What follows belongs to an exercise in optimizing a design on an open flow for small area; a production flow would make more cautious choices.
Where RTL was checked, it was by simulation tests only, not by an equivalence proof against the original.
The series may have gaps, and a smaller design here may also do less where the tests do not look.
No functional check of the RTL was part of run 5.
No activity file was given, so power comes from the tool's default toggle rates.

===== flow/run.sh =====
#!/bin/bash
# The standard layout with three changes:
#  - synthesis maps with an area-oriented ABC script (flow/abc_area.script);
#    everything else in ORFS's scripts folder is used unchanged (copied);
#  - buffers that ABC inserted are removed at floorplan (REMOVE_ABC_BUFFERS);
#  - port buffers use sky130_fd_sc_hd__buf_1 instead of clkdlybuf4s50_1.
set -euo pipefail
cd "$(dirname "${BASH_SOURCE[0]}")/.."
rm -rf scripts_local
cp -r "$FLOW_HOME/scripts" scripts_local
cp flow/abc_area.script scripts_local/abc_area.script
cat >> config.mk <<'EOC'
export BUFFER_PORTS_ARGS = -buffer_cell sky130_fd_sc_hd__buf_1
export REMOVE_ABC_BUFFERS = 1
EOC
bash standard.sh SCRIPTS_DIR="$PWD/scripts_local" finish > standard_make.log 2>&1

===== flow/abc_area.script =====
strash
&get -n
&st
&syn2
&dch
&nf -R 20 -p
&st
&syn2
&dch
&nf -R 20 -p
&st
&dch
&nf -R 20 -p
&put

===== standard.sh =====
#!/bin/bash
# synth_recipe.tcl (not shown) runs the flow's synth.tcl, then flattens the netlist and writes it again
# the make line also repeats each setting of config.mk as NAME=value (left out here)
make -C /OpenROAD-flow-scripts/flow DESIGN_CONFIG=/design/flow/config.mk WORK_HOME=/design/flow/orfs CLKGATE_MAP_FILE= SYNTH_SCRIPT=/design/flow/synth_recipe.tcl "${@:-finish}"

===== config.mk =====
export PLATFORM = sky130hd
export DESIGN_NAME = execute
export DESIGN_NICKNAME = execute
export VERILOG_FILES = /design/flow/design.v
export SDC_FILE = /design/flow/constraint.sdc
export NUM_CORES = 4
export LEC_CHECK = 0
export ABC_AREA = 1
export CAP_MARGIN = 20
export CORE_AREA = 3 3 277 277
export CTS_BUF_LIST = sky130_fd_sc_hd__clkbuf_8
export CTS_CLUSTER_DIAMETER = 60
export CTS_CLUSTER_SIZE = 16
export DIE_AREA = 0 0 280 280
export GPL_TIMING_DRIVEN = 0
export SLEW_MARGIN = 20
export BUFFER_PORTS_ARGS = -buffer_cell sky130_fd_sc_hd__buf_1
export REMOVE_ABC_BUFFERS = 1

===== constraint.sdc =====
create_clock -name core_clock -period 8.5 [get_ports {clk}]
set_input_delay 1.7000 -clock core_clock [delete_from_list [all_inputs] [get_ports {clk}]]
set_output_delay 1.7000 -clock core_clock [all_outputs]
set_load 0.01 [all_outputs]

===== design.v =====
module execute(EXE_NPC, EXE_CSRFD, EXE_ALU1, EXE_ALU2, EXE_IR,
               EXE_V, EXE_RFD, MEM_NPC, MEM_ALU_RESULT, MEM_IR,
               MEM_SR2, MEM_SR1, MEM_V, MEM_CSRFD, MEM_RFD, clk, V_MEM_STALL, MEM_ECALL, EXE_ECALL, RESET,
               V_AGEX_BR_STALL, EXE_IR_OLD, V_AGEX_TRAP_STALL);
input clk;
input EXE_V;
input V_MEM_STALL;
input RESET;
input EXE_ECALL;
input [31:0] EXE_IR;
input [63:0] EXE_NPC, EXE_CSRFD, EXE_ALU1, EXE_ALU2;
input [63:0] EXE_RFD;
output reg MEM_ECALL;
output reg [31:0] MEM_IR;
output [31:0] EXE_IR_OLD;
output reg [63:0] MEM_NPC, MEM_ALU_RESULT, MEM_SR2, MEM_SR1,
                  MEM_CSRFD, MEM_RFD;
output reg MEM_V;
output V_AGEX_BR_STALL;
output V_AGEX_TRAP_STALL;
wire [6:0] op = EXE_IR[6:0];
wire [2:0] f3 = EXE_IR[14:12];
wire b30 = EXE_IR[30];
assign V_AGEX_BR_STALL = (op == 7'b1100011) | (op == 7'b1101111) | (op == 7'b1100111);
assign V_AGEX_TRAP_STALL = (EXE_IR[27:0] == 28'h0000073);
assign EXE_IR_OLD = EXE_IR;
wire load = EXE_V & ~V_MEM_STALL & ~RESET;
wire isLUI  = (op == 7'b0110111);
wire isAUI  = (op == 7'b0010111);
wire isPC   = (op == 7'b0000011) | (op == 7'b0100011) | (op == 7'b1101111) | (op == 7'b1100111);
wire isOPI  = (op == 7'b0010011);
wire isOP   = (op == 7'b0110011);
wire isOPIW = (op == 7'b0011011);
wire isOPW  = (op == 7'b0111011);
wire rr = isOPI | isOP;
wire ww = isOPIW | isOPW;
wire f0 = (f3 == 3'd0);
wire f1 = (f3 == 3'd1);
wire f5 = (f3 == 3'd5);
wire selAdd64 = isLUI | isAUI | isPC | (rr & f0);
wire selAddW  = ww & f0;
wire selLt    = rr & (f3[2:1] == 2'b01);
wire selXorOr = rr & ((f3 == 3'd4) | (f3 == 3'd6));
wire selAndOr = rr & ((f3 == 3'd7) | (f3 == 3'd6));
wire selR64   = rr & f5;
wire selL64   = rr & f1;
wire selRW    = ww & f5 & ~(isOPW & b30);
wire selLW    = ww & (f1 | (isOPW & f5 & b30));
wire upd      = selAdd64 | selAddW | selLt | selXorOr | selAndOr |
                selR64 | selL64 | selRW | selLW;
wire sub    = ((isOP | isOPW) & f0 & b30) | selLt;
wire ltSign = ~f3[0];
wire left   = selL64 | selLW;
wire arith  = isOPIW & f5 & b30;
wire word   = ww;
reg [63:0] orp;
integer i, l;
always @* begin
    orp = EXE_NPC;
    for (l = 0; l < 6; l = l + 1)
        for (i = 2; i < 64; i = i + 1)
            if (((i - 2) >> l) & 1)
                orp[i] = orp[i] | orp[((((i - 2) >> l) << l) - 1) + 2];
end
wire [63:0] npcm4;
assign npcm4[1:0] = EXE_NPC[1:0];
assign npcm4[2] = ~EXE_NPC[2];
genvar k;
generate for (k = 3; k < 64; k = k + 1) begin : g_dec
    assign npcm4[k] = ~(EXE_NPC[k] ^ orp[k-1]);
end endgenerate
wire useA1 = ~isPC & ~isLUI;
wire [63:0] A = ({64{isPC}} & npcm4) | ({64{useA1}} & EXE_ALU1);
wire [63:0] B = EXE_ALU2;
wire [63:0] Bx = B ^ {64{sub}};
wire [63:0] p0 = A ^ Bx;
wire [63:0] g0 = A & Bx;
reg [63:0] G, P;
always @* begin
    G = g0;
    P = p0;
    G[0] = g0[0] | (p0[0] & sub);
    for (l = 0; l < 6; l = l + 1)
        for (i = 0; i < 64; i = i + 1)
            if ((i >> l) & 1) begin
                G[i] = G[i] | (P[i] & G[((i >> l) << l) - 1]);
                P[i] = P[i] & P[((i >> l) << l) - 1];
            end
end
wire [63:0] carry = {G[62:0], sub};
wire [63:0] sum = p0 ^ carry;
wire cout = G[63];
wire ltu = ~cout;
wire lt = ltSign ? ((A[63] ^ B[63]) ? A[63] : ltu) : ltu;
wire [5:0] sh = {EXE_ALU2[5] & ~word, EXE_ALU2[4:0]};
wire [63:0] x;
generate for (k = 0; k < 64; k = k + 1) begin : g_sx
    if (k < 32) begin : lo
        assign x[k] = left ? A[63-k] : A[k];
    end else begin : hi
        assign x[k] = left ? A[63-k] : (arith ? A[31] : A[k]);
    end
end endgenerate
wire [63:0] r1 = sh[0] ? {1'b0,  x[63:1]}  : x;
wire [63:0] r2 = sh[1] ? {2'b0,  r1[63:2]} : r1;
wire [63:0] r3 = sh[2] ? {4'b0,  r2[63:4]} : r2;
wire [63:0] r4 = sh[3] ? {8'b0,  r3[63:8]} : r3;
wire [63:0] r5 = sh[4] ? {16'b0, r4[63:16]} : r4;
wire [63:0] R  = sh[5] ? {32'b0, r5[63:32]} : r5;
wire [63:0] Rrev;
generate for (k = 0; k < 64; k = k + 1) begin : g_rv
    assign Rrev[k] = R[63-k];
end endgenerate
wire gAdd64 = load & selAdd64;
wire gAddW  = load & selAddW;
wire gAddLo = gAdd64 | gAddW;
wire gLt    = load & selLt;
wire gXO    = load & selXorOr;
wire gAO    = load & selAndOr;
wire gR64   = load & selR64;
wire gL64   = load & selL64;
wire gRlo   = gR64 | (load & selRW);
wire gLlo   = gL64 | (load & selLW);
wire [63:0] res;
assign res[31:0] = ({32{gAddLo}} & sum[31:0]) | ({32{gXO}} & p0[31:0]) |
                   ({32{gAO}} & g0[31:0]) | ({32{gRlo}} & R[31:0]) |
                   ({32{gLlo}} & Rrev[31:0]) | {31'd0, gLt & lt};
assign res[63:32] = ({32{gAdd64}} & sum[63:32]) | ({32{gAddW & sum[31]}}) |
                    ({32{gXO}} & p0[63:32]) | ({32{gAO}} & g0[63:32]) |
                    ({32{gR64}} & R[63:32]) | ({32{gL64}} & Rrev[63:32]);
wire hold = load & ~upd;
wire c1 = load & (EXE_IR[13:12] == 2'b01);
wire c2 = load & (EXE_IR[13:12] == 2'b10);
wire [63:0] csr = ({64{c1 | c2}} & EXE_RFD) | ({64{c2}} & EXE_ALU1);
always @(posedge clk) begin
    MEM_NPC   <= {64{load}} & EXE_NPC;
    MEM_ECALL <= load & EXE_ECALL;
    MEM_IR    <= {32{load}} & EXE_IR;
    MEM_SR1   <= {64{load}} & EXE_ALU1;
    MEM_SR2   <= {64{load}} & EXE_ALU2;
    MEM_CSRFD <= {64{load}} & EXE_CSRFD;
    MEM_RFD   <= csr;
    MEM_V     <= load;
    MEM_ALU_RESULT <= res | ({64{hold}} & MEM_ALU_RESULT);
end
endmodule

**Run 1: the routed nets**

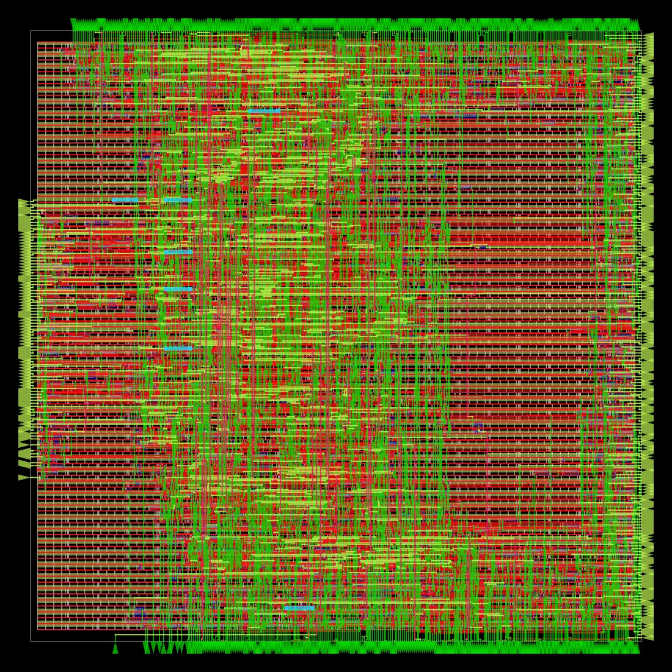
final WL: 117 mm
Avg WL per Cell: 26.4 um
M1 WL: 48.9 mm
DR WL met2: 50.5 mm

**Run 1: wires at chosen ports, followed through buffers**

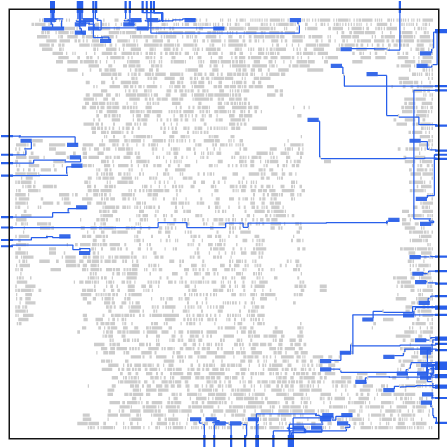
color	port	bits	direction	edge	end cells	buffers	wire
blue	MEM_RFD	64	output	29 right, 16 top, 11 bottom, 8 left	64	64	2,500 um
PortBufs: 808
# IOs: 809

**Run 1: cell area per tile**

Scale bar: 100 um. 28 x 28 tiles, from black (low) to pale yellow (high), 0 to 100% covered.
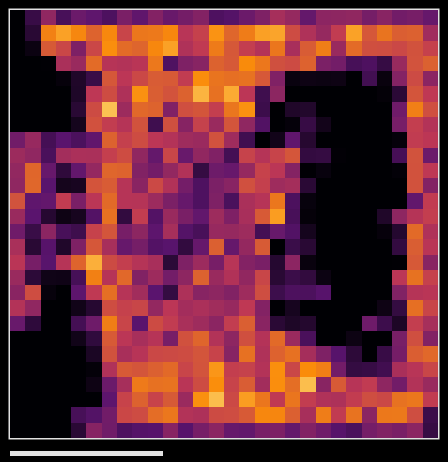
nearly empty tiles	20%
emptiest ninth of the die	right middle
fullest tile	87%
core area: 73,700 sq um
Starting Density: 0.291
final core occ: 0.378

**Run 1: wire density map**

Scale bar: 100 um. 28 x 28 tiles, from black (low) to pale yellow (high), scaled to the fullest tile. Values are wire area over tile area, all layers added.
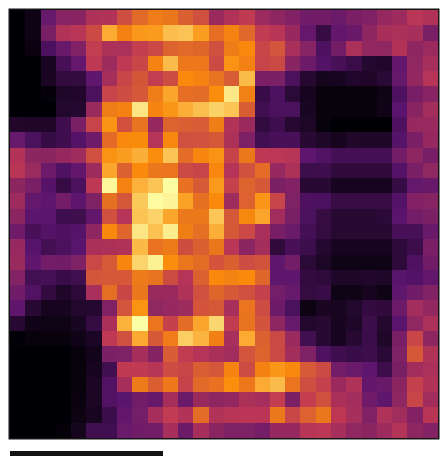
fullest tile	0.67
mean over tiles	0.26
tiles over half the peak	33%
nearly empty tiles	5.5%
via count: 24,100
Global Route Usage Sum: 0.281

==> results.cfg, run 1 <==
[synthesis]
syn_area_sq_um = 21400
ys_seq_area_frac = 0.391
synthSimpleGateAreaFrac = 0.227
yosysWarningCount = 1
synth-xor-area-share = 0.0450
synth_cells = 2535
synth_edf_count = 0
synthAdderAreaFrac = 0.0456
muxShareOfSynthArea = 0.0369
synth_top_family_by_area = compound AO/OA/AOI/OAI gates
synth.avg_cell_area_sq_um = 8.45
synth_compound_area_frac = 0.235
yosys_register_bits = 418
synthFlopType = dfxtp_1
netlist-cell-type-count = 61
async_flop_share = 0

[worst_setup_path]
max_stage_delay_ns = 0.60
critPathMaxFanout = 4
start_kind = input port
cp_data_required_time_ns = 9.00
cp-end-kind = flip-flop
ff2ff_path_depth = 4
arrival_ns = 8.78
crit_path_top_delay_cell = o21ai_1
path_class = input port to flip-flop

[pwr]
ir_drop_mv = 0.130
leakage_nw = 10.4
power-per-cell-area_nw_per_um2 = 167

[clock_tree]
clock_path_buffers = 3
cts_buffers = 47
clk_pin_slew_worst_paths_ns = 0.10
cts_max_level = 2
cts-root-buf = clkbuf_8
cts_tree = done
cts_sinks = 418
clock_latency_ns = 0.66

[global_routing]
overflow = 0
antenna_found_initial = 30
grt_pass1_wl_mm = 161
grt_pass1_vias = 22200
grt_start_max_net_pins = 120

[die]
die_w_um = 280
dieArea_sq_um = 78400
chipHeight_um = 280
rows = 99

[run_status]
outcome = complete, no violations

[timing]
hold_violations = 0
setup_viol = 0
clock.fmax_ghz = 0.121
fin_skew_ns = 0
drv_slew = 0
finalCriticalPeriod_ns = 8.28
finalCritPeriodShare = 0.974
worst_slack_ns = 0.222
worst_pin_slew_ns = 1.12
maxSlewHeadroom = 0.244

[placed_design]
dp_worst_setup_slack_ns = -2.25
dp_hpwl_mm = 94.0
dp_cells = 4319
gp_congestion = 1.00

[final_layout]
layout_commonest_cell = buf_1
area_growth_syn_to_layout_pct = 30.0
fin_nets = 3864
final_cells = 4436
mostFrequentLayoutCells = buf_1 (801), dfxtp_1 (418), and2_0 (287)
final_layout_size_suffix_gt1_frac = 0.0632

[run]
drv_cap = 0

[detailed_routing]
postRouteAntennaNets = 0
dr.first_iter.drc_count = 2763
via_per_inst = 5.43
drc = 0
firstDrtPassIters = 8

[min_path]
min_path_cells = 2
hold_path_class = flip-flop to flip-flop
-- run 1: power breakdown --
group          total (mW)  switching, mW  internal [mW]
logic               0.974          0.666          0.307
clock network        1.66          0.902          0.761
registers            2.02         0.0146           2.00
-- run 1: cells in the mapped netlist, types with 7 or more instances --
| library cell | number | area share |
|---|---|---|
| nor2b_1 | 26 | 0.0076 |
| nor4_1 | 17 | 0.0050 |
| o221ai_1 | 11 | 0.0045 |
| nand3_1 | 35 | 0.0082 |
| nor3_1 | 51 | 0.012 |
| buf_4 | 32 | 0.011 |
| o211ai_1 | 10 | 0.0035 |
| clkinv_1 | 54 | 0.0095 |
| a22oi_1 | 20 | 0.0070 |
| o311ai_0 | 9 | 0.0037 |
| a21o_1 | 19 | 0.0067 |
| or2_0 | 7 | 0.0020 |
| xnor2_1 | 88 | 0.036 |
| and2_0 | 290 | 0.085 |
| mux2i_1 | 62 | 0.029 |
| a22o_1 | 84 | 0.034 |
| or3_1 | 14 | 0.0041 |
| nand4_1 | 14 | 0.0041 |
| a221o_1 | 8 | 0.0037 |
| a211oi_1 | 13 | 0.0046 |
| mux2_1 | 15 | 0.0079 |
| dfxtp_1 | 418 | 0.39 |
| nand2b_1 | 8 | 0.0023 |
| o31ai_1 | 13 | 0.0046 |
| nand2_1 | 266 | 0.047 |
| a222oi_1 | 30 | 0.014 |
| a21oi_1 | 230 | 0.054 |
| o22ai_1 | 11 | 0.0032 |
| xor2_1 | 22 | 0.0090 |
| o21a_1 | 31 | 0.011 |
| ha_1 | 70 | 0.041 |
| a221oi_1 | 10 | 0.0041 |
| o21ai_0 | 247 | 0.058 |
| nor2_1 | 220 | 0.039 |
-- run 1: final cells by class --
cell class                      count  area [sq um]
Timing Repair Buffer              878          3940
Multi-Input combinational cell   2033         13000
Sequential cell                   418          8370
Inverter                           54           208
Antenna cell                       13          32.5
Clock inverter                     31           444
Tap cell                          959          1200
Clock buffer                       50           688
Fill cell                        7761         45900
-- run 1: path summary, 6_finish.rpt --
path / endpoint / slack (ns) / startpoint
min reg2reg: MEM_ALU_RESULT[28]$_DFF_P_ / 0.49 / MEM_ALU_RESULT[28]$_DFF_P_
max: MEM_ALU_RESULT[55]$_DFF_P_ / 0.22 / EXE_NPC[2]
min: MEM_ALU_RESULT[28]$_DFF_P_ / 0.49 / MEM_ALU_RESULT[28]$_DFF_P_
max reg2reg: MEM_ALU_RESULT[44]$_DFF_P_ / 7.17 / MEM_ALU_RESULT[44]$_DFF_P_
-- run 1: timing repair --
| action | 4_1_cts | 5_1_grt |
|---|---|---|
| pin swaps | 7 | 10 |
| hold buffers | 0 | 0 |
| cloned | 2 | 0 |
| buffers inserted | 8 | 13 |
| gates resized for setup | 29 | 35 |
| endpoints found under the setup margin | 64 | 38 |
| hold endpoints to repair | 0 | 0 |
-- run 1: metal layers --
metal	routed length, um	GRT usage	vias to the layer above
met5	79	0	-
met4	4250	0.102	14
met3	13500	0.0813	205
met2	50500	0.425	1446
met1	48900	0.381	11400
li1	-	-	11000
-- run 1: cell families after synthesis --
logic type,Yosys count
AOI/OAI and AO/OA,792
xor gates and xnor gates,110
adders and majority gates,75
buffers and inverters,86
DFF,418
muxes,77
and+or+nand+nor,977
-- run 1: metrics by stage --
stage	TNS, ns	power, mW	cell area, sq um	utilization	hold slack, ns
after global routing	-0.0405	4.83	27800	0.378	0.555
after CTS	0	4.65	27600	0.375	0.490
after global placement	-1741.28	2.98	25400	0.345	0.465
after detailed placement	-106.47	2.98	26300	0.357	0.467
final	0	4.66	27900	0.378	0.492
after floorplan	-85.90	2.54	21200	-	0.516
-- run 1: state kept, by name (all words and copies together) (netlist names) --
register	cells
MEM_ALU_RESULT	64
MEM_ECALL	1
MEM_SR2	64
MEM_IR	32
MEM_CSRFD	64
MEM_V	1
MEM_SR1	64
MEM_NPC	64
MEM_RFD	64
-- run 1: critical path: cells and delay by family --
kind / cells / cell delay, ns
XOR/XNOR: 1 / 0.16
AO/OA/AOI/OAI: 11 / 2.99
buffers and inverters: 4 / 0.54
adder cells (fa/ha/maj): 2 / 0.60
AND/OR/NAND/NOR: 13 / 2.80
**Run 1: wiring by layer**

Scale bar: 100 um.
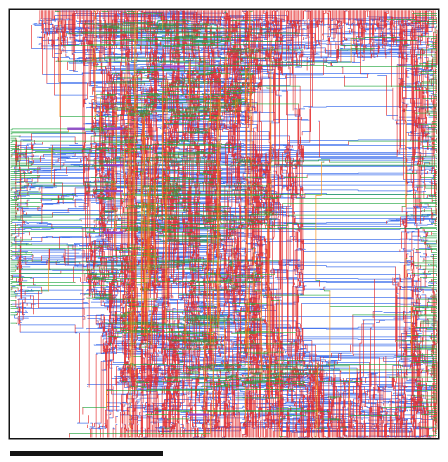

==> run 2: changes to the inputs <==
==> flow/run.sh (replaced) <==
#!/bin/bash
# The standard layout with these changes:
#  - synthesis maps with an area-oriented ABC script (flow/abc_area.script);
#    everything else in ORFS's scripts folder is used unchanged (copied);
#  - buffers that ABC inserted are removed at floorplan (REMOVE_ABC_BUFFERS);
#  - port buffers use sky130_fd_sc_hd__buf_1 instead of clkdlybuf4s50_1;
set -euo pipefail
cd "$(dirname "${BASH_SOURCE[0]}")/.."
rm -rf scripts_local
cp -r "$FLOW_HOME/scripts" scripts_local
cp flow/abc_area.script scripts_local/abc_area.script
cat >> config.mk <<'EOC'
export BUFFER_PORTS_ARGS = -buffer_cell sky130_fd_sc_hd__buf_1
export REMOVE_ABC_BUFFERS = 1
export CTS_ARGS = -sink_clustering_enable -repair_clock_nets -dont_use_dummy_load -sink_clustering_size 16 -sink_clustering_max_diameter 60 -buf_list sky130_fd_sc_hd__clkbuf_8
EOC
bash standard.sh SCRIPTS_DIR="$PWD/scripts_local" finish > standard_make.log 2>&1
==> flow/abc_area.script (replaced) <==
strash
&get -n
&st
&syn2
&dch
&nf -R 5 -p
&st
&syn2
&dch
&nf -R 5 -p
&st
&dch
&nf -R 5 -p
&put
--- a/config.mk
+++ b/config.mk
@@ -16,3 +16,4 @@
 export SLEW_MARGIN = 20
 export BUFFER_PORTS_ARGS = -buffer_cell sky130_fd_sc_hd__buf_1
 export REMOVE_ABC_BUFFERS = 1
+export CTS_ARGS = -sink_clustering_enable -repair_clock_nets -dont_use_dummy_load -sink_clustering_size 16 -sink_clustering_max_diameter 60 -buf_list sky130_fd_sc_hd__clkbuf_8
**Run 2: wiring by layer**

Scale bar: 100 um.
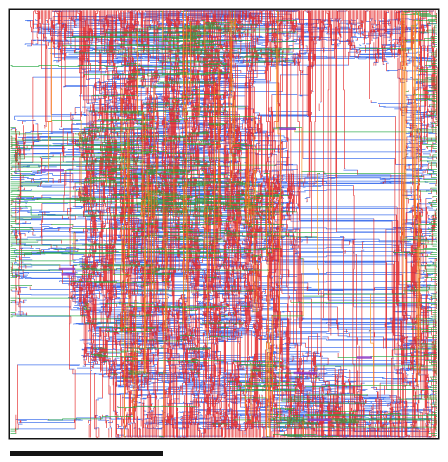
color	layer	wire length
green	metal 3	12,100 um
red	metal 2	55.1 mm
blue	metal 1	49.5 mm
purple	metal 5	75.4 um
orange	metal 4	5,830 um
Avg WL per Cell: 28.0 um
via count: 23,900

**Run 2: wire density map**

Scale bar: 100 um. 28 x 28 tiles, from black (low) to pale yellow (high), scaled to the fullest tile. Values are wire area over tile area, all layers added.
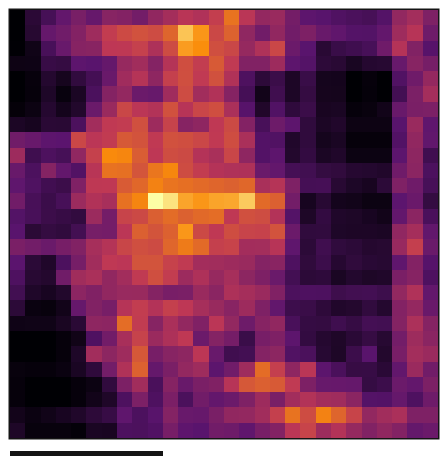
tiles over half the peak	18%
nearly empty tiles	5.0%
mean over tiles	0.27
Global Route Usage Sum: 0.295
final WL: 123 mm

==> results.cfg, run 2 <==
[timing]
finalCriticalPeriod_ns = 8.25
maxSlewHeadroom = 0.187
fin_skew_ns = 0
hold_violations = 0
finalCritPeriodShare = 0.971
setup_viol = 0
rsz0062_at_grt = true
drv_slew = 0
worst_pin_slew_ns = 1.22
clock.fmax_ghz = 0.121
holdWs_ns = 0.491

[detailed_routing]
via_per_inst = 5.48
wl_met3_mm = 12.1
postRouteAntennaNets = 0
drc = 0
firstDrtPassIters = 8
routedLengthMet1_mm = 49.5
dr.first_iter.drc_count = 2947
dr.max_layer_used = met5
wl_met2_mm = 55.1

[worst_setup_path]
max_stage_delay_ns = 0.56
reg2reg_slack_ns = 7.24
crit_top_cell = o21ai_0
path_class = input port to flip-flop
cp_data_required_time_ns = 9.08
start_kind = input port
crit_path_top_delay_cell = or4b_1
crit_start = EXE_NPC[2]
arrival_ns = 8.83
r2r_start = MEM_ALU_RESULT[52]$_DFF_P_
cp-end-kind = flip-flop
critPathMaxFanout = 7

[final_layout]
final_layout_size_suffix_gt1_frac = 0.0505
layout_commonest_cell = buf_1
area_growth_syn_to_layout_pct = 27.5
fin_nets = 3840
n_fill_cell = 7809
mostFrequentLayoutCells = buf_1 (799), dfxtp_1 (418), and2_0 (290)

[run_status]
outcome = complete, no violations

[pwr]
ir_drop_mv = 0.106
power_mw = 4.24
switching_share = 0.337
power-per-cell-area_nw_per_um2 = 153
power.internal_mw = 2.81
leakage_nw = 10.3
seqPwrFrac = 0.476
power.switching_mw = 1.43
power_frac_comb = 0.237
p_clk_frac = 0.287

[placed_design]
portBuffers = 808
gp_congestion = 1.00
dp_hpwl_mm = 99.5

[clock_tree]
cts_tree = done
cts-root-buf = clkbuf_8
cts_max_level = 2
clk_pin_slew_worst_paths_ns = 0.10
cts_buffers = 47
clock_latency_ns = 0.65
cts_sinks = 418
postCtsHoldBufs = 0
clock_path_buffers = 3

[global_routing]
grt_pass1_vias = 22200
grt_pass1_wl_mm = 166
antenna_found_initial = 18
grt_start_max_net_pins = 108
overflow = 0

[synthesis]
synth_top_family_by_area = compound AO/OA/AOI/OAI gates
async_flop_share = 0
synthFlopType = dfxtp_1
synthAdderAreaFrac = 0.0450
ys_seq_area_frac = 0.386
synth-xor-area-share = 0.0428
syn_area_sq_um = 21700
synth.avg_cell_area_sq_um = 8.60
synth_edf_count = 0
yosys.area.top_type = dfxtp_1
yosys_register_bits = 418
synth_common_cells = dfxtp_1 (418), and2_0 (291), nand2_1 (251)
muxShareOfSynthArea = 0.0504
synthSimpleGateAreaFrac = 0.218
netlist-cell-type-count = 65
synth_compound_area_frac = 0.236
synth.area.top_cells = dfxtp_1 (39%), and2_0 (8.4%), a21oi_1 (4.9%), o21ai_0 (4.8%), nand2_1 (4.3%)
yosysMostFrequentCell = dfxtp_1
synth_top_area_frac = 0.386
synth_cells = 2521
yosysWarningCount = 1

[min_path]
hold_path_class = flip-flop to flip-flop
min_from = MEM_ALU_RESULT[18]$_DFF_P_

[die]
chipHeight_um = 280
dieArea_sq_um = 78400
rows = 99
core_sq_um = 73700
io_pins = 809
die_w_um = 280

[run]
drv_cap = 0
**Run 2: cell area per tile**

Scale bar: 100 um. 28 x 28 tiles, from black (low) to pale yellow (high), 0 to 100% covered.
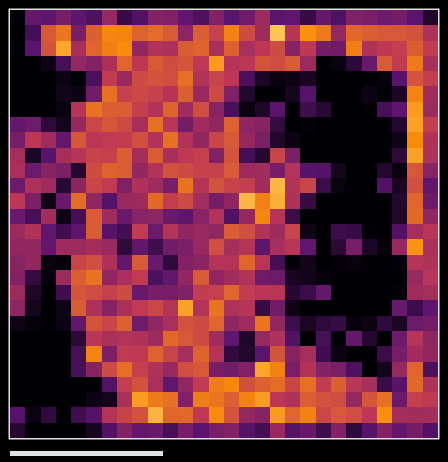
densest ninth of the die	bottom middle
emptiest ninth of the die	right middle
nearly empty tiles	17%
fullest tile	87%
tiles over 75% full	2.3%
final core occ: 0.375
Starting Density: 0.294

## run 2: changes by cell type in the layout (fill, tap and decap cells not counted), sizes merged, moves of 7 or more
cell	before	now
mux2i	62	80
o211ai	10	28
o21ai	247	206
diode	13	6
nand2	266	251
a211oi	13	23
a21oi	230	213
mux2	15	26
buf	878	868
inv	18	1
nor2	220	195
## run 2: path summary, 6_finish.rpt
path,end,depth (start not counted)
worst max register to register,MEM_ALU_RESULT[52]$_DFF_P_,3
worst max-delay path,MEM_ALU_RESULT[1]$_DFF_P_,30
worst min register to register,MEM_ALU_RESULT[18]$_DFF_P_,2
worst min-delay path,MEM_ALU_RESULT[18]$_DFF_P_,2
## run 2: worst max-delay path, delay by kind of cell
family / cells / cell delay [ns]
AO/OA/AOI/OAI: 11 / 2.78
adder cells (fa/ha/maj): 1 / 0.16
buffers and inverters: 8 / 1.38
AND/OR/NAND/NOR: 10 / 2.78
## run 2: kinds of logic after synthesis
family	count (synthesis)
fa+ha+maj	75
buf+inv	92
compound gates	785
mux	106
simple gates	939
flops	418
xor+xnor	106
## run 2: power groups by stage
stage / combinational (mW) / sequential, mW / clock [mW]
after floorplan: 0.464 / 2.09 / 0
after global placement: 0.941 / 2.06 / 0
after detailed placement: 0.945 / 2.06 / 0
after CTS: 0.960 / 2.02 / 1.25
after global routing: 1.07 / 2.02 / 1.32
final: 1.01 / 2.02 / 1.22
## run 2: what timing repair did
| item | CTS | global route |
|---|---|---|
| cloned | 1 | 0 |
| endpoints found under the setup margin | 64 | 42 |
| buffers inserted | 6 | 11 |
| gates resized for setup | 30 | 27 |
| pin swaps | 3 | 7 |
## run 2: cell type report
type	instances	area, sq um	area share
Inverter	60	233	0.00841
Tap cell	959	1200	0.0434
Clock buffer	47	647	0.0234
Timing Repair Buffer	869	3950	0.143
Sequential cell	418	8370	0.303
Multi-Input combinational cell	2012	13300	0.479
Antenna cell	6	15.0	0.000543
## run 2: stage by stage
stage / std cells / cell area (sq um) / utilization / setup TNS [ns] / worst slack, ns
3_5_place_dp: 4299 / 26600 / 0.361 / -87.02 / -2.39
3_3_place_gp: 4256 / 25700 / 0.348 / -1992.56 / -10.19
6_report: 4371 / 27700 / 0.375 / 0 / 0.250
5_1_grt: 4367 / 27700 / 0.375 / -0.102 / -0.0667
2_1_floorplan: 2489 / 21400 / - / -82.99 / -1.66
4_1_cts: 4353 / 27400 / 0.372 / 0 / 0.0885
## run 2: per-layer routing
layer,up-vias,global-route usage
met5,-,0
li1,10900,-
met4,14,0.120
met3,238,0.0745
met1,11400,0.378
met2,1337,0.473
**Run 2: the routed nets**

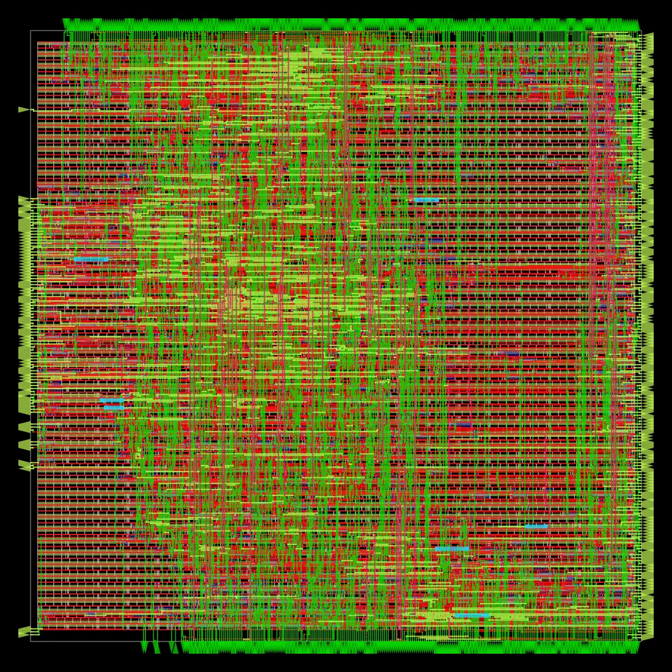

==> run 3: changes to the inputs <==
==> flow/abc_area.script (replaced) <==
strash
&get -n
&st
&syn2
&dch
&nf -R 20 -p
&st
&syn2
&dch
&nf -R 20 -p
&st
&dch
&nf -R 20 -p
&put
--- a/config.mk
+++ b/config.mk
@@ -13,6 +13,7 @@
 export CTS_CLUSTER_SIZE = 16
 export DIE_AREA = 0 0 280 280
 export GPL_TIMING_DRIVEN = 0
+export SETUP_SLACK_MARGIN = 0.1
 export SLEW_MARGIN = 20
 export BUFFER_PORTS_ARGS = -buffer_cell sky130_fd_sc_hd__buf_1
 export REMOVE_ABC_BUFFERS = 1
**Run 3: the routed nets**

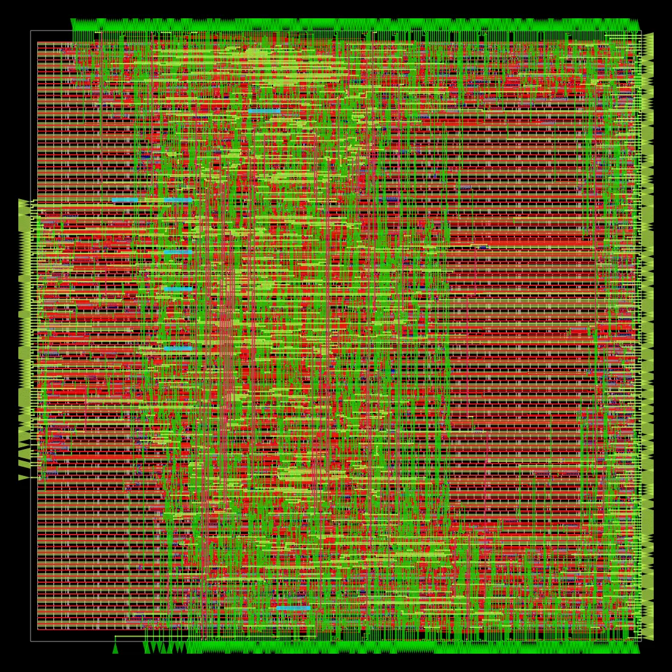
Avg WL per Cell: 26.6 um
M1 WL: 49.3 mm

**Run 3: cell area per tile**

Scale bar: 100 um. 28 x 28 tiles, from black (low) to pale yellow (high), 0 to 100% covered.
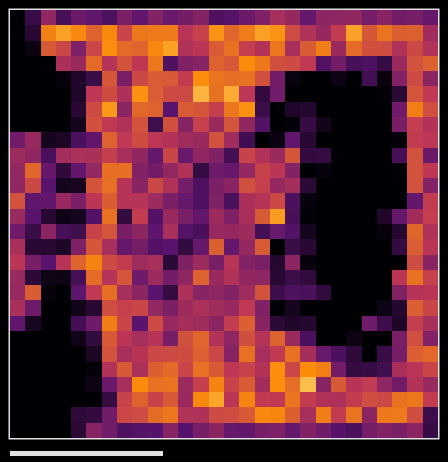
nearly empty tiles	20%
tiles over 75% full	2.3%
mean over tiles	33%
Starting Density: 0.291
final core occ: 0.371

==> results.cfg, run 3 <==
[timing]
setup_viol = 0
rsz0062_at_grt = true
maxSlewHeadroom = 0.200
worst_pin_slew_ns = 1.19
hold_violations = 0
worst_slack_ns = 0.236
clock.fmax_ghz = 0.121
finalCriticalPeriod_ns = 8.26
fin_skew_ns = 0
finalCritPeriodShare = 0.972
drv_slew = 0

[global_routing]
grt_pass1_vias = 22200
overflow = 0
grt_start_max_net_pins = 120
antenna_found_initial = 29
grt_pass1_wl_mm = 161
track_usage = 0.281

[synthesis]
yosysWarningCount = 1
synth_cells = 2535
yosys_register_bits = 418
synth_common_cells = dfxtp_1 (418), and2_0 (290), nand2_1 (266)
yosysMostFrequentCell = dfxtp_1
async_flop_share = 0
yosys.area.top_type = dfxtp_1
netlist-cell-type-count = 61
synthFlopType = dfxtp_1
syn_area_sq_um = 21400
synth_top_area_frac = 0.391
synth_edf_count = 0
ys_seq_area_frac = 0.391
synth.avg_cell_area_sq_um = 8.45
synth.area.top_cells = dfxtp_1 (39%), and2_0 (8.5%), o21ai_0 (5.8%), a21oi_1 (5.4%), nand2_1 (4.7%)

[final_layout]
mostFrequentLayoutCells = buf_1 (801), dfxtp_1 (418), and2_0 (287)
final_layout_size_suffix_gt1_frac = 0.0560
fin_nets = 3865
final_cells = 4403
multi_input_area_sq_um = 13000
seqCellArea_sq_um = 8370
area_growth_syn_to_layout_pct = 27.8
n_fill_cell = 7811
layout_commonest_cell = buf_1

[placed_design]
dp_cells = 4319
dp_worst_setup_slack_ns = -2.25
dp_hpwl_mm = 94.0
portBuffers = 808
gp_congestion = 1.00

[die]
io_pins = 809
dieArea_sq_um = 78400
chipHeight_um = 280
core_sq_um = 73700
rows = 99
die_w_um = 280

[worst_setup_path]
cp_top_family = simple AND/OR/NAND/NOR gates
ff2ff_path_depth = 3
crit_path_top_delay_cell = or4b_4
max_stage_delay_ns = 0.55
crit_start = EXE_NPC[2]
r2r_end = MEM_ALU_RESULT[52]$_DFF_P_
critical_path_buf_inv_count = 5
start_kind = input port
arrival_ns = 8.73
r2r_start = MEM_ALU_RESULT[52]$_DFF_P_
path_class = input port to flip-flop
cp_data_required_time_ns = 8.96
critPathMaxFanout = 5
crit_cells = 32
crit_path_end = MEM_ALU_RESULT[0]$_DFF_P_
reg2reg_slack_ns = 7.17
cp-end-kind = flip-flop

[clock_tree]
cts_tree = done
cts_max_level = 2
clk_pin_slew_worst_paths_ns = 0.09
cts_sinks = 418
postCtsHoldBufs = 0
cts-root-buf = clkbuf_8
clock_path_buffers = 3
cts_buffers = 47
clock_latency_ns = 0.62

[pwr]
power_mw = 4.20
leakage_nw = 10.2
power-per-cell-area_nw_per_um2 = 153
ir_drop_mv = 0.115

[min_path]
hold_path_class = flip-flop to flip-flop

[detailed_routing]
drt_wl_total_mm = 117
firstDrtPassIters = 7
drc = 0
postRouteAntennaNets = 0
dr.first_iter.drc_count = 2857
via_count = 24000
via_per_inst = 5.44

[run_status]
outcome = complete, no violations

[run]
drv_cap = 0
**Run 3: wires at chosen ports, followed through buffers**

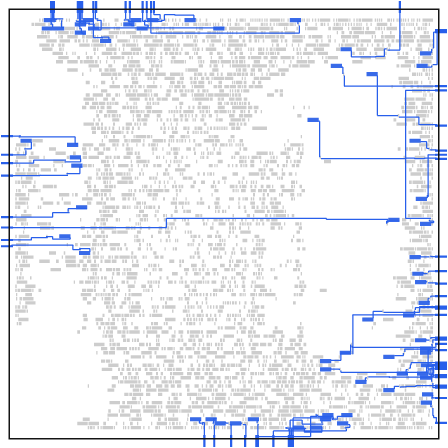
color	port	bits	direction	edge	end cells	buffers	wire
blue	MEM_RFD	64	output	29 right, 16 top, 11 bottom, 8 left	64	64	2,520 um

## run 3: per-stage QoR
stage,hold WS (ns),TNS (ns),instance area (sq um)
after CTS,0.487,0,27100
final,0.490,0,27400
after detailed placement,0.467,-106.47,26300
after global routing,0.552,0,27400
after global placement,0.465,-1741.28,25400
after floorplan,0.516,-85.90,21200
## run 3: worst min path at each step
stage	slack, ns	cells after the start	to	startpoint
floorplan	0.52	2	MEM_ALU_RESULT[28]$_DFF_P_	MEM_ALU_RESULT[28]$_DFF_P_
global placement	0.46	2	MEM_ALU_RESULT[28]$_DFF_P_	MEM_ALU_RESULT[28]$_DFF_P_
detailed placement	0.47	2	MEM_ALU_RESULT[28]$_DFF_P_	MEM_ALU_RESULT[28]$_DFF_P_
CTS	0.49	2	MEM_ALU_RESULT[28]$_DFF_P_	MEM_ALU_RESULT[28]$_DFF_P_
global route	0.55	2	MEM_ALU_RESULT[29]$_DFF_P_	MEM_ALU_RESULT[29]$_DFF_P_
finish	0.49	2	MEM_ALU_RESULT[28]$_DFF_P_	MEM_ALU_RESULT[28]$_DFF_P_
## run 3: final cells by class
type / instances / area share
Timing Repair Buffer: 879 / 0.144
Antenna cell: 13 / 0.00119
Tap cell: 959 / 0.0438
Multi-Input combinational cell: 2033 / 0.474
Inverter: 54 / 0.00759
Sequential cell: 418 / 0.306
Clock buffer: 47 / 0.0236
## run 3: cell families after synthesis
| family | count (synthesis) | synth area share |
|---|---|---|
| AO/OA/AOI/OAI | 792 | 0.235 |
| XOR/XNOR | 110 | 0.0450 |
| adder cells (fa/ha/maj) | 75 | 0.0456 |
| buffers and inverters | 86 | 0.0207 |
| flip-flops | 418 | 0.391 |
| multiplexers | 77 | 0.0369 |
| AND/OR/NAND/NOR | 977 | 0.227 |
## run 3: power breakdown
group / switching, mW / internal (mW)
Combinational: 0.668 / 0.308
Sequential: 0.0146 / 2.01
Clock: 0.717 / 0.488
Total: 1.40 / 2.80
## run 3: what timing repair did
action | 4_1_cts | 5_1_grt
buffers inserted | 8 | 14
cloned | 2 | 0
endpoints found under the setup margin | 64 | 49
hold endpoints to repair | 0 | 0
pin swaps | 7 | 11
gates resized for setup | 31 | 38
## run 3: worst register-to-register path, cell delays in order (launching register included)
cell and delay (ns):
dfxtp_1 0.37, a222oi_1 0.33, o311ai_0 0.21, a221o_1 0.31
## run 3: routing by layer
| metal | global-route usage | vias up | wire, um |
|---|---|---|---|
| li1 | - | 11000 | - |
| met3 | 0.0786 | 200 | 13100 |
| met1 | 0.382 | 11400 | 49300 |
| met2 | 0.429 | 1406 | 50900 |
| met5 | 0 | - | 80 |
| met4 | 0.0950 | 14 | 4050 |
**Run 3: wire density map**

Scale bar: 100 um. 28 x 28 tiles, from black (low) to pale yellow (high), scaled to the fullest tile. Values are wire area over tile area, all layers added.
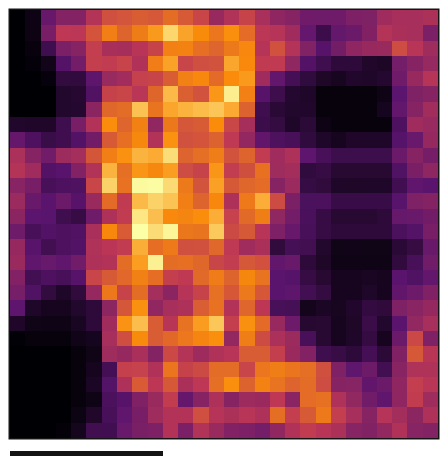

==> run 4: changes to the inputs <==
--- a/config.mk
+++ b/config.mk
@@ -13,7 +13,7 @@
 export CTS_CLUSTER_SIZE = 16
 export DIE_AREA = 0 0 280 280
 export GPL_TIMING_DRIVEN = 0
-export SETUP_SLACK_MARGIN = 0.1
+export SETUP_SLACK_MARGIN = 0.25
 export SLEW_MARGIN = 20
 export BUFFER_PORTS_ARGS = -buffer_cell sky130_fd_sc_hd__buf_1
 export REMOVE_ABC_BUFFERS = 1
**Run 4: wire density map**

Scale bar: 100 um. 28 x 28 tiles, from black (low) to pale yellow (high), scaled to the fullest tile. Values are wire area over tile area, all layers added.
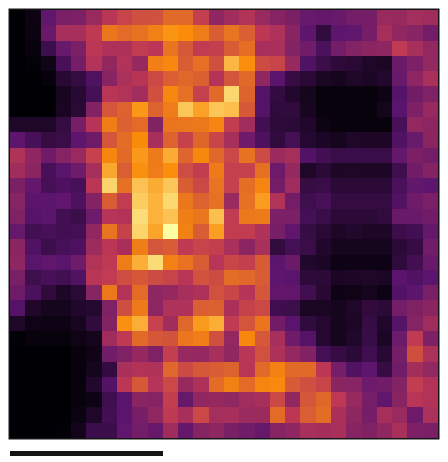
nearly empty tiles	7.3%
mean over tiles	0.26
fullest tile	0.72
final WL: 117 mm
Avg WL per Cell: 26.6 um
Global Route Usage Sum: 0.281

**Run 4: wiring by layer**

Scale bar: 100 um.
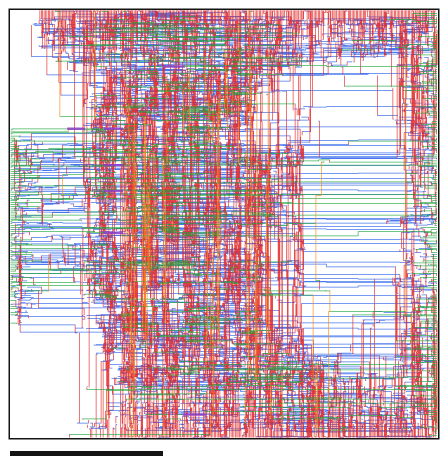
color	layer	wire length
orange	metal 4	4,320 um
green	metal 3	13,800 um
red	metal 2	50.6 mm
purple	metal 5	81.0 um
blue	metal 1	48.5 mm
via count: 24,000

**Run 4: cell area per tile**

Scale bar: 100 um. 28 x 28 tiles, from black (low) to pale yellow (high), 0 to 100% covered.
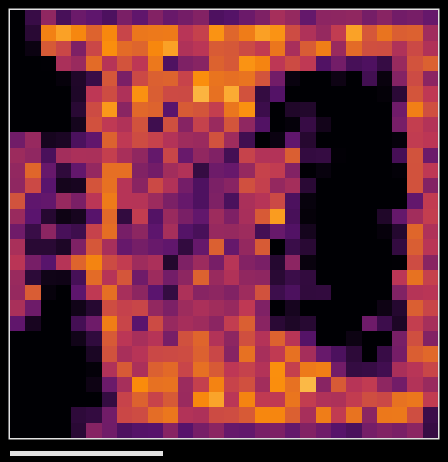
fullest tile	85%
nearly empty tiles	20%
tiles over 75% full	2.4%
mean over tiles	33%
emptiest ninth of the die	right middle
final core occ: 0.372

==> results.cfg, run 4 <==
[global_routing]
grt_start_max_net_pins = 120
grt_pass1_vias = 22200
grt_pass1_wl_mm = 161
overflow = 0
antenna_found_initial = 29

[worst_setup_path]
start_kind = input port
cp_top_family = compound AO/OA/AOI/OAI gates
cp-end-kind = flip-flop
crit_start = EXE_NPC[2]
crit_path_top_delay_cell = or4b_4
max_stage_delay_ns = 0.55
path_class = input port to flip-flop
crit_top_cell = buf_4
arrival_ns = 8.67
critical_path_buf_inv_count = 5
cp_data_required_time_ns = 9.04
r2r_start = MEM_ALU_RESULT[44]$_DFF_P_
critPathMaxFanout = 4

[die]
chipHeight_um = 280
die_w_um = 280
io_pins = 809
rows = 99
initial_core_util = 0.291
dieArea_sq_um = 78400
core_sq_um = 73700

[final_layout]
final_cells = 4408
layout_commonest_cell = buf_1
area_growth_syn_to_layout_pct = 28.0
fin_nets = 3866
final_layout_size_suffix_gt1_frac = 0.0577
mostFrequentLayoutCells = buf_1 (801), dfxtp_1 (418), and2_0 (286)

[clock_tree]
cts_max_level = 2
cts_sinks = 418
postCtsHoldBufs = 0
clock_path_buffers = 3
clock_latency_ns = 0.62
cts_buffers = 47
cts_tree = done
cts-root-buf = clkbuf_8
clk_pin_slew_worst_paths_ns = 0.09

[detailed_routing]
via_per_inst = 5.44
postRouteAntennaNets = 0
dr.first_iter.drc_count = 2840
firstDrtPassIters = 6
drc = 0

[timing]
finalCritPeriodShare = 0.956
rsz0062_at_grt = true
finalCriticalPeriod_ns = 8.13
maxSlewHeadroom = 0.205
hold_violations = 0
setup_viol = 0
fin_skew_ns = 0
clock.fmax_ghz = 0.123
worst_pin_slew_ns = 1.18
drv_slew = 0

[synthesis]
ys_seq_area_frac = 0.391
netlist-cell-type-count = 61
synth_edf_count = 0
synthFlopType = dfxtp_1
synth_common_cells = dfxtp_1 (418), and2_0 (290), nand2_1 (266)
yosysWarningCount = 1
synth.avg_cell_area_sq_um = 8.45
yosysMostFrequentCell = dfxtp_1
yosys_register_bits = 418
async_flop_share = 0
synth.area.top_cells = dfxtp_1 (39%), and2_0 (8.5%), o21ai_0 (5.8%), a21oi_1 (5.4%), nand2_1 (4.7%)
synth_top_area_frac = 0.391
synth_cells = 2535
syn_area_sq_um = 21400
yosys.area.top_type = dfxtp_1

[pwr]
power.internal_mw = 2.80
power-per-cell-area_nw_per_um2 = 153
leakage_nw = 10.2
power.switching_mw = 1.40
power_frac_comb = 0.233
seqPwrFrac = 0.481
p_clk_frac = 0.286
ir_drop_mv = 0.114
switching_share = 0.333
power_mw = 4.20

[min_path]
min_from = MEM_ALU_RESULT[28]$_DFF_P_
hold_path_class = flip-flop to flip-flop

[placed_design]
gp_congestion = 1.00
dp_hpwl_mm = 94.0
dp_cells = 4319
portBuffers = 808

[run]
drv_cap = 0

[run_status]
outcome = complete, no violations
## run 4: power by group through the flow
stage | sequential (mW) | clock (mW) | combinational [mW]
2_1_floorplan | 2.09 | 0 | 0.451
3_3_place_gp | 2.06 | 0 | 0.916
3_5_place_dp | 2.06 | 0 | 0.920
4_1_cts | 2.02 | 1.24 | 0.939
5_1_grt | 2.02 | 1.31 | 1.04
6_report | 2.02 | 1.20 | 0.981
## run 4: logic make-up after synthesis
logic type,count (synthesis),synth area share
and+or+nand+nor,977,0.227
AOI/OAI and AO/OA,792,0.235
DFF,418,0.391
xor gates and xnor gates,110,0.0450
buffers and inverters,86,0.0207
muxes,77,0.0369
adders and majority gates,75,0.0456
## run 4: stage by stage
step / hold WS (ns) / cell area (sq um) / setup slack (ns) / setup TNS (ns) / util
detailed placement: 0.467 / 26300 / -2.25 / -106.47 / 0.357
global route: 0.552 / 27400 / 0.129 / 0 / 0.372
global placement: 0.465 / 25400 / -9.80 / -1741.28 / 0.345
floorplan: 0.516 / 21200 / -2.01 / -85.90 / -
finish: 0.494 / 27400 / 0.370 / 0 / 0.372
CTS: 0.487 / 27200 / 0.166 / 0 / 0.369
## run 4: layout make-up
class,count,area [sq um]
Timing Repair Buffer,880,3960
Inverter,54,208
Multi-Input combinational cell,2033,13000
Tap cell,959,1200
Sequential cell,418,8370
Fill cell,7815,46300
Clock buffer,47,647
Antenna cell,17,42.5
## run 4: repair_timing
item                                    CTS  global route
buffers inserted                         12            11
gates cloned                              2             0
pin swaps                                 8            13
gates resized for setup                  34            47
endpoints found under the setup margin   64            48
## run 4: routing by layer
layer,routed length (um),share of wire,vias to the layer above,global-route usage
met1,48500,0.41,11400,0.381
li1,-,-,11000,-
met3,13800,0.12,197,0.0818
met2,50600,0.43,1416,0.427
met4,4320,0.037,14,0.0978
met5,80,0.00068,-,0
## run 4: path summary, 6_finish.rpt
path,slack (ns),cells after the start,to
setup / recovery,0.37,32,MEM_ALU_RESULT[63]$_DFF_P_
setup reg to reg,7.17,4,MEM_ALU_RESULT[44]$_DFF_P_
hold reg to reg,0.49,2,MEM_ALU_RESULT[28]$_DFF_P_
hold / removal,0.49,2,MEM_ALU_RESULT[28]$_DFF_P_
## run 4: worst register-to-register path, delay by kind of cell (launching register included)
family | cells | cell delay (ns)
AO/OA/AOI/OAI | 4 | 0.85
flip-flops | 1 | 0.31
**Run 4: wires at chosen ports, followed through buffers**

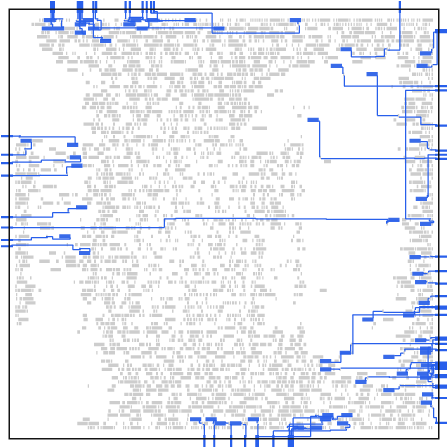

==> run 5: changes to the inputs <==
--- a/design.v
+++ b/design.v
@@ -96,9 +96,9 @@
 wire [63:0] x;
 generate for (k = 0; k < 64; k = k + 1) begin : g_sx
     if (k < 32) begin : lo
-        assign x[k] = left ? A[63-k] : A[k];
+        assign x[k] = left ? EXE_ALU1[63-k] : EXE_ALU1[k];
     end else begin : hi
-        assign x[k] = left ? A[63-k] : (arith ? A[31] : A[k]);
+        assign x[k] = left ? EXE_ALU1[63-k] : (arith ? EXE_ALU1[31] : EXE_ALU1[k]);
     end
 end endgenerate
 wire [63:0] r1 = sh[0] ? {1'b0,  x[63:1]}  : x;
--- a/config.mk
+++ b/config.mk
@@ -13,7 +13,6 @@
 export CTS_CLUSTER_SIZE = 16
 export DIE_AREA = 0 0 280 280
 export GPL_TIMING_DRIVEN = 0
-export SETUP_SLACK_MARGIN = 0.25
 export SLEW_MARGIN = 20
 export BUFFER_PORTS_ARGS = -buffer_cell sky130_fd_sc_hd__buf_1
 export REMOVE_ABC_BUFFERS = 1
**Run 5: wires at chosen ports, followed through buffers**

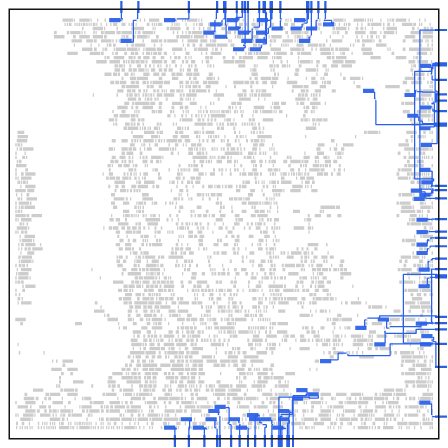
color	port	bits	direction	edge	end cells	buffers	wire
blue	MEM_RFD	64	output	26 right, 21 top, 17 bottom	64	64	1,570 um

**Run 5: cell area per tile**

Scale bar: 100 um. 28 x 28 tiles, from black (low) to pale yellow (high), 0 to 100% covered.
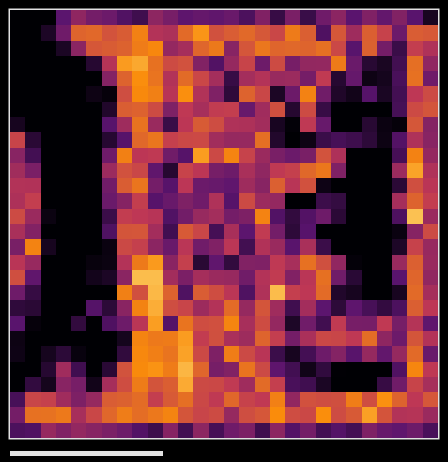
fullest tile	87%
densest ninth of the die	bottom middle
tiles over 75% full	3.1%
mean over tiles	34%
nearly empty tiles	19%
Starting Density: 0.290
final core occ: 0.378

**Run 5: wiring by layer**

Scale bar: 100 um.
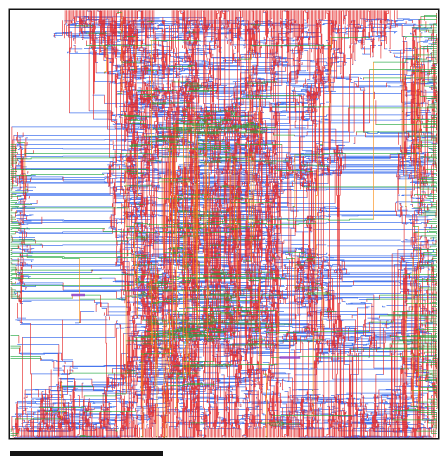
color	layer	wire length
orange	metal 4	3,800 um
purple	metal 5	29.4 um
red	metal 2	49.3 mm
blue	metal 1	43.2 mm
green	metal 3	8,110 um
Global Route Usage Sum: 0.251
via count: 22,900

==> results.cfg, run 5 <==
[synthesis]
synthFlopType = dfxtp_1
ys_seq_area_frac = 0.391
netlist-cell-type-count = 62
yosysMostFrequentCell = dfxtp_1
synth_edf_count = 0
synth.avg_cell_area_sq_um = 8.55
synth_common_cells = dfxtp_1 (418), nand2_1 (335), and2_0 (284)
yosys.area.top_type = dfxtp_1
synth_top_area_frac = 0.391
yosys_register_bits = 418
async_flop_share = 0
yosysWarningCount = 1
synth_cells = 2499
syn_area_sq_um = 21400
synth.area.top_cells = dfxtp_1 (39%), and2_0 (8.3%), nand2_1 (5.9%), o21ai_0 (4.9%), a21oi_1 (4.4%)

[clock_tree]
cts_sinks = 418
cts_buffers = 46
clock_path_buffers = 3
cts-root-buf = clkbuf_8
cts_max_level = 2
clock_latency_ns = 0.63
clk_pin_slew_worst_paths_ns = 0.08
cts_tree = done
postCtsHoldBufs = 0

[timing]
setup_viol = 2
finalCriticalPeriod_ns = 8.57
worst_pin_slew_ns = 1.17
hold_violations = 0
clock.fmax_ghz = 0.117
tns_ns = -0.134
fin_skew_ns = 0
drv_slew = 0
rsz0062_at_grt = true
worst_slack_ns = -0.0722
maxSlewHeadroom = 0.220
finalCritPeriodShare = 1.01

[final_layout]
mostFrequentLayoutCells = buf_1 (799), dfxtp_1 (418), nand2_1 (331)
layout_commonest_cell = buf_1
n_fill_cell = 7756
fin_nets = 3854
final_layout_size_suffix_gt1_frac = 0.0690
area_growth_syn_to_layout_pct = 30.3

[detailed_routing]
firstDrtPassIters = 9
drc = 0
routedWlPerCell_um = 23.8
postRouteAntennaNets = 0
dr.first_iter.drc_count = 2200
drt_wl_total_mm = 104
via_per_inst = 5.23

[global_routing]
grt_start_max_net_pins = 106
grt_pass1_wl_mm = 147
overflow = 0
grt_pass1_vias = 21700
antenna_found_initial = 11

[worst_setup_path]
crit_path_top_delay_cell = or4_4
cp-end-kind = flip-flop
start_kind = input port
max_stage_delay_ns = 0.54
path_class = input port to flip-flop
ff2ff_path_depth = 4
cp_data_required_time_ns = 9.03
critPathMaxFanout = 5
arrival_ns = 9.10
crit_top_cell = or4_4

[pwr]
leakage_nw = 10.8
ir_drop_mv = 0.109
power_mw = 4.13
power-per-cell-area_nw_per_um2 = 148

[run]
drv_cap = 0

[die]
chipHeight_um = 280
core_sq_um = 73700
die_w_um = 280
io_pins = 809
dieArea_sq_um = 78400
rows = 99

[min_path]
min_path_cells = 2
hold_path_class = flip-flop to flip-flop

[placed_design]
dp_hpwl_mm = 82.9
portBuffers = 808
gp_congestion = 0.998

[run_status]
outcome = complete, but fails checks
so_faults = negative setup slack
## run 5: cell count changes after synthesis, sizes merged, moves of 13 or more
| cell | before | now |
|---|---|---|
| nor2 | 220 | 192 |
| and3 | 3 | 20 |
| nor3 | 51 | 38 |
| a21oi | 230 | 190 |
| nor2b | 26 | 13 |
| mux2i | 62 | 95 |
| nand2b | 8 | 28 |
| nand2 | 266 | 335 |
| o21a | 31 | 15 |
| o21ai | 247 | 211 |
| nand3 | 35 | 21 |
| a222oi | 30 | 44 |
## run 5: worst paths after layout
kind,to,start,slack (ns)
setup / recovery,MEM_ALU_RESULT[62]$_DFF_P_,EXE_NPC[2],-0.07
hold / removal,MEM_ALU_RESULT[57]$_DFF_P_,MEM_ALU_RESULT[57]$_DFF_P_,0.48
setup reg to reg,MEM_ALU_RESULT[20]$_DFF_P_,MEM_ALU_RESULT[20]$_DFF_P_,7.13
hold reg to reg,MEM_ALU_RESULT[57]$_DFF_P_,MEM_ALU_RESULT[57]$_DFF_P_,0.48
## run 5: kinds of logic (layout without fill, tap and decap cells)
family | Yosys count | in the layout | share of synthesized area
DFF | 418 | 418 | 0.391
muxes | 112 | 112 | 0.0550
and+or+nand+nor | 999 | 999 | 0.229
other | 0 | 8 | 0
adders and majority gates | 76 | 76 | 0.0466
AOI/OAI and AO/OA | 714 | 714 | 0.216
buffers and inverters | 75 | 995 | 0.0188
xor gates and xnor gates | 105 | 105 | 0.0430
## run 5: metrics by stage
| stage | cells | setup WS [ns] | instance area, sq um | hold slack [ns] |
|---|---|---|---|---|
| after floorplan | 2467 | -2.52 | 21100 | 0.503 |
| after global placement | 4234 | -6.66 | 25400 | 0.447 |
| after detailed placement | 4267 | -3.93 | 26300 | 0.463 |
| after CTS | 4365 | -0.469 | 27600 | 0.478 |
| after global routing | 4383 | -0.341 | 27800 | 0.505 |
| final | 4386 | -0.0722 | 27800 | 0.483 |
## run 5: layer usage
layer / GRT usage / vias to the layer above / share of wire
li1: - / 10800 / -
met1: 0.316 / 10900 / 0.41
met2: 0.423 / 1031 / 0.47
met3: 0.0528 / 184 / 0.078
met4: 0.0943 / 6 / 0.036
met5: 0 / - / 0.00028
## run 5: worst max-delay path: cells and delay by family
family	cells	cell delay (ns)
buffers and inverters	3	0.32
AO/OA/AOI/OAI	6	1.18
AND/OR/NAND/NOR	23	5.53
adder cells (fa/ha/maj)	2	0.34
## run 5: cell type report
type                       instances  area [sq um]  share of cell area
antenna                            8          20.0            0.000719
clock buffer                      46           633              0.0227
inverter                          43           180             0.00647
multi-input combinational       2006         13100               0.471
sequential                       418          8370               0.301
tap                              959          1200              0.0431
timing repair buffer             906          4320               0.155
## run 5: power breakdown
group | switching (mW) | internal (mW)
logic | 0.609 | 0.321
clock network | 0.708 | 0.478
registers | 0.0127 | 2.01
total | 1.33 | 2.80
## run 5: repair_timing
action	CTS	global route
endpoints found under the setup margin	21	17
buffers inserted	57	19
resized for setup	72	41
pin swaps	54	46
**Run 5: wire density map**

Scale bar: 100 um. 28 x 28 tiles, from black (low) to pale yellow (high), scaled to the fullest tile. Values are wire area over tile area, all layers added.
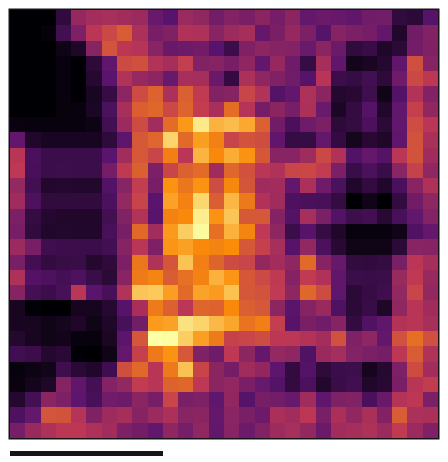

==> run 6: changes to the inputs <==
--- a/design.v
+++ b/design.v
@@ -96,9 +96,9 @@
 wire [63:0] x;
 generate for (k = 0; k < 64; k = k + 1) begin : g_sx
     if (k < 32) begin : lo
-        assign x[k] = left ? EXE_ALU1[63-k] : EXE_ALU1[k];
+        assign x[k] = left ? A[63-k] : A[k];
     end else begin : hi
-        assign x[k] = left ? EXE_ALU1[63-k] : (arith ? EXE_ALU1[31] : EXE_ALU1[k]);
+        assign x[k] = left ? A[63-k] : (arith ? A[31] : A[k]);
     end
 end endgenerate
 wire [63:0] r1 = sh[0] ? {1'b0,  x[63:1]}  : x;
--- a/flow/run.sh
+++ b/flow/run.sh
@@ -12,6 +12,6 @@
 cat >> config.mk <<'EOC'
 export BUFFER_PORTS_ARGS = -buffer_cell sky130_fd_sc_hd__buf_1
 export REMOVE_ABC_BUFFERS = 1
-export CTS_ARGS = -sink_clustering_enable -repair_clock_nets -dont_use_dummy_load -sink_clustering_size 16 -sink_clustering_max_diameter 60 -buf_list sky130_fd_sc_hd__clkbuf_8
+export CTS_ARGS = -sink_clustering_enable -repair_clock_nets -dont_use_dummy_load -sink_clustering_size 16 -sink_clustering_max_diameter 100 -buf_list sky130_fd_sc_hd__clkbuf_8
 EOC
 bash standard.sh SCRIPTS_DIR="$PWD/scripts_local" finish > standard_make.log 2>&1
==> config.mk (replaced) <==
export PLATFORM = sky130hd
export DESIGN_NAME = execute
export DESIGN_NICKNAME = execute
export VERILOG_FILES = /design/flow/design.v
export SDC_FILE = /design/flow/constraint.sdc
export NUM_CORES = 4
export LEC_CHECK = 0
export ABC_AREA = 1
export CAP_MARGIN = 20
export CORE_AREA = 3 3 277 277
export CTS_BUF_LIST = sky130_fd_sc_hd__clkbuf_8
export CTS_CLUSTER_DIAMETER = 100
export CTS_CLUSTER_SIZE = 16
export DIE_AREA = 0 0 280 280
export GPL_TIMING_DRIVEN = 0
export SETUP_SLACK_MARGIN = 0.25
export SLEW_MARGIN = 20
export BUFFER_PORTS_ARGS = -buffer_cell sky130_fd_sc_hd__buf_1
export REMOVE_ABC_BUFFERS = 1
export CTS_ARGS = -sink_clustering_enable -repair_clock_nets -dont_use_dummy_load -sink_clustering_size 16 -sink_clustering_max_diameter 100 -buf_list sky130_fd_sc_hd__clkbuf_8
**Run 6: wire density map**

Scale bar: 100 um. 28 x 28 tiles, from black (low) to pale yellow (high), scaled to the fullest tile. Values are wire area over tile area, all layers added.
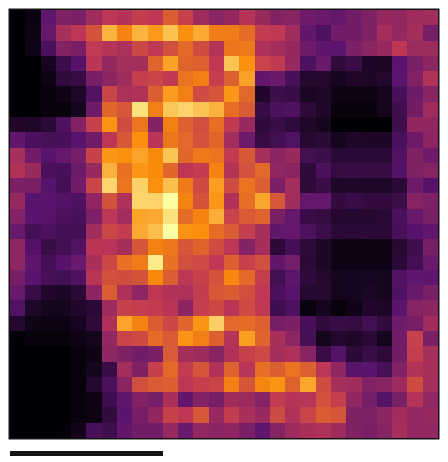
mean over tiles	0.26
nearly empty tiles	6.8%
tiles over half the peak	30%
fullest tile	0.71
via count: 23,900
final WL: 118 mm

**Run 6: cell area per tile**

Scale bar: 100 um. 28 x 28 tiles, from black (low) to pale yellow (high), 0 to 100% covered.
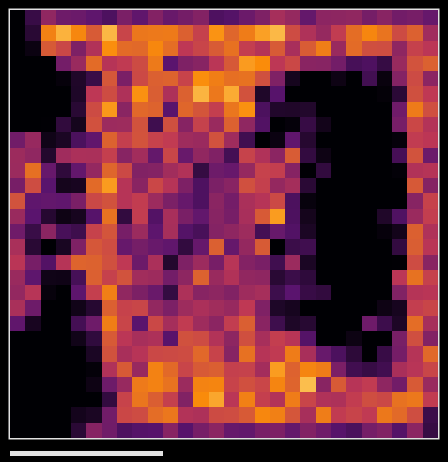
mean over tiles	33%
emptiest ninth of the die	right middle
fullest tile	86%
nearly empty tiles	20%
Starting Density: 0.291
final core occ: 0.372

**Run 6: wiring by layer**

Scale bar: 100 um.
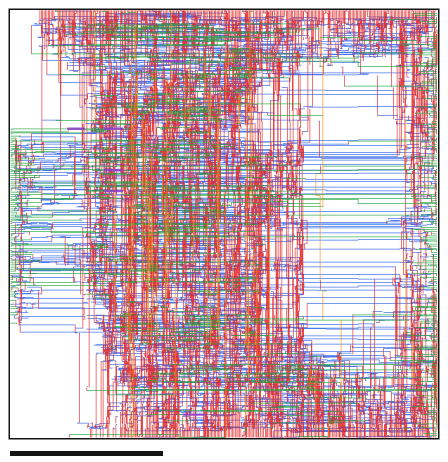
color	layer	wire length
purple	metal 5	69.9 um
red	metal 2	51.1 mm
green	metal 3	14,200 um
blue	metal 1	48.4 mm
orange	metal 4	4,010 um
Global Route Usage Sum: 0.282
Avg WL per Cell: 26.8 um

==> results.cfg, run 6 <==
[die]
rows = 99
io_pins = 809
dieArea_sq_um = 78400
core_sq_um = 73700
die_w_um = 280
chipHeight_um = 280

[pwr]
ir_drop_mv = 0.101
leakage_nw = 10.1
power-per-cell-area_nw_per_um2 = 149

[synthesis]
async_flop_share = 0
synth.area.top_cells = dfxtp_1 (39%), and2_0 (8.5%), o21ai_0 (5.8%), a21oi_1 (5.4%), nand2_1 (4.7%)
ys_seq_area_frac = 0.391
netlist-cell-type-count = 61
synth_cells = 2535
syn_area_sq_um = 21400
yosysMostFrequentCell = dfxtp_1
yosys.area.top_type = dfxtp_1
synth_top_area_frac = 0.391
yosys_register_bits = 418
synthFlopType = dfxtp_1
synth_common_cells = dfxtp_1 (418), and2_0 (290), nand2_1 (266)
yosysWarningCount = 1

[worst_setup_path]
max_stage_delay_ns = 0.54
crit_path_top_delay_cell = or4b_4
crit_start = EXE_NPC[2]
cp_data_required_time_ns = 9.03
r2r_start = MEM_ALU_RESULT[44]$_DFF_P_
arrival_ns = 8.60
start_kind = input port
cp-end-kind = flip-flop

[run_status]
outcome = complete, no violations

[timing]
fin_skew_ns = 0
hold_violations = 0
clock.fmax_ghz = 0.124
finalCritPeriodShare = 0.950
finalCriticalPeriod_ns = 8.07
holdWs_ns = 0.506
maxSlewHeadroom = 0.217
drv_slew = 0
setup_viol = 0

[clock_tree]
cts-root-buf = clkbuf_8
cts_tree = done
cts_max_level = 2
clk_pin_slew_worst_paths_ns = 0.11
clock_latency_ns = 0.61
cts_sinks = 418
cts_buffers = 35

[detailed_routing]
postRouteAntennaNets = 0
via_per_inst = 5.43
drc = 0

[final_layout]
n_fill_cell = 7809
final_cells = 4392
final_layout_size_suffix_gt1_frac = 0.0646
mostFrequentLayoutCells = buf_1 (801), dfxtp_1 (418), and2_0 (286)
area_growth_syn_to_layout_pct = 28.0
fin_nets = 3854
layout_commonest_cell = buf_1

[min_path]
hold_path_class = flip-flop to flip-flop

[global_routing]
overflow = 0
grt_start_max_net_pins = 120
grt_pass1_wl_mm = 161

[placed_design]
dp_cells = 4319
gp_congestion = 1.00

[run]
drv_cap = 0
==> run 6: cell count changes after synthesis, moves of 11 or more <==
cell	delta
a222oi_1	-14
a211oi_1	-12
a21oi_1	+40
nand2b_1	-20
o21ai_0	+36
nand2_1	-69
nand3_1	+14
nor3_1	+13
nor2_1	+28
clkinv_1	+11
o21a_1	+16
nor2b_1	+13
mux2i_1	-33
and3_1	-17
==> run 6: timing repair <==
action / 4_1_cts / 5_1_grt
setup buffers: 12 / 11
pin swaps: 11 / 19
hold buffers: 0 / 0
endpoints found under the hold margin: 0 / 0
resized for setup: 35 / 91
gates cloned: 2 / 0
setup endpoints to repair: 64 / 53
==> run 6: kinds of logic (layout without fill, tap and decap cells) <==
family                     count (synthesis)  count (layout)  synth area share
AOI/OAI and AO/OA                        792             792             0.235
xor gates and xnor gates                 110             110            0.0450
adders and majority gates                 75              75            0.0456
buffers and inverters                     86             969            0.0207
DFF                                      418             418             0.391
muxes                                     77              77            0.0369
other                                      0              13                 0
and+or+nand+nor                          977             979             0.227
==> run 6: critical path: cells and delay by family <==
kind / cells / cell delay (ns)
compound gates: 13 / 3.09
xor+xnor: 1 / 0.08
simple gates: 12 / 2.39
fa+ha+maj: 2 / 0.60
buf+inv: 5 / 0.71
==> run 6: where the power goes <==
part           switching (mW)  internal, mW
logic                   0.676         0.315
registers              0.0146          2.00
clock network           0.699         0.371
==> run 6: path summary, 6_finish.rpt <==
kind,cells past startpoint,endpoint,slack (ns)
setup / recovery,33,MEM_ALU_RESULT[0]$_DFF_P_,0.43
hold / removal,2,MEM_ALU_RESULT[28]$_DFF_P_,0.51
setup reg to reg,4,MEM_ALU_RESULT[44]$_DFF_P_,7.15
hold reg to reg,2,MEM_ALU_RESULT[28]$_DFF_P_,0.51
==> run 6: layout make-up <==
class / instances / area [sq um] / area share
Tap cell: 959 / 1200 / 0.0438
Inverter: 54 / 208 / 0.00757
Multi-Input combinational cell: 2033 / 13200 / 0.480
Antenna cell: 13 / 32.5 / 0.00119
Timing Repair Buffer: 880 / 3960 / 0.144
Clock buffer: 35 / 482 / 0.0176
Sequential cell: 418 / 8370 / 0.305
==> run 6: per-stage QoR <==
stage                     setup WS, ns  power (mW)  TNS [ns]  area [sq um]
after detailed placement         -2.25        2.98   -106.47         26300
after global routing             0.206        4.25         0         27400
final                            0.428        4.08         0         27400
after floorplan                  -2.01        2.54    -85.90         21200
after CTS                        0.257        4.06         0         27000
after global placement           -9.80        2.98  -1741.28         25400
==> run 6: routing by layer <==
layer	vias up	share of wire	global-route usage
met2	1404	0.43	0.430
met5	-	0.00059	0
met1	11300	0.41	0.378
li1	10900	-	-
met3	198	0.12	0.0881
met4	12	0.034	0.0894
**Run 6: the routed nets**

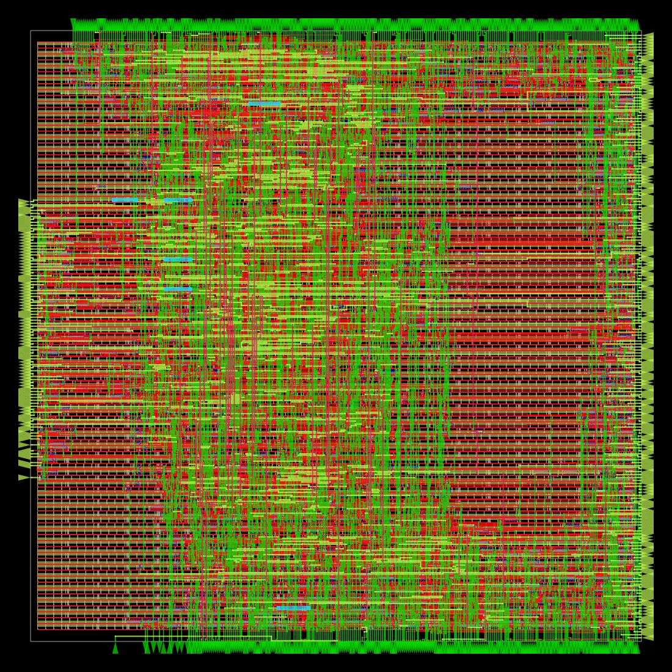

==> run 7: changes to the inputs <==
--- a/config.mk
+++ b/config.mk
@@ -13,7 +13,7 @@
 export CTS_CLUSTER_SIZE = 16
 export DIE_AREA = 0 0 280 280
 export GPL_TIMING_DRIVEN = 0
-export SETUP_SLACK_MARGIN = 0.25
+export SETUP_SLACK_MARGIN = 0.12
 export SLEW_MARGIN = 20
 export BUFFER_PORTS_ARGS = -buffer_cell sky130_fd_sc_hd__buf_1
 export REMOVE_ABC_BUFFERS = 1
**Run 7: the routed nets**

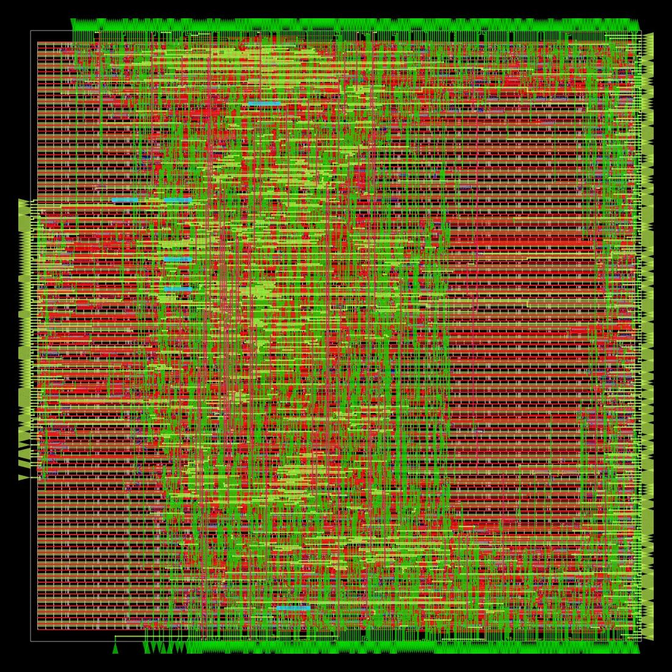
Avg WL per Cell: 26.7 um
DR WL met2: 50.9 mm
Top Metal Used: met5

**Run 7: wires at chosen ports, followed through buffers**

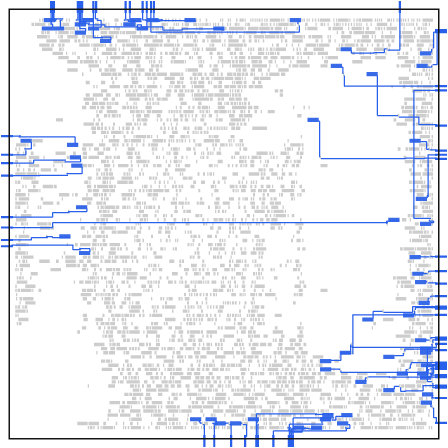
color	port	bits	direction	edge	end cells	buffers	wire
blue	MEM_RFD	64	output	29 right, 16 top, 11 bottom, 8 left	64	64	2,500 um

**Run 7: cell area per tile**

Scale bar: 100 um. 28 x 28 tiles, from black (low) to pale yellow (high), 0 to 100% covered.
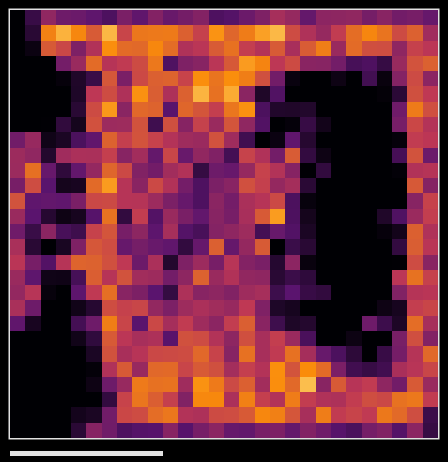
nearly empty tiles	20%
emptiest ninth of the die	right middle
fullest tile	86%
final core occ: 0.370

==> results.cfg, run 7 <==
[die]
dieArea_sq_um = 78400
initial_core_util = 0.291
die_w_um = 280
chipHeight_um = 280
io_pins = 809
core_sq_um = 73700
rows = 99

[final_layout]
n_fill_cell = 7824
final_layout_size_suffix_gt1_frac = 0.0544
mostFrequentLayoutCells = buf_1 (801), dfxtp_1 (418), and2_0 (287)
seqCellArea_sq_um = 8370
area_growth_syn_to_layout_pct = 27.1
multi_input_area_sq_um = 13000
layout_commonest_cell = buf_1
fin_nets = 3853

[pwr]
leakage_nw = 10.1
ir_drop_mv = 0.101
power-per-cell-area_nw_per_um2 = 149

[synthesis]
synth.avg_cell_area_sq_um = 8.45
synth_edf_count = 0
yosys_register_bits = 418
syn_area_sq_um = 21400
synth.area.top_cells = dfxtp_1 (39%), and2_0 (8.5%), o21ai_0 (5.8%), a21oi_1 (5.4%), nand2_1 (4.7%)
yosysMostFrequentCell = dfxtp_1
async_flop_share = 0
yosysWarningCount = 1
synth_cells = 2535
netlist-cell-type-count = 61
synth_common_cells = dfxtp_1 (418), and2_0 (290), nand2_1 (266)
synth_top_area_frac = 0.391
ys_seq_area_frac = 0.391
synthFlopType = dfxtp_1
yosys.area.top_type = dfxtp_1

[worst_setup_path]
max_stage_delay_ns = 0.55
crit_path_top_delay_cell = or4b_4
r2r_start = MEM_ALU_RESULT[44]$_DFF_P_
cp_data_required_time_ns = 9.02
ff2ff_path_depth = 4
cp-end-kind = flip-flop
crit_start = EXE_NPC[2]
critPathMaxFanout = 6
path_class = input port to flip-flop
arrival_ns = 8.73
start_kind = input port
reg2reg_slack_ns = 7.18

[timing]
drv_slew = 0
clock.fmax_ghz = 0.122
tns_ns = 0
maxSlewHeadroom = 0.251
rsz0062_at_grt = true
holdWs_ns = 0.500
fin_skew_ns = 0
worst_pin_slew_ns = 1.11
setup_viol = 0
hold_violations = 0
finalCritPeriodShare = 0.966
finalCriticalPeriod_ns = 8.21

[clock_tree]
cts_sinks = 418
clock_latency_ns = 0.61
clock_path_buffers = 3
cts_tree = done
clk_pin_slew_worst_paths_ns = 0.11
cts-root-buf = clkbuf_8
cts_max_level = 2
cts_buffers = 35

[detailed_routing]
postRouteAntennaNets = 0
firstDrtPassIters = 8
via_per_inst = 5.43
drt_wl_total_mm = 117
drc = 0
dr.first_iter.drc_count = 2605
via_count = 23800

[placed_design]
gp_congestion = 1.00
dp_hpwl_mm = 94.0
portBuffers = 808

[run]
drv_cap = 0

[min_path]
min_path_cells = 2
min_from = MEM_ALU_RESULT[28]$_DFF_P_
hold_path_class = flip-flop to flip-flop

[global_routing]
antenna_found_initial = 28
grt_pass1_wl_mm = 161
grt_start_max_net_pins = 120
grt_pass1_vias = 22000
overflow = 0
track_usage = 0.281

[run_status]
outcome = complete, no violations
[run 7: logic make-up (layout without fill, tap and decap cells)]
logic type                 Yosys count  count (layout)  share of synthesized area
other                                0              12                          0
DFF                                418             418                      0.391
adders and majority gates           75              75                     0.0456
xor gates and xnor gates           110             110                     0.0450
AOI/OAI and AO/OA                  792             792                      0.235
buffers and inverters               86             968                     0.0207
and+or+nand+nor                    977             979                      0.227
muxes                               77              77                     0.0369
[run 7: worst paths after layout]
path | end
max | MEM_ALU_RESULT[62]$_DFF_P_
min | MEM_ALU_RESULT[28]$_DFF_P_
max reg2reg | MEM_ALU_RESULT[44]$_DFF_P_
min reg2reg | MEM_ALU_RESULT[28]$_DFF_P_
[run 7: where the power goes]
| group | switching [mW] | internal, mW | total, mW |
|---|---|---|---|
| clock | 0.697 | 0.371 | 1.07 |
| sequential | 0.0147 | 2.00 | 2.02 |
| combinational | 0.668 | 0.310 | 0.978 |
[run 7: layout make-up]
cell class / instances / share of cell area
Multi-Input combinational cell: 2033 / 0.477
Timing Repair Buffer: 879 / 0.145
Antenna cell: 12 / 0.00110
Inverter: 54 / 0.00763
Sequential cell: 418 / 0.307
Tap cell: 959 / 0.0441
Clock buffer: 35 / 0.0177
[run 7: per-layer routing]
metal | vias up | global-route usage | part of all wire
met5 | - | 0 | 0.00059
met4 | 12 | 0.0911 | 0.034
met3 | 193 | 0.0870 | 0.11
met2 | 1398 | 0.429 | 0.43
met1 | 11300 | 0.378 | 0.42
li1 | 10900 | - | -
[run 7: critical path, delay by kind of cell]
| kind | cells | cell delay [ns] |
|---|---|---|
| AND/OR/NAND/NOR | 10 | 2.69 |
| AO/OA/AOI/OAI | 10 | 2.40 |
| buffers and inverters | 6 | 0.98 |
| multiplexers | 2 | 0.73 |
| adder cells (fa/ha/maj) | 1 | 0.20 |
[run 7: what timing repair did]
item | CTS | global route
endpoints found under the setup margin | 64 | 39
pin swaps | 8 | 11
setup buffers | 8 | 14
hold buffers | 0 | 0
cloned | 2 | 0
resized for setup | 33 | 44
[run 7: stage by stage]
step | util | cell area, sq um | setup slack [ns] | total power [mW] | cells
3_5_place_dp | 0.357 | 26300 | -2.25 | 2.98 | 4319
3_3_place_gp | 0.345 | 25400 | -9.80 | 2.98 | 4270
4_1_cts | 0.366 | 27000 | 0.175 | 4.06 | 4364
6_report | 0.370 | 27200 | 0.286 | 4.07 | 4390
5_1_grt | 0.369 | 27200 | 0.0487 | 4.24 | 4381
2_1_floorplan | - | 21200 | -2.01 | 2.54 | 2503
**Run 7: wire density map**

Scale bar: 100 um. 28 x 28 tiles, from black (low) to pale yellow (high), scaled to the fullest tile. Values are wire area over tile area, all layers added.
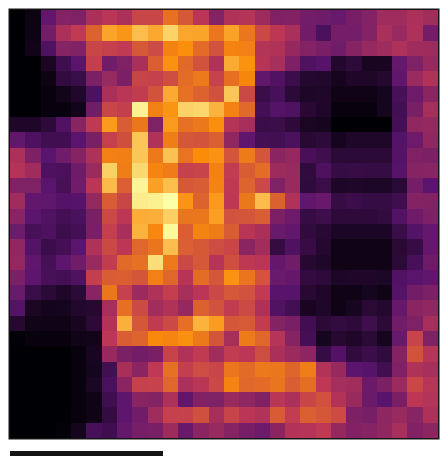

==> run 8: changes to the inputs <==
--- a/config.mk
+++ b/config.mk
@@ -6,7 +6,7 @@
 export NUM_CORES = 4
 export LEC_CHECK = 0
 export ABC_AREA = 1
-export CAP_MARGIN = 20
+export CAP_MARGIN = 10
 export CORE_AREA = 3 3 277 277
 export CTS_BUF_LIST = sky130_fd_sc_hd__clkbuf_8
 export CTS_CLUSTER_DIAMETER = 100
@@ -14,7 +14,7 @@
 export DIE_AREA = 0 0 280 280
 export GPL_TIMING_DRIVEN = 0
 export SETUP_SLACK_MARGIN = 0.12
-export SLEW_MARGIN = 20
+export SLEW_MARGIN = 10
 export BUFFER_PORTS_ARGS = -buffer_cell sky130_fd_sc_hd__buf_1
 export REMOVE_ABC_BUFFERS = 1
 export CTS_ARGS = -sink_clustering_enable -repair_clock_nets -dont_use_dummy_load -sink_clustering_size 16 -sink_clustering_max_diameter 100 -buf_list sky130_fd_sc_hd__clkbuf_8
**Run 8: wire density map**

Scale bar: 100 um. 28 x 28 tiles, from black (low) to pale yellow (high), scaled to the fullest tile. Values are wire area over tile area, all layers added.
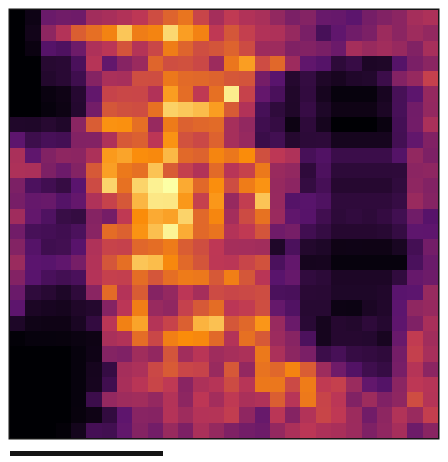
densest ninth of the die	middle
tiles over half the peak	28%
nearly empty tiles	5.0%
Avg WL per Cell: 26.6 um
Global Route Usage Sum: 0.278
via count: 23,800
final WL: 117 mm

**Run 8: wires at chosen ports, followed through buffers**

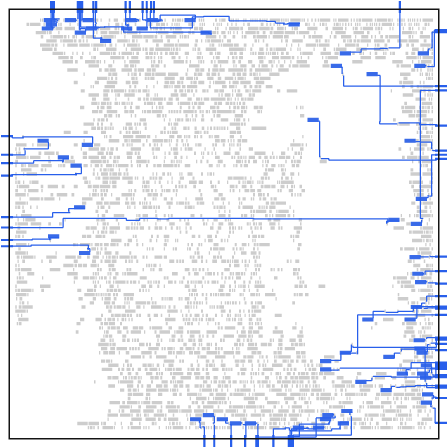
color	port	bits	direction	edge	end cells	buffers	wire
blue	MEM_RFD	64	output	29 right, 16 top, 11 bottom, 8 left	64	64	2,480 um

**Run 8: the routed nets**

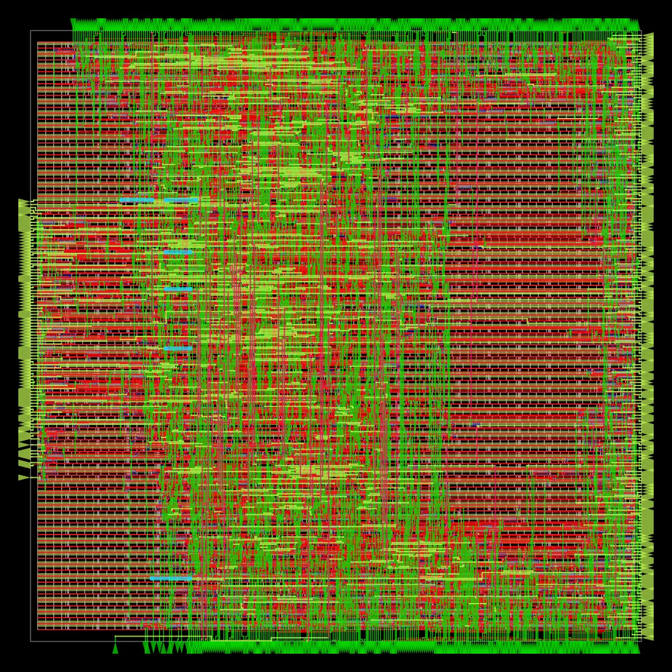
DR WL met2: 50.2 mm
met3 WL post-DR: 12.5 mm
M1 WL: 49.7 mm

==> results.cfg, run 8 <==
[timing]
tns_ns = 0
maxSlewHeadroom = 0.120
setup_viol = 0
drv_slew = 0
fin_skew_ns = 0
rsz0062_at_grt = false
clock.fmax_ghz = 0.120
finalCriticalPeriod_ns = 8.31
worst_pin_slew_ns = 1.32
hold_violations = 0
finalCritPeriodShare = 0.978

[global_routing]
grt_pass1_wl_mm = 158
overflow = 0
antenna_found_initial = 26
grt-busiest-layer = met2
grt_pass1_vias = 21600
use_met3 = 0.0790
grt_util_met1 = 0.379
grt_use_met2 = 0.421
grt_start_max_net_pins = 120

[final_layout]
layout_commonest_cell = buf_1
mostFrequentLayoutCells = buf_1 (801), dfxtp_1 (418), and2_0 (288)
n_fill_cell = 7799
area_growth_syn_to_layout_pct = 26.7
multi_input_area_sq_um = 13000
final_layout_size_suffix_gt1_frac = 0.0489
seqCellArea_sq_um = 8370
fin_nets = 3846

[die]
rows = 99
chipHeight_um = 280
io_pins = 809
dieArea_sq_um = 78400
initial_core_util = 0.291
core_sq_um = 73700
die_w_um = 280

[worst_setup_path]
path_class = input port to flip-flop
arrival_ns = 8.85
cp-end-kind = flip-flop
cp_data_required_time_ns = 9.03
critPathMaxFanout = 6
start_kind = input port

[synthesis]
async_flop_share = 0
yosys_register_bits = 418
synth_edf_count = 0
synthFlopType = dfxtp_1
yosysMostFrequentCell = dfxtp_1
synth_common_cells = dfxtp_1 (418), and2_0 (290), nand2_1 (266)
synth_top_area_frac = 0.391
yosys.area.top_type = dfxtp_1
netlist-cell-type-count = 61
yosysWarningCount = 1
synth.avg_cell_area_sq_um = 8.45
synth.area.top_cells = dfxtp_1 (39%), and2_0 (8.5%), o21ai_0 (5.8%), a21oi_1 (5.4%), nand2_1 (4.7%)
syn_area_sq_um = 21400
ys_seq_area_frac = 0.391
synth_cells = 2535

[min_path]
hold_path_class = flip-flop to flip-flop

[pwr]
p_clk_frac = 0.267
seqPwrFrac = 0.495
ir_drop_mv = 0.113
power-per-cell-area_nw_per_um2 = 150
power_frac_comb = 0.239
power_mw = 4.08
power.internal_mw = 2.69
power.switching_mw = 1.39
switching_share = 0.340
leakage_nw = 10.1

[clock_tree]
clk_pin_slew_worst_paths_ns = 0.12
cts_buffers = 36
clock_latency_ns = 0.65
cts-root-buf = clkbuf_8
cts_tree = done
clock_path_buffers = 3
cts_max_level = 2
cts_sinks = 418

[detailed_routing]
via_per_inst = 5.42
drc = 0
firstDrtPassIters = 8
postRouteAntennaNets = 0
dr.first_iter.drc_count = 2854

[run_status]
outcome = complete, no violations

[run]
drv_cap = 0

[placed_design]
gp_congestion = 1.00
dp_hpwl_mm = 93.8
portBuffers = 808
==> run 8: cell counts after synthesis <==
Identical to the previous run, type by type.
==> run 8: final timing paths <==
kind,startpoint,end,slack [ns],cells after the start
worst min-delay path,MEM_ALU_RESULT[28]$_DFF_P_,MEM_ALU_RESULT[28]$_DFF_P_,0.49,2
worst max-delay path,EXE_NPC[2],MEM_ALU_RESULT[44]$_DFF_P_,0.19,27
worst max register to register,MEM_ALU_RESULT[15]$_DFF_P_,MEM_ALU_RESULT[15]$_DFF_P_,7.19,2
worst min register to register,MEM_ALU_RESULT[28]$_DFF_P_,MEM_ALU_RESULT[28]$_DFF_P_,0.49,2
==> run 8: kinds of logic (layout without fill, tap and decap cells) <==
kind of cell    Yosys count  in the layout  share of synthesized area
compound gates          792            792                      0.235
buf+inv                  86            963                     0.0207
fa+ha+maj                75             75                     0.0456
simple gates            977            977                      0.227
other cells               0             10                          0
flops                   418            418                      0.391
mux                      77             77                     0.0369
xor+xnor                110            110                     0.0450
==> run 8: power by group through the flow <==
stage	sequential (mW)	clock [mW]	combinational [mW]
2_1_floorplan	2.09	0	0.451
3_3_place_gp	2.06	0	0.916
3_5_place_dp	2.06	0	0.917
4_1_cts	2.02	1.12	0.935
5_1_grt	2.02	1.18	1.04
6_report	2.02	1.09	0.975
==> run 8: worst max-delay path: stages <==
cell and delay, ns:
buf_1 0.11, clkinv_1 0.07, ha_1 0.20, or3b_4 0.40, or4b_4 0.55, nor4b_4 0.26
buf_4 0.18, nor4b_4 0.34, nand4_1 0.15, buf_4 0.21, buf_4 0.13, nor4_4 0.13
buf_4 0.20, nand3_1 0.20, or4_1 0.51, xor2_1 0.17, o21ai_1 0.55, nor2_1 0.11
nor2_1 0.11, a21oi_1 0.05, o21ai_0 0.39, mux2i_1 0.28, o21ai_0 0.45, mux2i_1 0.25
o311ai_0 0.87, a21oi_1 0.14, o21ai_0 0.15
==> run 8: stage by stage <==
stage	util	instance area [sq um]	cells	hold WS, ns	setup WS [ns]
finish	0.368	27100	4381	0.493	0.186
global route	0.368	27100	4374	0.558	0.0654
CTS	0.365	26900	4362	0.495	0.212
detailed placement	0.356	26200	4315	0.469	-2.65
global placement	0.345	25400	4270	0.465	-9.80
floorplan	-	21200	2503	0.516	-2.01
==> run 8: metal layers <==
metal | wire length, um | share of wire
met1 | 49700 | 0.43
met2 | 50200 | 0.43
met3 | 12500 | 0.11
met4 | 4090 | 0.035
met5 | 78 | 0.00067
==> run 8: timing repair <==
action                     4_1_cts  5_1_grt
setup endpoints to repair       64       40
hold buffers                     0        0
resized for setup               36       32
setup buffers                   11        8
pin swaps                        7        9
==> run 8: final cells by class <==
type                       count  area share
sequential                   418       0.308
tap                          959      0.0442
multi-input combinational   2031       0.477
clock buffer                  36      0.0183
antenna                       10    0.000922
inverter                      54     0.00765
timing repair buffer         873       0.143
**Run 8: wiring by layer**

Scale bar: 100 um.
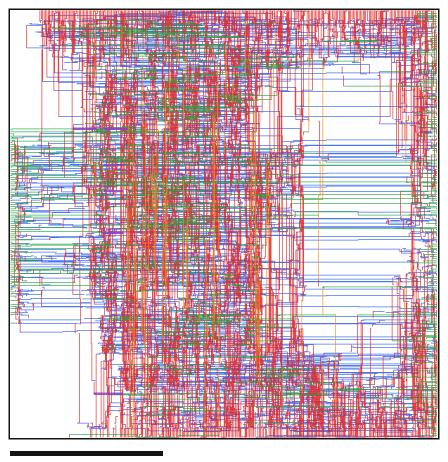

==> run 9: changes to the inputs <==
==> flow/abc_area.script (replaced) <==
strash
&get -n
&st
&syn2
&dch
&nf -R 20
&st
&syn2
&dch
&nf -R 20
&st
&dch
&nf -R 20
&put
**Run 9: wiring by layer**

Scale bar: 100 um.
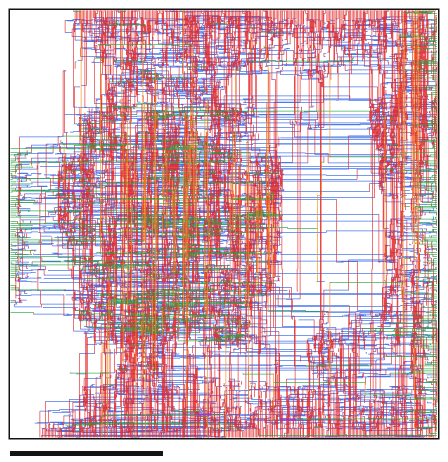
color	layer	wire length
purple	metal 5	39.6 um
red	metal 2	52.6 mm
green	metal 3	8,760 um
orange	metal 4	6,270 um
blue	metal 1	45.3 mm
via count: 23,300
final WL: 113 mm
Global Route Usage Sum: 0.271

**Run 9: the routed nets**

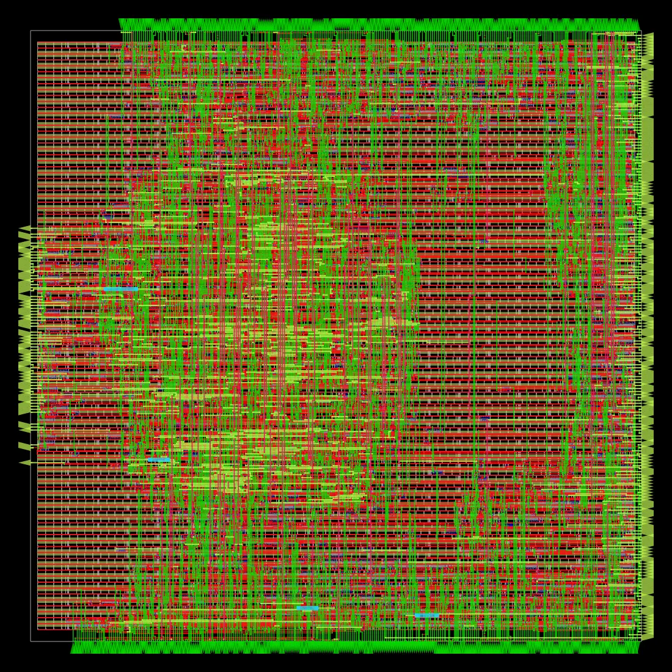
DR WL met2: 52.6 mm
Avg WL per Cell: 25.7 um
met3 WL post-DR: 8.76 mm
M1 WL: 45.3 mm

**Run 9: wire density map**

Scale bar: 100 um. 28 x 28 tiles, from black (low) to pale yellow (high), scaled to the fullest tile. Values are wire area over tile area, all layers added.
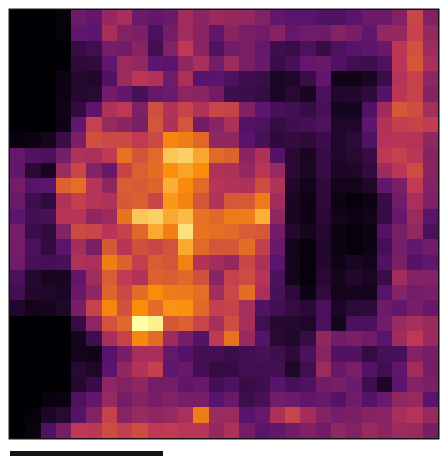
fullest tile	0.76
densest ninth of the die	middle
tiles over half the peak	20%

==> results.cfg, run 9 <==
[placed_design]
dp_hpwl_mm = 92.0
dpl_cell_area_sq_um = 26300
portBuffers = 808
gp_congestion = 1.02
dp_cells = 4328

[synthesis]
synth_common_cells = dfxtp_1 (418), and2_0 (289), nand2_1 (258)
async_flop_share = 0
synth_edf_count = 0
ys_seq_area_frac = 0.391
synth.avg_cell_area_sq_um = 8.42
synth_cells = 2546
synth_top_area_frac = 0.391
yosys.area.top_type = dfxtp_1
yosysMostFrequentCell = dfxtp_1
netlist-cell-type-count = 62
synthFlopType = dfxtp_1
synth.area.top_cells = dfxtp_1 (39%), and2_0 (8.4%), a21oi_1 (5.8%), o21ai_0 (5.3%), nand2_1 (4.5%)
yosys_register_bits = 418
yosysWarningCount = 1
syn_area_sq_um = 21400

[timing]
drv_slew = 0
finalCriticalPeriod_ns = 8.15
fin_skew_ns = 0
tns_ns = 0
hold_violations = 0
holdWs_ns = 0.501
maxSlewHeadroom = 0.110
finalCritPeriodShare = 0.959
setup_viol = 0
rsz0062_at_grt = true
clock.fmax_ghz = 0.123
worst_pin_slew_ns = 1.33

[pwr]
seqPwrFrac = 0.497
power-per-cell-area_nw_per_um2 = 148
leakage_nw = 10.2
ir_drop_mv = 0.102
switching_share = 0.338
power_frac_comb = 0.246
power.switching_mw = 1.37
power.internal_mw = 2.69
p_clk_frac = 0.256
power_mw = 4.06

[global_routing]
grt_pass1_vias = 21700
grt_pass1_wl_mm = 156
antenna_found_initial = 11
overflow = 0
grt_use_met2 = 0.448
grt_util_met1 = 0.334
use_met3 = 0.0545
grt-busiest-layer = met2
grt_start_max_net_pins = 145

[final_layout]
fin_area_sq_um = 27500
area_growth_syn_to_layout_pct = 28.3
fin_nets = 3866
n_fill_cell = 7823
final_cells = 4394
final_layout_size_suffix_gt1_frac = 0.0624
layout_commonest_cell = buf_1
mostFrequentLayoutCells = buf_1 (798), dfxtp_1 (418), and2_0 (288)

[die]
io_pins = 809
die_w_um = 280
dieArea_sq_um = 78400
chipHeight_um = 280
rows = 99
initial_core_util = 0.291
core_sq_um = 73700

[worst_setup_path]
crit_path_end = MEM_ALU_RESULT[58]$_DFF_P_
ff2ff_path_depth = 3
critPathMaxFanout = 7
r2r_end = MEM_ALU_RESULT[52]$_DFF_P_
arrival_ns = 8.57
path_class = input port to flip-flop
crit_start = EXE_NPC[2]
reg2reg_slack_ns = 7.12
cp_data_required_time_ns = 8.92
start_kind = input port
r2r_start = MEM_ALU_RESULT[52]$_DFF_P_
cp-end-kind = flip-flop

[detailed_routing]
drc = 0
postRouteAntennaNets = 0
dr.first_iter.drc_count = 2510
firstDrtPassIters = 9
via_per_inst = 5.29

[clock_tree]
clock_latency_ns = 0.63
clock_path_buffers = 3
cts_buffers = 34
clk_pin_slew_worst_paths_ns = 0.09
cts_tree = done
cts_max_level = 2
cts-root-buf = clkbuf_8
postCtsHoldBufs = 0
cts_sinks = 418

[run]
drv_cap = 0

[run_status]
outcome = complete, no violations

[min_path]
hold_path_class = flip-flop to flip-flop
-- run 9: changes by cell type in the layout (fill, tap and decap cells not counted), moves of 5 or more --
| cell | change |
|---|---|
| nor2_1 | +30 |
| o21ai_2 | +7 |
| a21oi_4 | +7 |
| nand2_1 | -8 |
| o21ai_1 | +10 |
| nand3_1 | -5 |
| and3_1 | +6 |
| diode_2 | -7 |
| o21ai_0 | -40 |
| a21oi_1 | +8 |
-- run 9: power groups by stage --
stage,clock network [mW],registers [mW],logic (mW)
final,1.04,2.02,1.00
after global routing,1.13,2.02,1.07
after CTS,1.08,2.02,0.951
after detailed placement,0,2.06,0.930
after global placement,0,2.06,0.922
after floorplan,0,2.09,0.456
-- run 9: layout make-up --
class,instances,area (sq um),share of cell area
Multi-Input combinational cell,2043,13200,0.480
Sequential cell,418,8370,0.304
Timing Repair Buffer,884,4050,0.147
Tap cell,959,1200,0.0437
Clock buffer,34,468,0.0170
Inverter,53,211,0.00769
Antenna cell,3,7.51,0.000273
-- run 9: cell families after synthesis --
| group | Yosys count | synth area share |
|---|---|---|
| simple gates | 988 | 0.226 |
| compound gates | 796 | 0.237 |
| flops | 418 | 0.391 |
| xor+xnor | 112 | 0.0458 |
| buf+inv | 85 | 0.0205 |
| fa+ha+maj | 75 | 0.0455 |
| mux | 72 | 0.0343 |
-- run 9: how the worst min path moves through the flow --
stage | depth (start not counted) | from | slack, ns | end
floorplan | 2 | MEM_ALU_RESULT[28]$_DFF_P_ | 0.52 | MEM_ALU_RESULT[28]$_DFF_P_
global placement | 2 | MEM_ALU_RESULT[28]$_DFF_P_ | 0.47 | MEM_ALU_RESULT[28]$_DFF_P_
detailed placement | 2 | MEM_ALU_RESULT[28]$_DFF_P_ | 0.48 | MEM_ALU_RESULT[28]$_DFF_P_
CTS | 2 | MEM_ALU_RESULT[28]$_DFF_P_ | 0.50 | MEM_ALU_RESULT[28]$_DFF_P_
global route | 2 | MEM_ALU_RESULT[28]$_DFF_P_ | 0.52 | MEM_ALU_RESULT[28]$_DFF_P_
finish | 2 | MEM_ALU_RESULT[28]$_DFF_P_ | 0.50 | MEM_ALU_RESULT[28]$_DFF_P_
-- run 9: critical path, stage by stage --
cell	delay (ns)
buf_6	0.13
inv_4	0.07
ha_4	0.12
or3b_4	0.40
or4b_4	0.55
nor4b_4	0.32
nor4b_4	0.28
buf_6	0.20
nand4_1	0.08
buf_4	0.22
nor4_4	0.24
nand4_1	0.13
buf_4	0.20
or4b_4	0.61
nor2_1	0.16
xnor2_1	0.13
o21ai_1	0.18
o21ai_0	0.20
o21ai_0	0.13
nand2_1	0.10
o21ai_0	0.22
o21ai_1	0.52
o22ai_2	0.30
a21oi_1	0.75
a21oi_1	0.33
nand2_1	0.14
o311ai_0	0.12
-- run 9: repair_timing --
item	4_1_cts	5_1_grt
resized for setup	60	72
pin swaps	5	28
setup buffers	10	19
cloned	0	0
setup endpoints to repair	64	56
-- run 9: stage by stage --
stage          utilization  setup slack (ns)
2_1_floorplan            -             -2.25
3_3_place_gp         0.345             -9.06
3_5_place_dp         0.357             -2.95
4_1_cts              0.368             0.122
5_1_grt              0.373            0.0475
6_report             0.373             0.347
-- run 9: layer usage --
layer  vias to the layer above  wire length (um)
li1                      11000                 -
met1                     11000             45300
met2                      1112             52600
met3                       214              8760
met4                         8              6270
met5                         -                39
**Run 9: cell area per tile**

Scale bar: 100 um. 28 x 28 tiles, from black (low) to pale yellow (high), 0 to 100% covered.
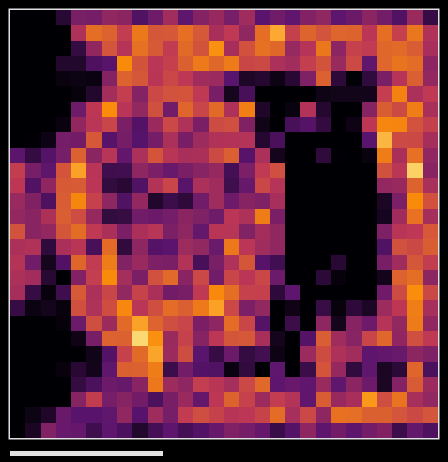

==> run 10: changes to the inputs <==
==> flow/abc_area.script (replaced) <==
strash
&get -n
&st
&syn2
&dch
&nf -R 20 -p -F 8 -A 4
&st
&syn2
&dch
&nf -R 20 -p -F 8 -A 4
&st
&dch
&nf -R 20 -p -F 8 -A 4
&put
**Run 10: cell area per tile**

Scale bar: 100 um. 28 x 28 tiles, from black (low) to pale yellow (high), 0 to 100% covered.
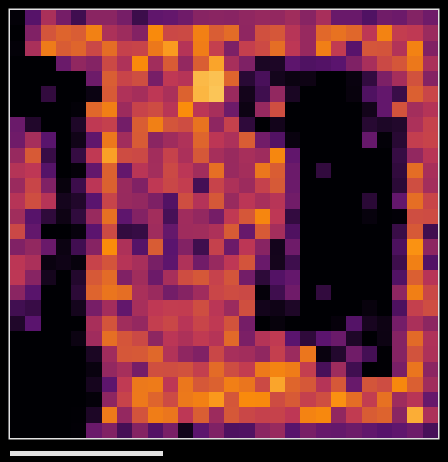
nearly empty tiles	21%
densest ninth of the die	bottom middle
mean over tiles	33%
fullest tile	88%
emptiest ninth of the die	right middle
final core occ: 0.371
Starting Density: 0.290

**Run 10: the routed nets**

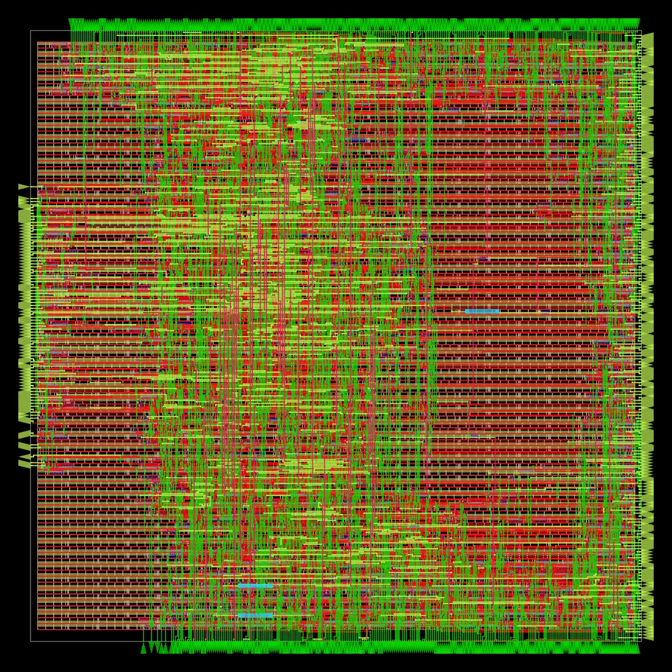
met3 WL post-DR: 13.8 mm
Global Route Usage Sum: 0.275
Avg WL per Cell: 26.2 um

==> results.cfg, run 10 <==
[clock_tree]
cts_sinks = 418
cts-root-buf = clkbuf_8
cts_buffers = 36
clock_latency_ns = 0.62
cts_tree = done
postCtsHoldBufs = 0
cts_max_level = 2
clock_path_buffers = 3
clk_pin_slew_worst_paths_ns = 0.11

[worst_setup_path]
crit_path_end = MEM_ALU_RESULT[1]$_DFF_P_
start_kind = input port
max_stage_delay_ns = 0.72
arrival_ns = 8.83
critical_path_buf_inv_count = 8
cp_data_required_time_ns = 9.03
r2r_start = MEM_ALU_RESULT[56]$_DFF_P_
crit_path_top_delay_cell = o21ai_0
reg2reg_slack_ns = 7.17
r2r_end = MEM_ALU_RESULT[56]$_DFF_P_
path_class = input port to flip-flop
cp_top_family = compound AO/OA/AOI/OAI gates
ff2ff_path_depth = 4
crit_start = EXE_NPC[3]
crit_cells = 30
cp-end-kind = flip-flop
crit_top_cell = buf_4
critPathMaxFanout = 6

[synthesis]
synth_common_cells = dfxtp_1 (418), and2_0 (298), o21ai_0 (254)
yosysMostFrequentCell = dfxtp_1
syn_area_sq_um = 21400
synth.area.top_cells = dfxtp_1 (39%), and2_0 (8.7%), o21ai_0 (5.9%), a21oi_1 (5.7%), nand2_1 (4.3%)
synth.avg_cell_area_sq_um = 8.49
synth_top_area_frac = 0.391
yosys_register_bits = 418
yosysWarningCount = 1
synth_edf_count = 0
async_flop_share = 0
ys_seq_area_frac = 0.391
synthFlopType = dfxtp_1
netlist-cell-type-count = 64
yosys.area.top_type = dfxtp_1
synth_cells = 2519

[global_routing]
grt_start_max_net_pins = 60
grt_pass1_wl_mm = 157
antenna_found_initial = 22
grt_pass1_vias = 21800
overflow = 0

[pwr]
seqPwrFrac = 0.496
p_clk_frac = 0.265
power.switching_mw = 1.37
power.internal_mw = 2.70
leakage_nw = 10.1
switching_share = 0.337
power_frac_comb = 0.239
ir_drop_mv = 0.120
power-per-cell-area_nw_per_um2 = 149

[placed_design]
portBuffers = 808
dp_hpwl_mm = 93.5
dpl_cell_area_sq_um = 26300
gp_congestion = 1.03
dp_worst_setup_slack_ns = -2.81

[final_layout]
area_growth_syn_to_layout_pct = 27.7
final_layout_size_suffix_gt1_frac = 0.0574
layout_commonest_cell = buf_1
fin_area_sq_um = 27300
fin_nets = 3849
mostFrequentLayoutCells = buf_1 (799), dfxtp_1 (418), and2_0 (296)

[timing]
finalCriticalPeriod_ns = 8.29
maxSlewHeadroom = 0.124
worst_pin_slew_ns = 1.30
clock.fmax_ghz = 0.121
hold_violations = 0
worst_slack_ns = 0.209
fin_skew_ns = 0
tns_ns = 0
rsz0062_at_grt = false
drv_slew = 0
holdWs_ns = 0.500
finalCritPeriodShare = 0.975
setup_viol = 0

[die]
dieArea_sq_um = 78400
die_w_um = 280
core_sq_um = 73700
rows = 99
io_pins = 809
chipHeight_um = 280

[detailed_routing]
wl_met2_mm = 48.4
firstDrtPassIters = 6
via_per_inst = 5.40
drc = 0
dr.max_layer_used = met5
dr.first_iter.drc_count = 2386
postRouteAntennaNets = 0
routedLengthMet1_mm = 47.9

[run_status]
outcome = complete, no violations

[min_path]
hold_path_class = flip-flop to flip-flop

[run]
drv_cap = 0
**Run 10: wire density map**

Scale bar: 100 um. 28 x 28 tiles, from black (low) to pale yellow (high), scaled to the fullest tile. Values are wire area over tile area, all layers added.
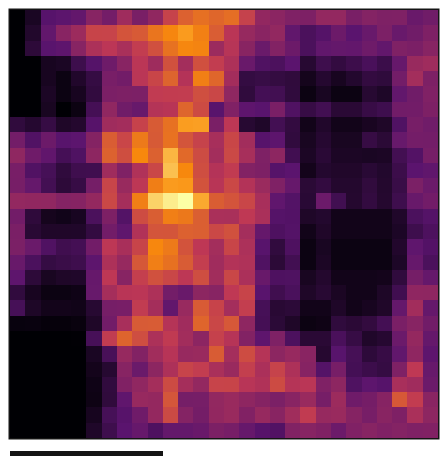
mean over tiles	0.25
tiles over half the peak	17%
densest ninth of the die	middle
nearly empty tiles	6.2%
fullest tile	0.84
via count: 23,700
final WL: 115 mm

run 10: worst min-delay path by stage:
stage | slack [ns] | startpoint | endpoint | cells past startpoint
4_1_cts | 0.51 | MEM_ALU_RESULT[18]$_DFF_P_ | MEM_ALU_RESULT[18]$_DFF_P_ | 2
3_5_place_dp | 0.48 | MEM_ALU_RESULT[18]$_DFF_P_ | MEM_ALU_RESULT[18]$_DFF_P_ | 2
5_1_grt | 0.53 | MEM_ALU_RESULT[18]$_DFF_P_ | MEM_ALU_RESULT[18]$_DFF_P_ | 2
2_1_floorplan | 0.52 | MEM_ALU_RESULT[37]$_DFF_P_ | MEM_ALU_RESULT[37]$_DFF_P_ | 2
3_3_place_gp | 0.47 | MEM_ALU_RESULT[18]$_DFF_P_ | MEM_ALU_RESULT[18]$_DFF_P_ | 2
6_report | 0.50 | MEM_ALU_RESULT[18]$_DFF_P_ | MEM_ALU_RESULT[18]$_DFF_P_ | 2
run 10: worst min-delay path, delay by kind of cell, from the launching register on:
family | cells | cell delay (ns)
compound gates | 2 | 0.14
flops | 1 | 0.34
run 10: layer usage:
layer	up-vias	global-route usage
li1	10900	-
met1	11200	0.371
met2	1369	0.409
met3	207	0.0926
met4	6	0.0989
met5	-	0
run 10: cell families (layout without fill, tap and decap cells):
family	Yosys count	after routing	synth area share
adder cells (fa/ha/maj)	75	75	0.0456
AO/OA/AOI/OAI	806	806	0.238
other	0	11	0
buffers and inverters	90	986	0.0214
multiplexers	76	76	0.0365
XOR/XNOR	109	109	0.0447
AND/OR/NAND/NOR	945	945	0.222
flip-flops	418	418	0.391
run 10: layout make-up:
type                    instances  area, sq um
inverters                      58          218
flip-flops and latches        418         8370
repair buffers                892         4030
fillers                      7819        46400
multi-input cells            2011        13000
well taps                     959         1200
clock buffers                  36          495
diodes                         11         27.5
run 10: timing repair:
item / CTS / global route
pin swaps: 5 / 12
endpoints found under the setup margin: 64 / 44
gates resized for setup: 38 / 48
buffers inserted: 10 / 15
hold endpoints to repair: 0 / 0
run 10: power groups by stage:
stage | clock, mW | sequential, mW | combinational (mW)
after CTS | 1.13 | 2.02 | 0.931
after global placement | 0 | 2.06 | 0.910
after global routing | 1.17 | 2.02 | 1.04
final | 1.08 | 2.02 | 0.971
after detailed placement | 0 | 2.06 | 0.912
after floorplan | 0 | 2.09 | 0.451
run 10: stage by stage:
stage,total power [mW],util,instances
floorplan,2.54,-,2487
global placement,2.97,0.344,4254
detailed placement,2.98,0.357,4313
CTS,4.08,0.367,4359
global route,4.24,0.370,4378
finish,4.07,0.371,4385
**Run 10: wiring by layer**

Scale bar: 100 um.
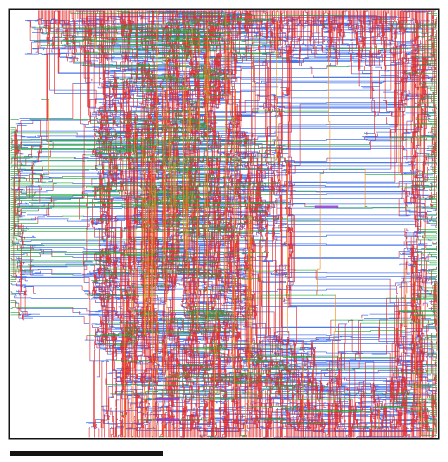

==> run 11: changes to the inputs <==
==> flow/abc_area.script (replaced) <==
strash
&get -n
&st
&syn2
&dch
&nf -R 20 -p
&st
&syn2
&dch
&nf -R 20 -p
&st
&dch
&nf -R 20 -p
&put
--- a/config.mk
+++ b/config.mk
@@ -12,7 +12,7 @@
 export CTS_CLUSTER_DIAMETER = 100
 export CTS_CLUSTER_SIZE = 16
 export DIE_AREA = 0 0 280 280
-export GPL_TIMING_DRIVEN = 0
+export GPL_TIMING_DRIVEN = 1
 export SETUP_SLACK_MARGIN = 0.12
 export SLEW_MARGIN = 10
 export BUFFER_PORTS_ARGS = -buffer_cell sky130_fd_sc_hd__buf_1
**Run 11: wiring by layer**

Scale bar: 100 um.
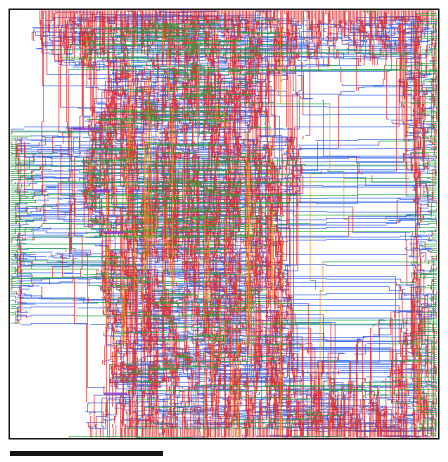
color	layer	wire length
purple	metal 5	51.5 um
orange	metal 4	3,880 um
red	metal 2	50.5 mm
green	metal 3	14,200 um
blue	metal 1	50.3 mm
Global Route Usage Sum: 0.285
Avg WL per Cell: 25.9 um

**Run 11: wires at chosen ports, followed through buffers**

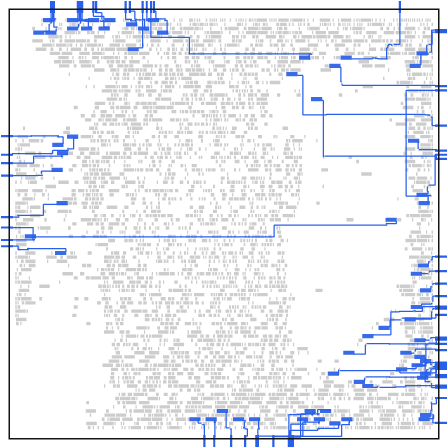
color	port	bits	direction	edge	end cells	buffers	wire
blue	MEM_RFD	64	output	29 right, 16 top, 11 bottom, 8 left	64	64	2,410 um

**Run 11: cell area per tile**

Scale bar: 100 um. 28 x 28 tiles, from black (low) to pale yellow (high), 0 to 100% covered.
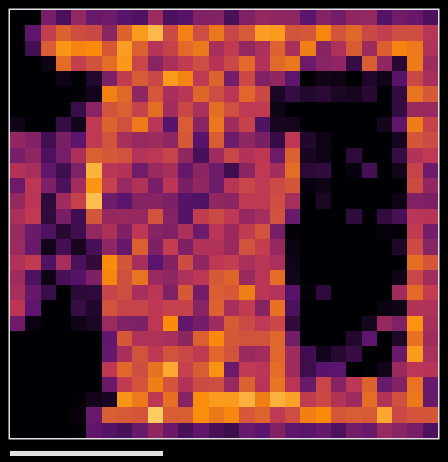
emptiest ninth of the die	right middle
fullest tile	89%
tiles over 75% full	3.2%
final core occ: 0.381
Starting Density: 0.291

==> results.cfg, run 11 <==
[die]
io_pins = 809
core_sq_um = 73700
rows = 99
dieArea_sq_um = 78400
die_w_um = 280

[run]
drv_cap = 0

[detailed_routing]
drt_wl_total_mm = 119
dr.first_iter.drc_count = 2962
via_count = 24500
drc = 0
postRouteAntennaNets = 0
via_per_inst = 5.35
firstDrtPassIters = 6

[clock_tree]
cts_max_level = 2
postCtsHoldBufs = 0
clock_latency_ns = 0.62
clk_pin_slew_worst_paths_ns = 0.11
cts_buffers = 35
cts-root-buf = clkbuf_8
cts_sinks = 418
clock_path_buffers = 3
cts_tree = done

[final_layout]
mostFrequentLayoutCells = buf_1 (803), dfxtp_1 (418), and2_0 (289)
area_growth_syn_to_layout_pct = 31.2
fin_nets = 4051
n_fill_cell = 7860
fin_area_sq_um = 28100
multi_input_area_sq_um = 12700
seqCellArea_sq_um = 8370
layout_commonest_cell = buf_1
final_layout_size_suffix_gt1_frac = 0.0929

[pwr]
switching_share = 0.337
power.internal_mw = 2.78
power_frac_comb = 0.261
p_clk_frac = 0.257
ir_drop_mv = 0.110
power.switching_mw = 1.41
seqPwrFrac = 0.482
leakage_nw = 10.8
power-per-cell-area_nw_per_um2 = 149

[timing]
rsz0062_at_grt = false
clock.fmax_ghz = 0.126
setup_viol = 0
worst_pin_slew_ns = 1.10
finalCriticalPeriod_ns = 7.93
drv_slew = 0
maxSlewHeadroom = 0.263
fin_skew_ns = 0
hold_violations = 0
tns_ns = 0
finalCritPeriodShare = 0.933

[global_routing]
antenna_found_initial = 21
grt_pass1_wl_mm = 164
grt_pass1_vias = 22900
grt_start_max_net_pins = 200
overflow = 0

[synthesis]
async_flop_share = 0
synth.area.top_cells = dfxtp_1 (39%), and2_0 (8.5%), o21ai_0 (5.8%), a21oi_1 (5.4%), nand2_1 (4.7%)
synth_cells = 2535
synth.avg_cell_area_sq_um = 8.45
yosysWarningCount = 1
synth_edf_count = 0
synth_top_area_frac = 0.391
synthFlopType = dfxtp_1
syn_area_sq_um = 21400
synth_common_cells = dfxtp_1 (418), and2_0 (290), nand2_1 (266)
yosys.area.top_type = dfxtp_1
netlist-cell-type-count = 61
yosys_register_bits = 418
ys_seq_area_frac = 0.391
yosysMostFrequentCell = dfxtp_1

[worst_setup_path]
crit_top_cell = buf_4
r2r_end = MEM_ALU_RESULT[58]$_DFF_P_
reg2reg_slack_ns = 7.21
critPathMaxFanout = 4
max_stage_delay_ns = 0.53
crit_path_top_delay_cell = or4b_4
cp-end-kind = flip-flop
path_class = input port to flip-flop
start_kind = input port
r2r_start = MEM_ALU_RESULT[58]$_DFF_P_
arrival_ns = 8.47
ff2ff_path_depth = 4
cp_data_required_time_ns = 9.03

[min_path]
min_from = MEM_ALU_RESULT[28]$_DFF_P_
min_path_cells = 2
hold_path_class = flip-flop to flip-flop
hold_end = MEM_ALU_RESULT[28]$_DFF_P_

[placed_design]
portBuffers = 808
dp_hpwl_mm = 95.1
gp_congestion = 1.06
dpl_cell_area_sq_um = 27500

[run_status]
outcome = complete, no violations
-- run 11: worst max-delay path by stage --
stage                from                    endpoint  slack, ns  depth (start not counted)
2_1_floorplan   EXE_IR[3]   MEM_ALU_RESULT[0]$_DFF_P_      -2.01                         26
3_3_place_gp   EXE_NPC[2]  MEM_ALU_RESULT[63]$_DFF_P_      -0.27                         35
3_5_place_dp   EXE_NPC[2]  MEM_ALU_RESULT[63]$_DFF_P_      -0.42                         32
4_1_cts        EXE_NPC[2]  MEM_ALU_RESULT[63]$_DFF_P_       0.20                         32
5_1_grt        EXE_NPC[2]  MEM_ALU_RESULT[55]$_DFF_P_       0.16                         32
6_report       EXE_NPC[2]  MEM_ALU_RESULT[63]$_DFF_P_       0.57                         32
-- run 11: cell type report --
cell class / count / share of cell area
repair buffers: 1079 / 0.181
flip-flops and latches: 418 / 0.298
diodes: 9 / 0.000802
well taps: 959 / 0.0427
multi-input cells: 2031 / 0.453
inverters: 54 / 0.00748
clock buffers: 35 / 0.0171
-- run 11: metrics by stage --
stage	util	std cells	power, mW	hold slack [ns]	setup slack, ns
finish	0.381	4585	4.19	0.498	0.568
global route	0.381	4577	4.35	0.518	0.163
CTS	0.380	4575	4.19	0.502	0.199
detailed placement	0.373	4540	3.11	0.477	-0.417
global placement	0.373	4540	3.12	0.468	-0.268
floorplan	-	2503	2.54	0.516	-2.01
-- run 11: timing repair --
action                                  4_1_cts  5_1_grt
gates resized for setup                       0       14
setup buffers                                 0        1
hold endpoints to repair                      0        0
endpoints found under the setup margin        0       19
-- run 11: metal layers --
| metal | global-route usage | up-vias | share of wire |
|---|---|---|---|
| li1 | - | 11300 | - |
| met1 | 0.391 | 11600 | 0.42 |
| met2 | 0.426 | 1416 | 0.42 |
| met3 | 0.0904 | 199 | 0.12 |
| met4 | 0.0888 | 8 | 0.033 |
| met5 | 0 | - | 0.00043 |
-- run 11: cells by family (layout without fill, tap and decap cells) --
family / count (synthesis) / in the layout / synth area share
DFF: 418 / 418 / 0.391
xor gates and xnor gates: 110 / 110 / 0.0450
buffers and inverters: 86 / 1168 / 0.0207
and+or+nand+nor: 977 / 977 / 0.227
muxes: 77 / 77 / 0.0369
other: 0 / 9 / 0
adders and majority gates: 75 / 75 / 0.0456
AOI/OAI and AO/OA: 792 / 792 / 0.235
-- run 11: power by group through the flow --
stage	sequential [mW]	clock (mW)	combinational (mW)
floorplan	2.09	0	0.451
CTS	2.02	1.11	1.06
detailed placement	2.06	0	1.05
global placement	2.06	0	1.05
global route	2.02	1.16	1.16
finish	2.02	1.08	1.09
-- run 11: critical path: cells and delay by family --
family / cells / cell delay (ns)
compound gates: 13 / 2.92
simple gates: 11 / 2.54
buf+inv: 5 / 0.65
fa+ha+maj: 2 / 0.49
xor+xnor: 1 / 0.17
**Run 11: wire density map**

Scale bar: 100 um. 28 x 28 tiles, from black (low) to pale yellow (high), scaled to the fullest tile. Values are wire area over tile area, all layers added.
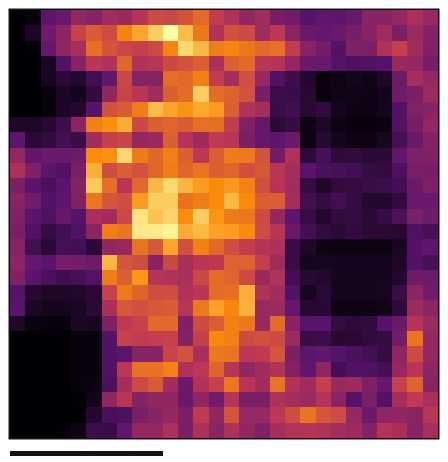

==> run 12: changes to the inputs <==
--- a/flow/run.sh
+++ b/flow/run.sh
@@ -12,6 +12,6 @@
 cat >> config.mk <<'EOC'
 export BUFFER_PORTS_ARGS = -buffer_cell sky130_fd_sc_hd__buf_1
 export REMOVE_ABC_BUFFERS = 1
-export CTS_ARGS = -sink_clustering_enable -repair_clock_nets -dont_use_dummy_load -sink_clustering_size 16 -sink_clustering_max_diameter 100 -buf_list sky130_fd_sc_hd__clkbuf_8
+export CTS_ARGS = -sink_clustering_enable -repair_clock_nets -dont_use_dummy_load -sink_clustering_size 8 -sink_clustering_max_diameter 60 -buf_list sky130_fd_sc_hd__clkbuf_4
 EOC
 bash standard.sh SCRIPTS_DIR="$PWD/scripts_local" finish > standard_make.log 2>&1
==> config.mk (replaced) <==
export PLATFORM = sky130hd
export DESIGN_NAME = execute
export DESIGN_NICKNAME = execute
export VERILOG_FILES = /design/flow/design.v
export SDC_FILE = /design/flow/constraint.sdc
export NUM_CORES = 4
export LEC_CHECK = 0
export ABC_AREA = 1
export CAP_MARGIN = 10
export CORE_AREA = 3 3 277 277
export CTS_BUF_LIST = sky130_fd_sc_hd__clkbuf_4
export CTS_CLUSTER_DIAMETER = 60
export CTS_CLUSTER_SIZE = 8
export DIE_AREA = 0 0 280 280
export GPL_TIMING_DRIVEN = 0
export SETUP_SLACK_MARGIN = 0.2
export SLEW_MARGIN = 10
export BUFFER_PORTS_ARGS = -buffer_cell sky130_fd_sc_hd__buf_1
export REMOVE_ABC_BUFFERS = 1
export CTS_ARGS = -sink_clustering_enable -repair_clock_nets -dont_use_dummy_load -sink_clustering_size 8 -sink_clustering_max_diameter 60 -buf_list sky130_fd_sc_hd__clkbuf_4
**Run 12: wire density map**

Scale bar: 100 um. 28 x 28 tiles, from black (low) to pale yellow (high), scaled to the fullest tile. Values are wire area over tile area, all layers added.
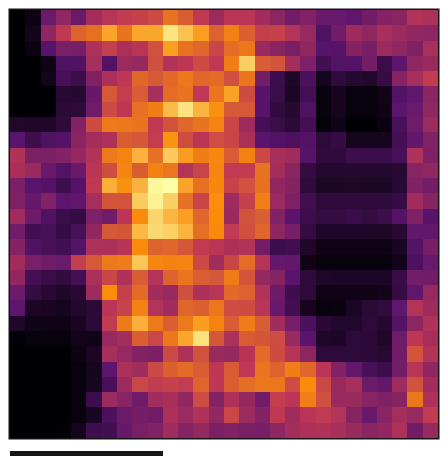
mean over tiles	0.25
emptiest ninth of the die	right middle
nearly empty tiles	5.2%
tiles over half the peak	30%
final WL: 117 mm
Global Route Usage Sum: 0.280
Avg WL per Cell: 26.4 um
via count: 24,000

**Run 12: wires at chosen ports, followed through buffers**

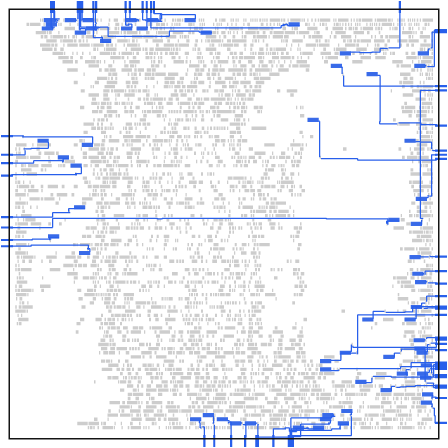
color	port	bits	direction	edge	end cells	buffers	wire
blue	MEM_RFD	64	output	29 right, 16 top, 11 bottom, 8 left	64	64	2,480 um

**Run 12: wiring by layer**

Scale bar: 100 um.
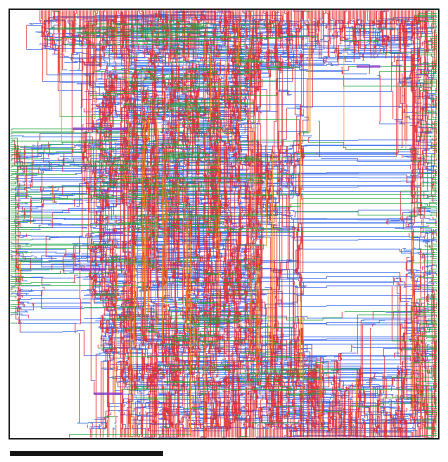
color	layer	wire length
orange	metal 4	4,650 um
green	metal 3	12,300 um
blue	metal 1	49.9 mm
red	metal 2	49.9 mm
purple	metal 5	101 um

==> results.cfg, run 12 <==
[run_status]
outcome = complete, no violations

[global_routing]
overflow = 0
grt_pass1_vias = 21900
antenna_found_initial = 28
grt_pass1_wl_mm = 159
grt_start_max_net_pins = 120

[timing]
fin_skew_ns = 0
setup_viol = 0
hold_violations = 0
clock.fmax_ghz = 0.123
rsz0062_at_grt = true
finalCritPeriodShare = 0.957
worst_pin_slew_ns = 1.32
tns_ns = 0
finalCriticalPeriod_ns = 8.14
drv_slew = 0
maxSlewHeadroom = 0.116

[worst_setup_path]
arrival_ns = 8.84
start_kind = input port
cp-end-kind = flip-flop
cp_data_required_time_ns = 9.20
critPathMaxFanout = 6
path_class = input port to flip-flop

[synthesis]
ys_seq_area_frac = 0.391
yosys_register_bits = 418
synth_edf_count = 0
yosysWarningCount = 1
netlist-cell-type-count = 61
synthFlopType = dfxtp_1
syn_area_sq_um = 21400
synth.avg_cell_area_sq_um = 8.45
yosys.area.top_type = dfxtp_1
yosysMostFrequentCell = dfxtp_1
synth_top_area_frac = 0.391
synth_cells = 2535
async_flop_share = 0
synth_common_cells = dfxtp_1 (418), and2_0 (290), nand2_1 (266)
synth.area.top_cells = dfxtp_1 (39%), and2_0 (8.5%), o21ai_0 (5.8%), a21oi_1 (5.4%), nand2_1 (4.7%)

[clock_tree]
cts_tree = done
cts_sinks = 418
cts_max_level = 3
clock_path_buffers = 3
clock_latency_ns = 0.81
clk_pin_slew_worst_paths_ns = 0.11
postCtsHoldBufs = 0
cts-root-buf = clkbuf_4
cts_buffers = 69

[placed_design]
dp_hpwl_mm = 93.8
dp_cells = 4315
gp_congestion = 1.00
portBuffers = 808

[pwr]
power-per-cell-area_nw_per_um2 = 151
ir_drop_mv = 0.0815
leakage_nw = 10.1

[final_layout]
mostFrequentLayoutCells = buf_1 (799), dfxtp_1 (418), and2_0 (288)
area_growth_syn_to_layout_pct = 26.9
final_cells = 4422
fin_nets = 3882
final_layout_size_suffix_gt1_frac = 0.0568
layout_commonest_cell = buf_1

[die]
dieArea_sq_um = 78400
initial_core_util = 0.291
chipHeight_um = 280
io_pins = 809
die_w_um = 280
core_sq_um = 73700
rows = 99

[detailed_routing]
firstDrtPassIters = 8
dr.first_iter.drc_count = 2845
drc = 0
via_per_inst = 5.42
postRouteAntennaNets = 0

[min_path]
hold_path_class = flip-flop to flip-flop

[run]
drv_cap = 0
==> run 12: cell counts after synthesis <==
Identical to the previous run, type by type.
==> run 12: final timing paths <==
check,startpoint,endpoint,slack [ns],cells past startpoint
hold / removal,MEM_ALU_RESULT[28]$_DFF_P_,MEM_ALU_RESULT[28]$_DFF_P_,0.50,2
hold reg to reg,MEM_ALU_RESULT[28]$_DFF_P_,MEM_ALU_RESULT[28]$_DFF_P_,0.50,2
setup / recovery,EXE_NPC[2],MEM_ALU_RESULT[44]$_DFF_P_,0.36,26
setup reg to reg,MEM_ALU_RESULT[44]$_DFF_P_,MEM_ALU_RESULT[44]$_DFF_P_,7.18,4
==> run 12: cell type report <==
| cell class | count | area [sq um] |
|---|---|---|
| clock buffer | 69 | 518 |
| timing repair buffer | 876 | 3930 |
| antenna | 15 | 37.5 |
| multi-input combinational | 2031 | 12900 |
| tap | 959 | 1200 |
| fill | 7823 | 46500 |
| sequential | 418 | 8370 |
| inverter | 54 | 208 |
==> run 12: kinds of logic (layout without fill, tap and decap cells) <==
kind of cell               count (synthesis)  after routing  share of synthesized area
xor gates and xnor gates                 110            110                     0.0450
other                                      0             15                          0
adders and majority gates                 75             75                     0.0456
AOI/OAI and AO/OA                        792            792                      0.235
buffers and inverters                     86            999                     0.0207
and+or+nand+nor                          977            977                      0.227
DFF                                      418            418                      0.391
muxes                                     77             77                     0.0369
==> run 12: metrics by stage <==
step           cell area [sq um]  power, mW   util  hold WS [ns]  setup slack (ns)
5_1_grt                    27200       4.28  0.368         0.556             0.160
2_1_floorplan              21200       2.54      -         0.516             -2.01
3_3_place_gp               25400       2.98  0.345         0.465             -9.80
4_1_cts                    26900       4.10  0.365         0.493             0.194
6_report                   27200       4.10  0.369         0.495             0.362
3_5_place_dp               26200       2.98  0.356         0.469             -2.65
==> run 12: power breakdown <==
part	internal [mW]	total, mW	switching [mW]	leakage [nW]
clock network	0.371	1.11	0.738	0.318
logic	0.309	0.975	0.666	6.43
registers	2.00	2.02	0.0145	3.40
total	2.69	4.10	1.42	10.1
==> run 12: worst max-delay path: stages <==
cell      delay [ns]
buf_1           0.13
clkinv_1        0.08
ha_1            0.20
or3b_1          0.39
or4b_4          0.55
nor4b_4         0.26
buf_4           0.17
nor4b_4         0.33
nand4_1         0.13
buf_4           0.20
nor4_4          0.28
buf_4           0.20
nand3_1         0.18
or4_1           0.51
xor2_1          0.17
o21ai_1         0.56
nor2_1          0.11
nor2_1          0.11
a21oi_1         0.05
o21ai_0         0.44
mux2i_1         0.30
o21ai_0         0.45
mux2i_1         0.24
o311ai_0        0.81
a21oi_1         0.14
o21ai_0         0.15
==> run 12: timing repair <==
action                                  CTS  global route
gates cloned                              0             0
endpoints found under the setup margin   64            49
pin swaps                                 5             8
resized for setup                        33            28
setup buffers                             8            14
==> run 12: routing by layer <==
layer	global-route usage	share of wire	up-vias	wire length (um)
li1	-	-	11000	-
met4	0.100	0.040	14	4650
met3	0.0818	0.11	237	12300
met2	0.421	0.43	1393	49900
met5	0	0.00086	-	101
met1	0.380	0.43	11300	49900

==> static timing again, ports no longer ideal <==
The results above use ideal ports. As a check the final layouts listed here were re-extracted and re-timed, cells and wires unchanged.
Step 1: set_driving_cell puts a clkbuf_16 on clk and a buf_2 on each other input, an assumption about the parent block.
Step 2 moves the port delays by t, midway between the first and last clock arrival at a register: inputs arrive t later, outputs are due t later. That takes back most of the time a late clock gives input paths.
Slacks: ideal / step 1 / step 2; pairs: ideal / step 1.
run | t, ns | slack for setup (ns) | latest minus earliest clock arrival (ns)
run 1 | 0.714 | 0.222 / 0.247 / -0.466 | 0.039 / 0.039
run 2 | 0.700 | 0.250 / 0.257 / -0.443 | 0.079 / 0.079
run 3 | 0.693 | 0.236 / 0.265 / -0.428 | 0.098 / 0.098
run 4 | 0.687 | 0.370 / 0.397 / -0.290 | 0.090 / 0.090
run 5 | 0.694 | -0.072 / -0.071 / -0.765 | 0.109 / 0.110
run 6 | 0.681 | 0.428 / 0.460 / -0.221 | 0.078 / 0.078
run 7 | 0.681 | 0.286 / 0.319 / -0.362 | 0.074 / 0.074
run 8 | 0.693 | 0.186 / 0.211 / -0.482 | 0.099 / 0.099
run 9 | 0.672 | 0.347 / 0.358 / -0.314 | 0.054 / 0.054
run 10 | 0.685 | 0.209 / 0.225 / -0.460 | 0.075 / 0.075
run 11 | 0.673 | 0.568 / 0.605 / -0.068 | 0.051 / 0.051
run 12 | 0.879 | 0.362 / 0.387 / -0.493 | 0.110 / 0.111
Met with ideal ports but missed after step 2: setup timing in 11 of these runs. The setup slack of run 12, which loses most, moves by +0.025 ns with the drivers and by -0.855 ns with both steps.
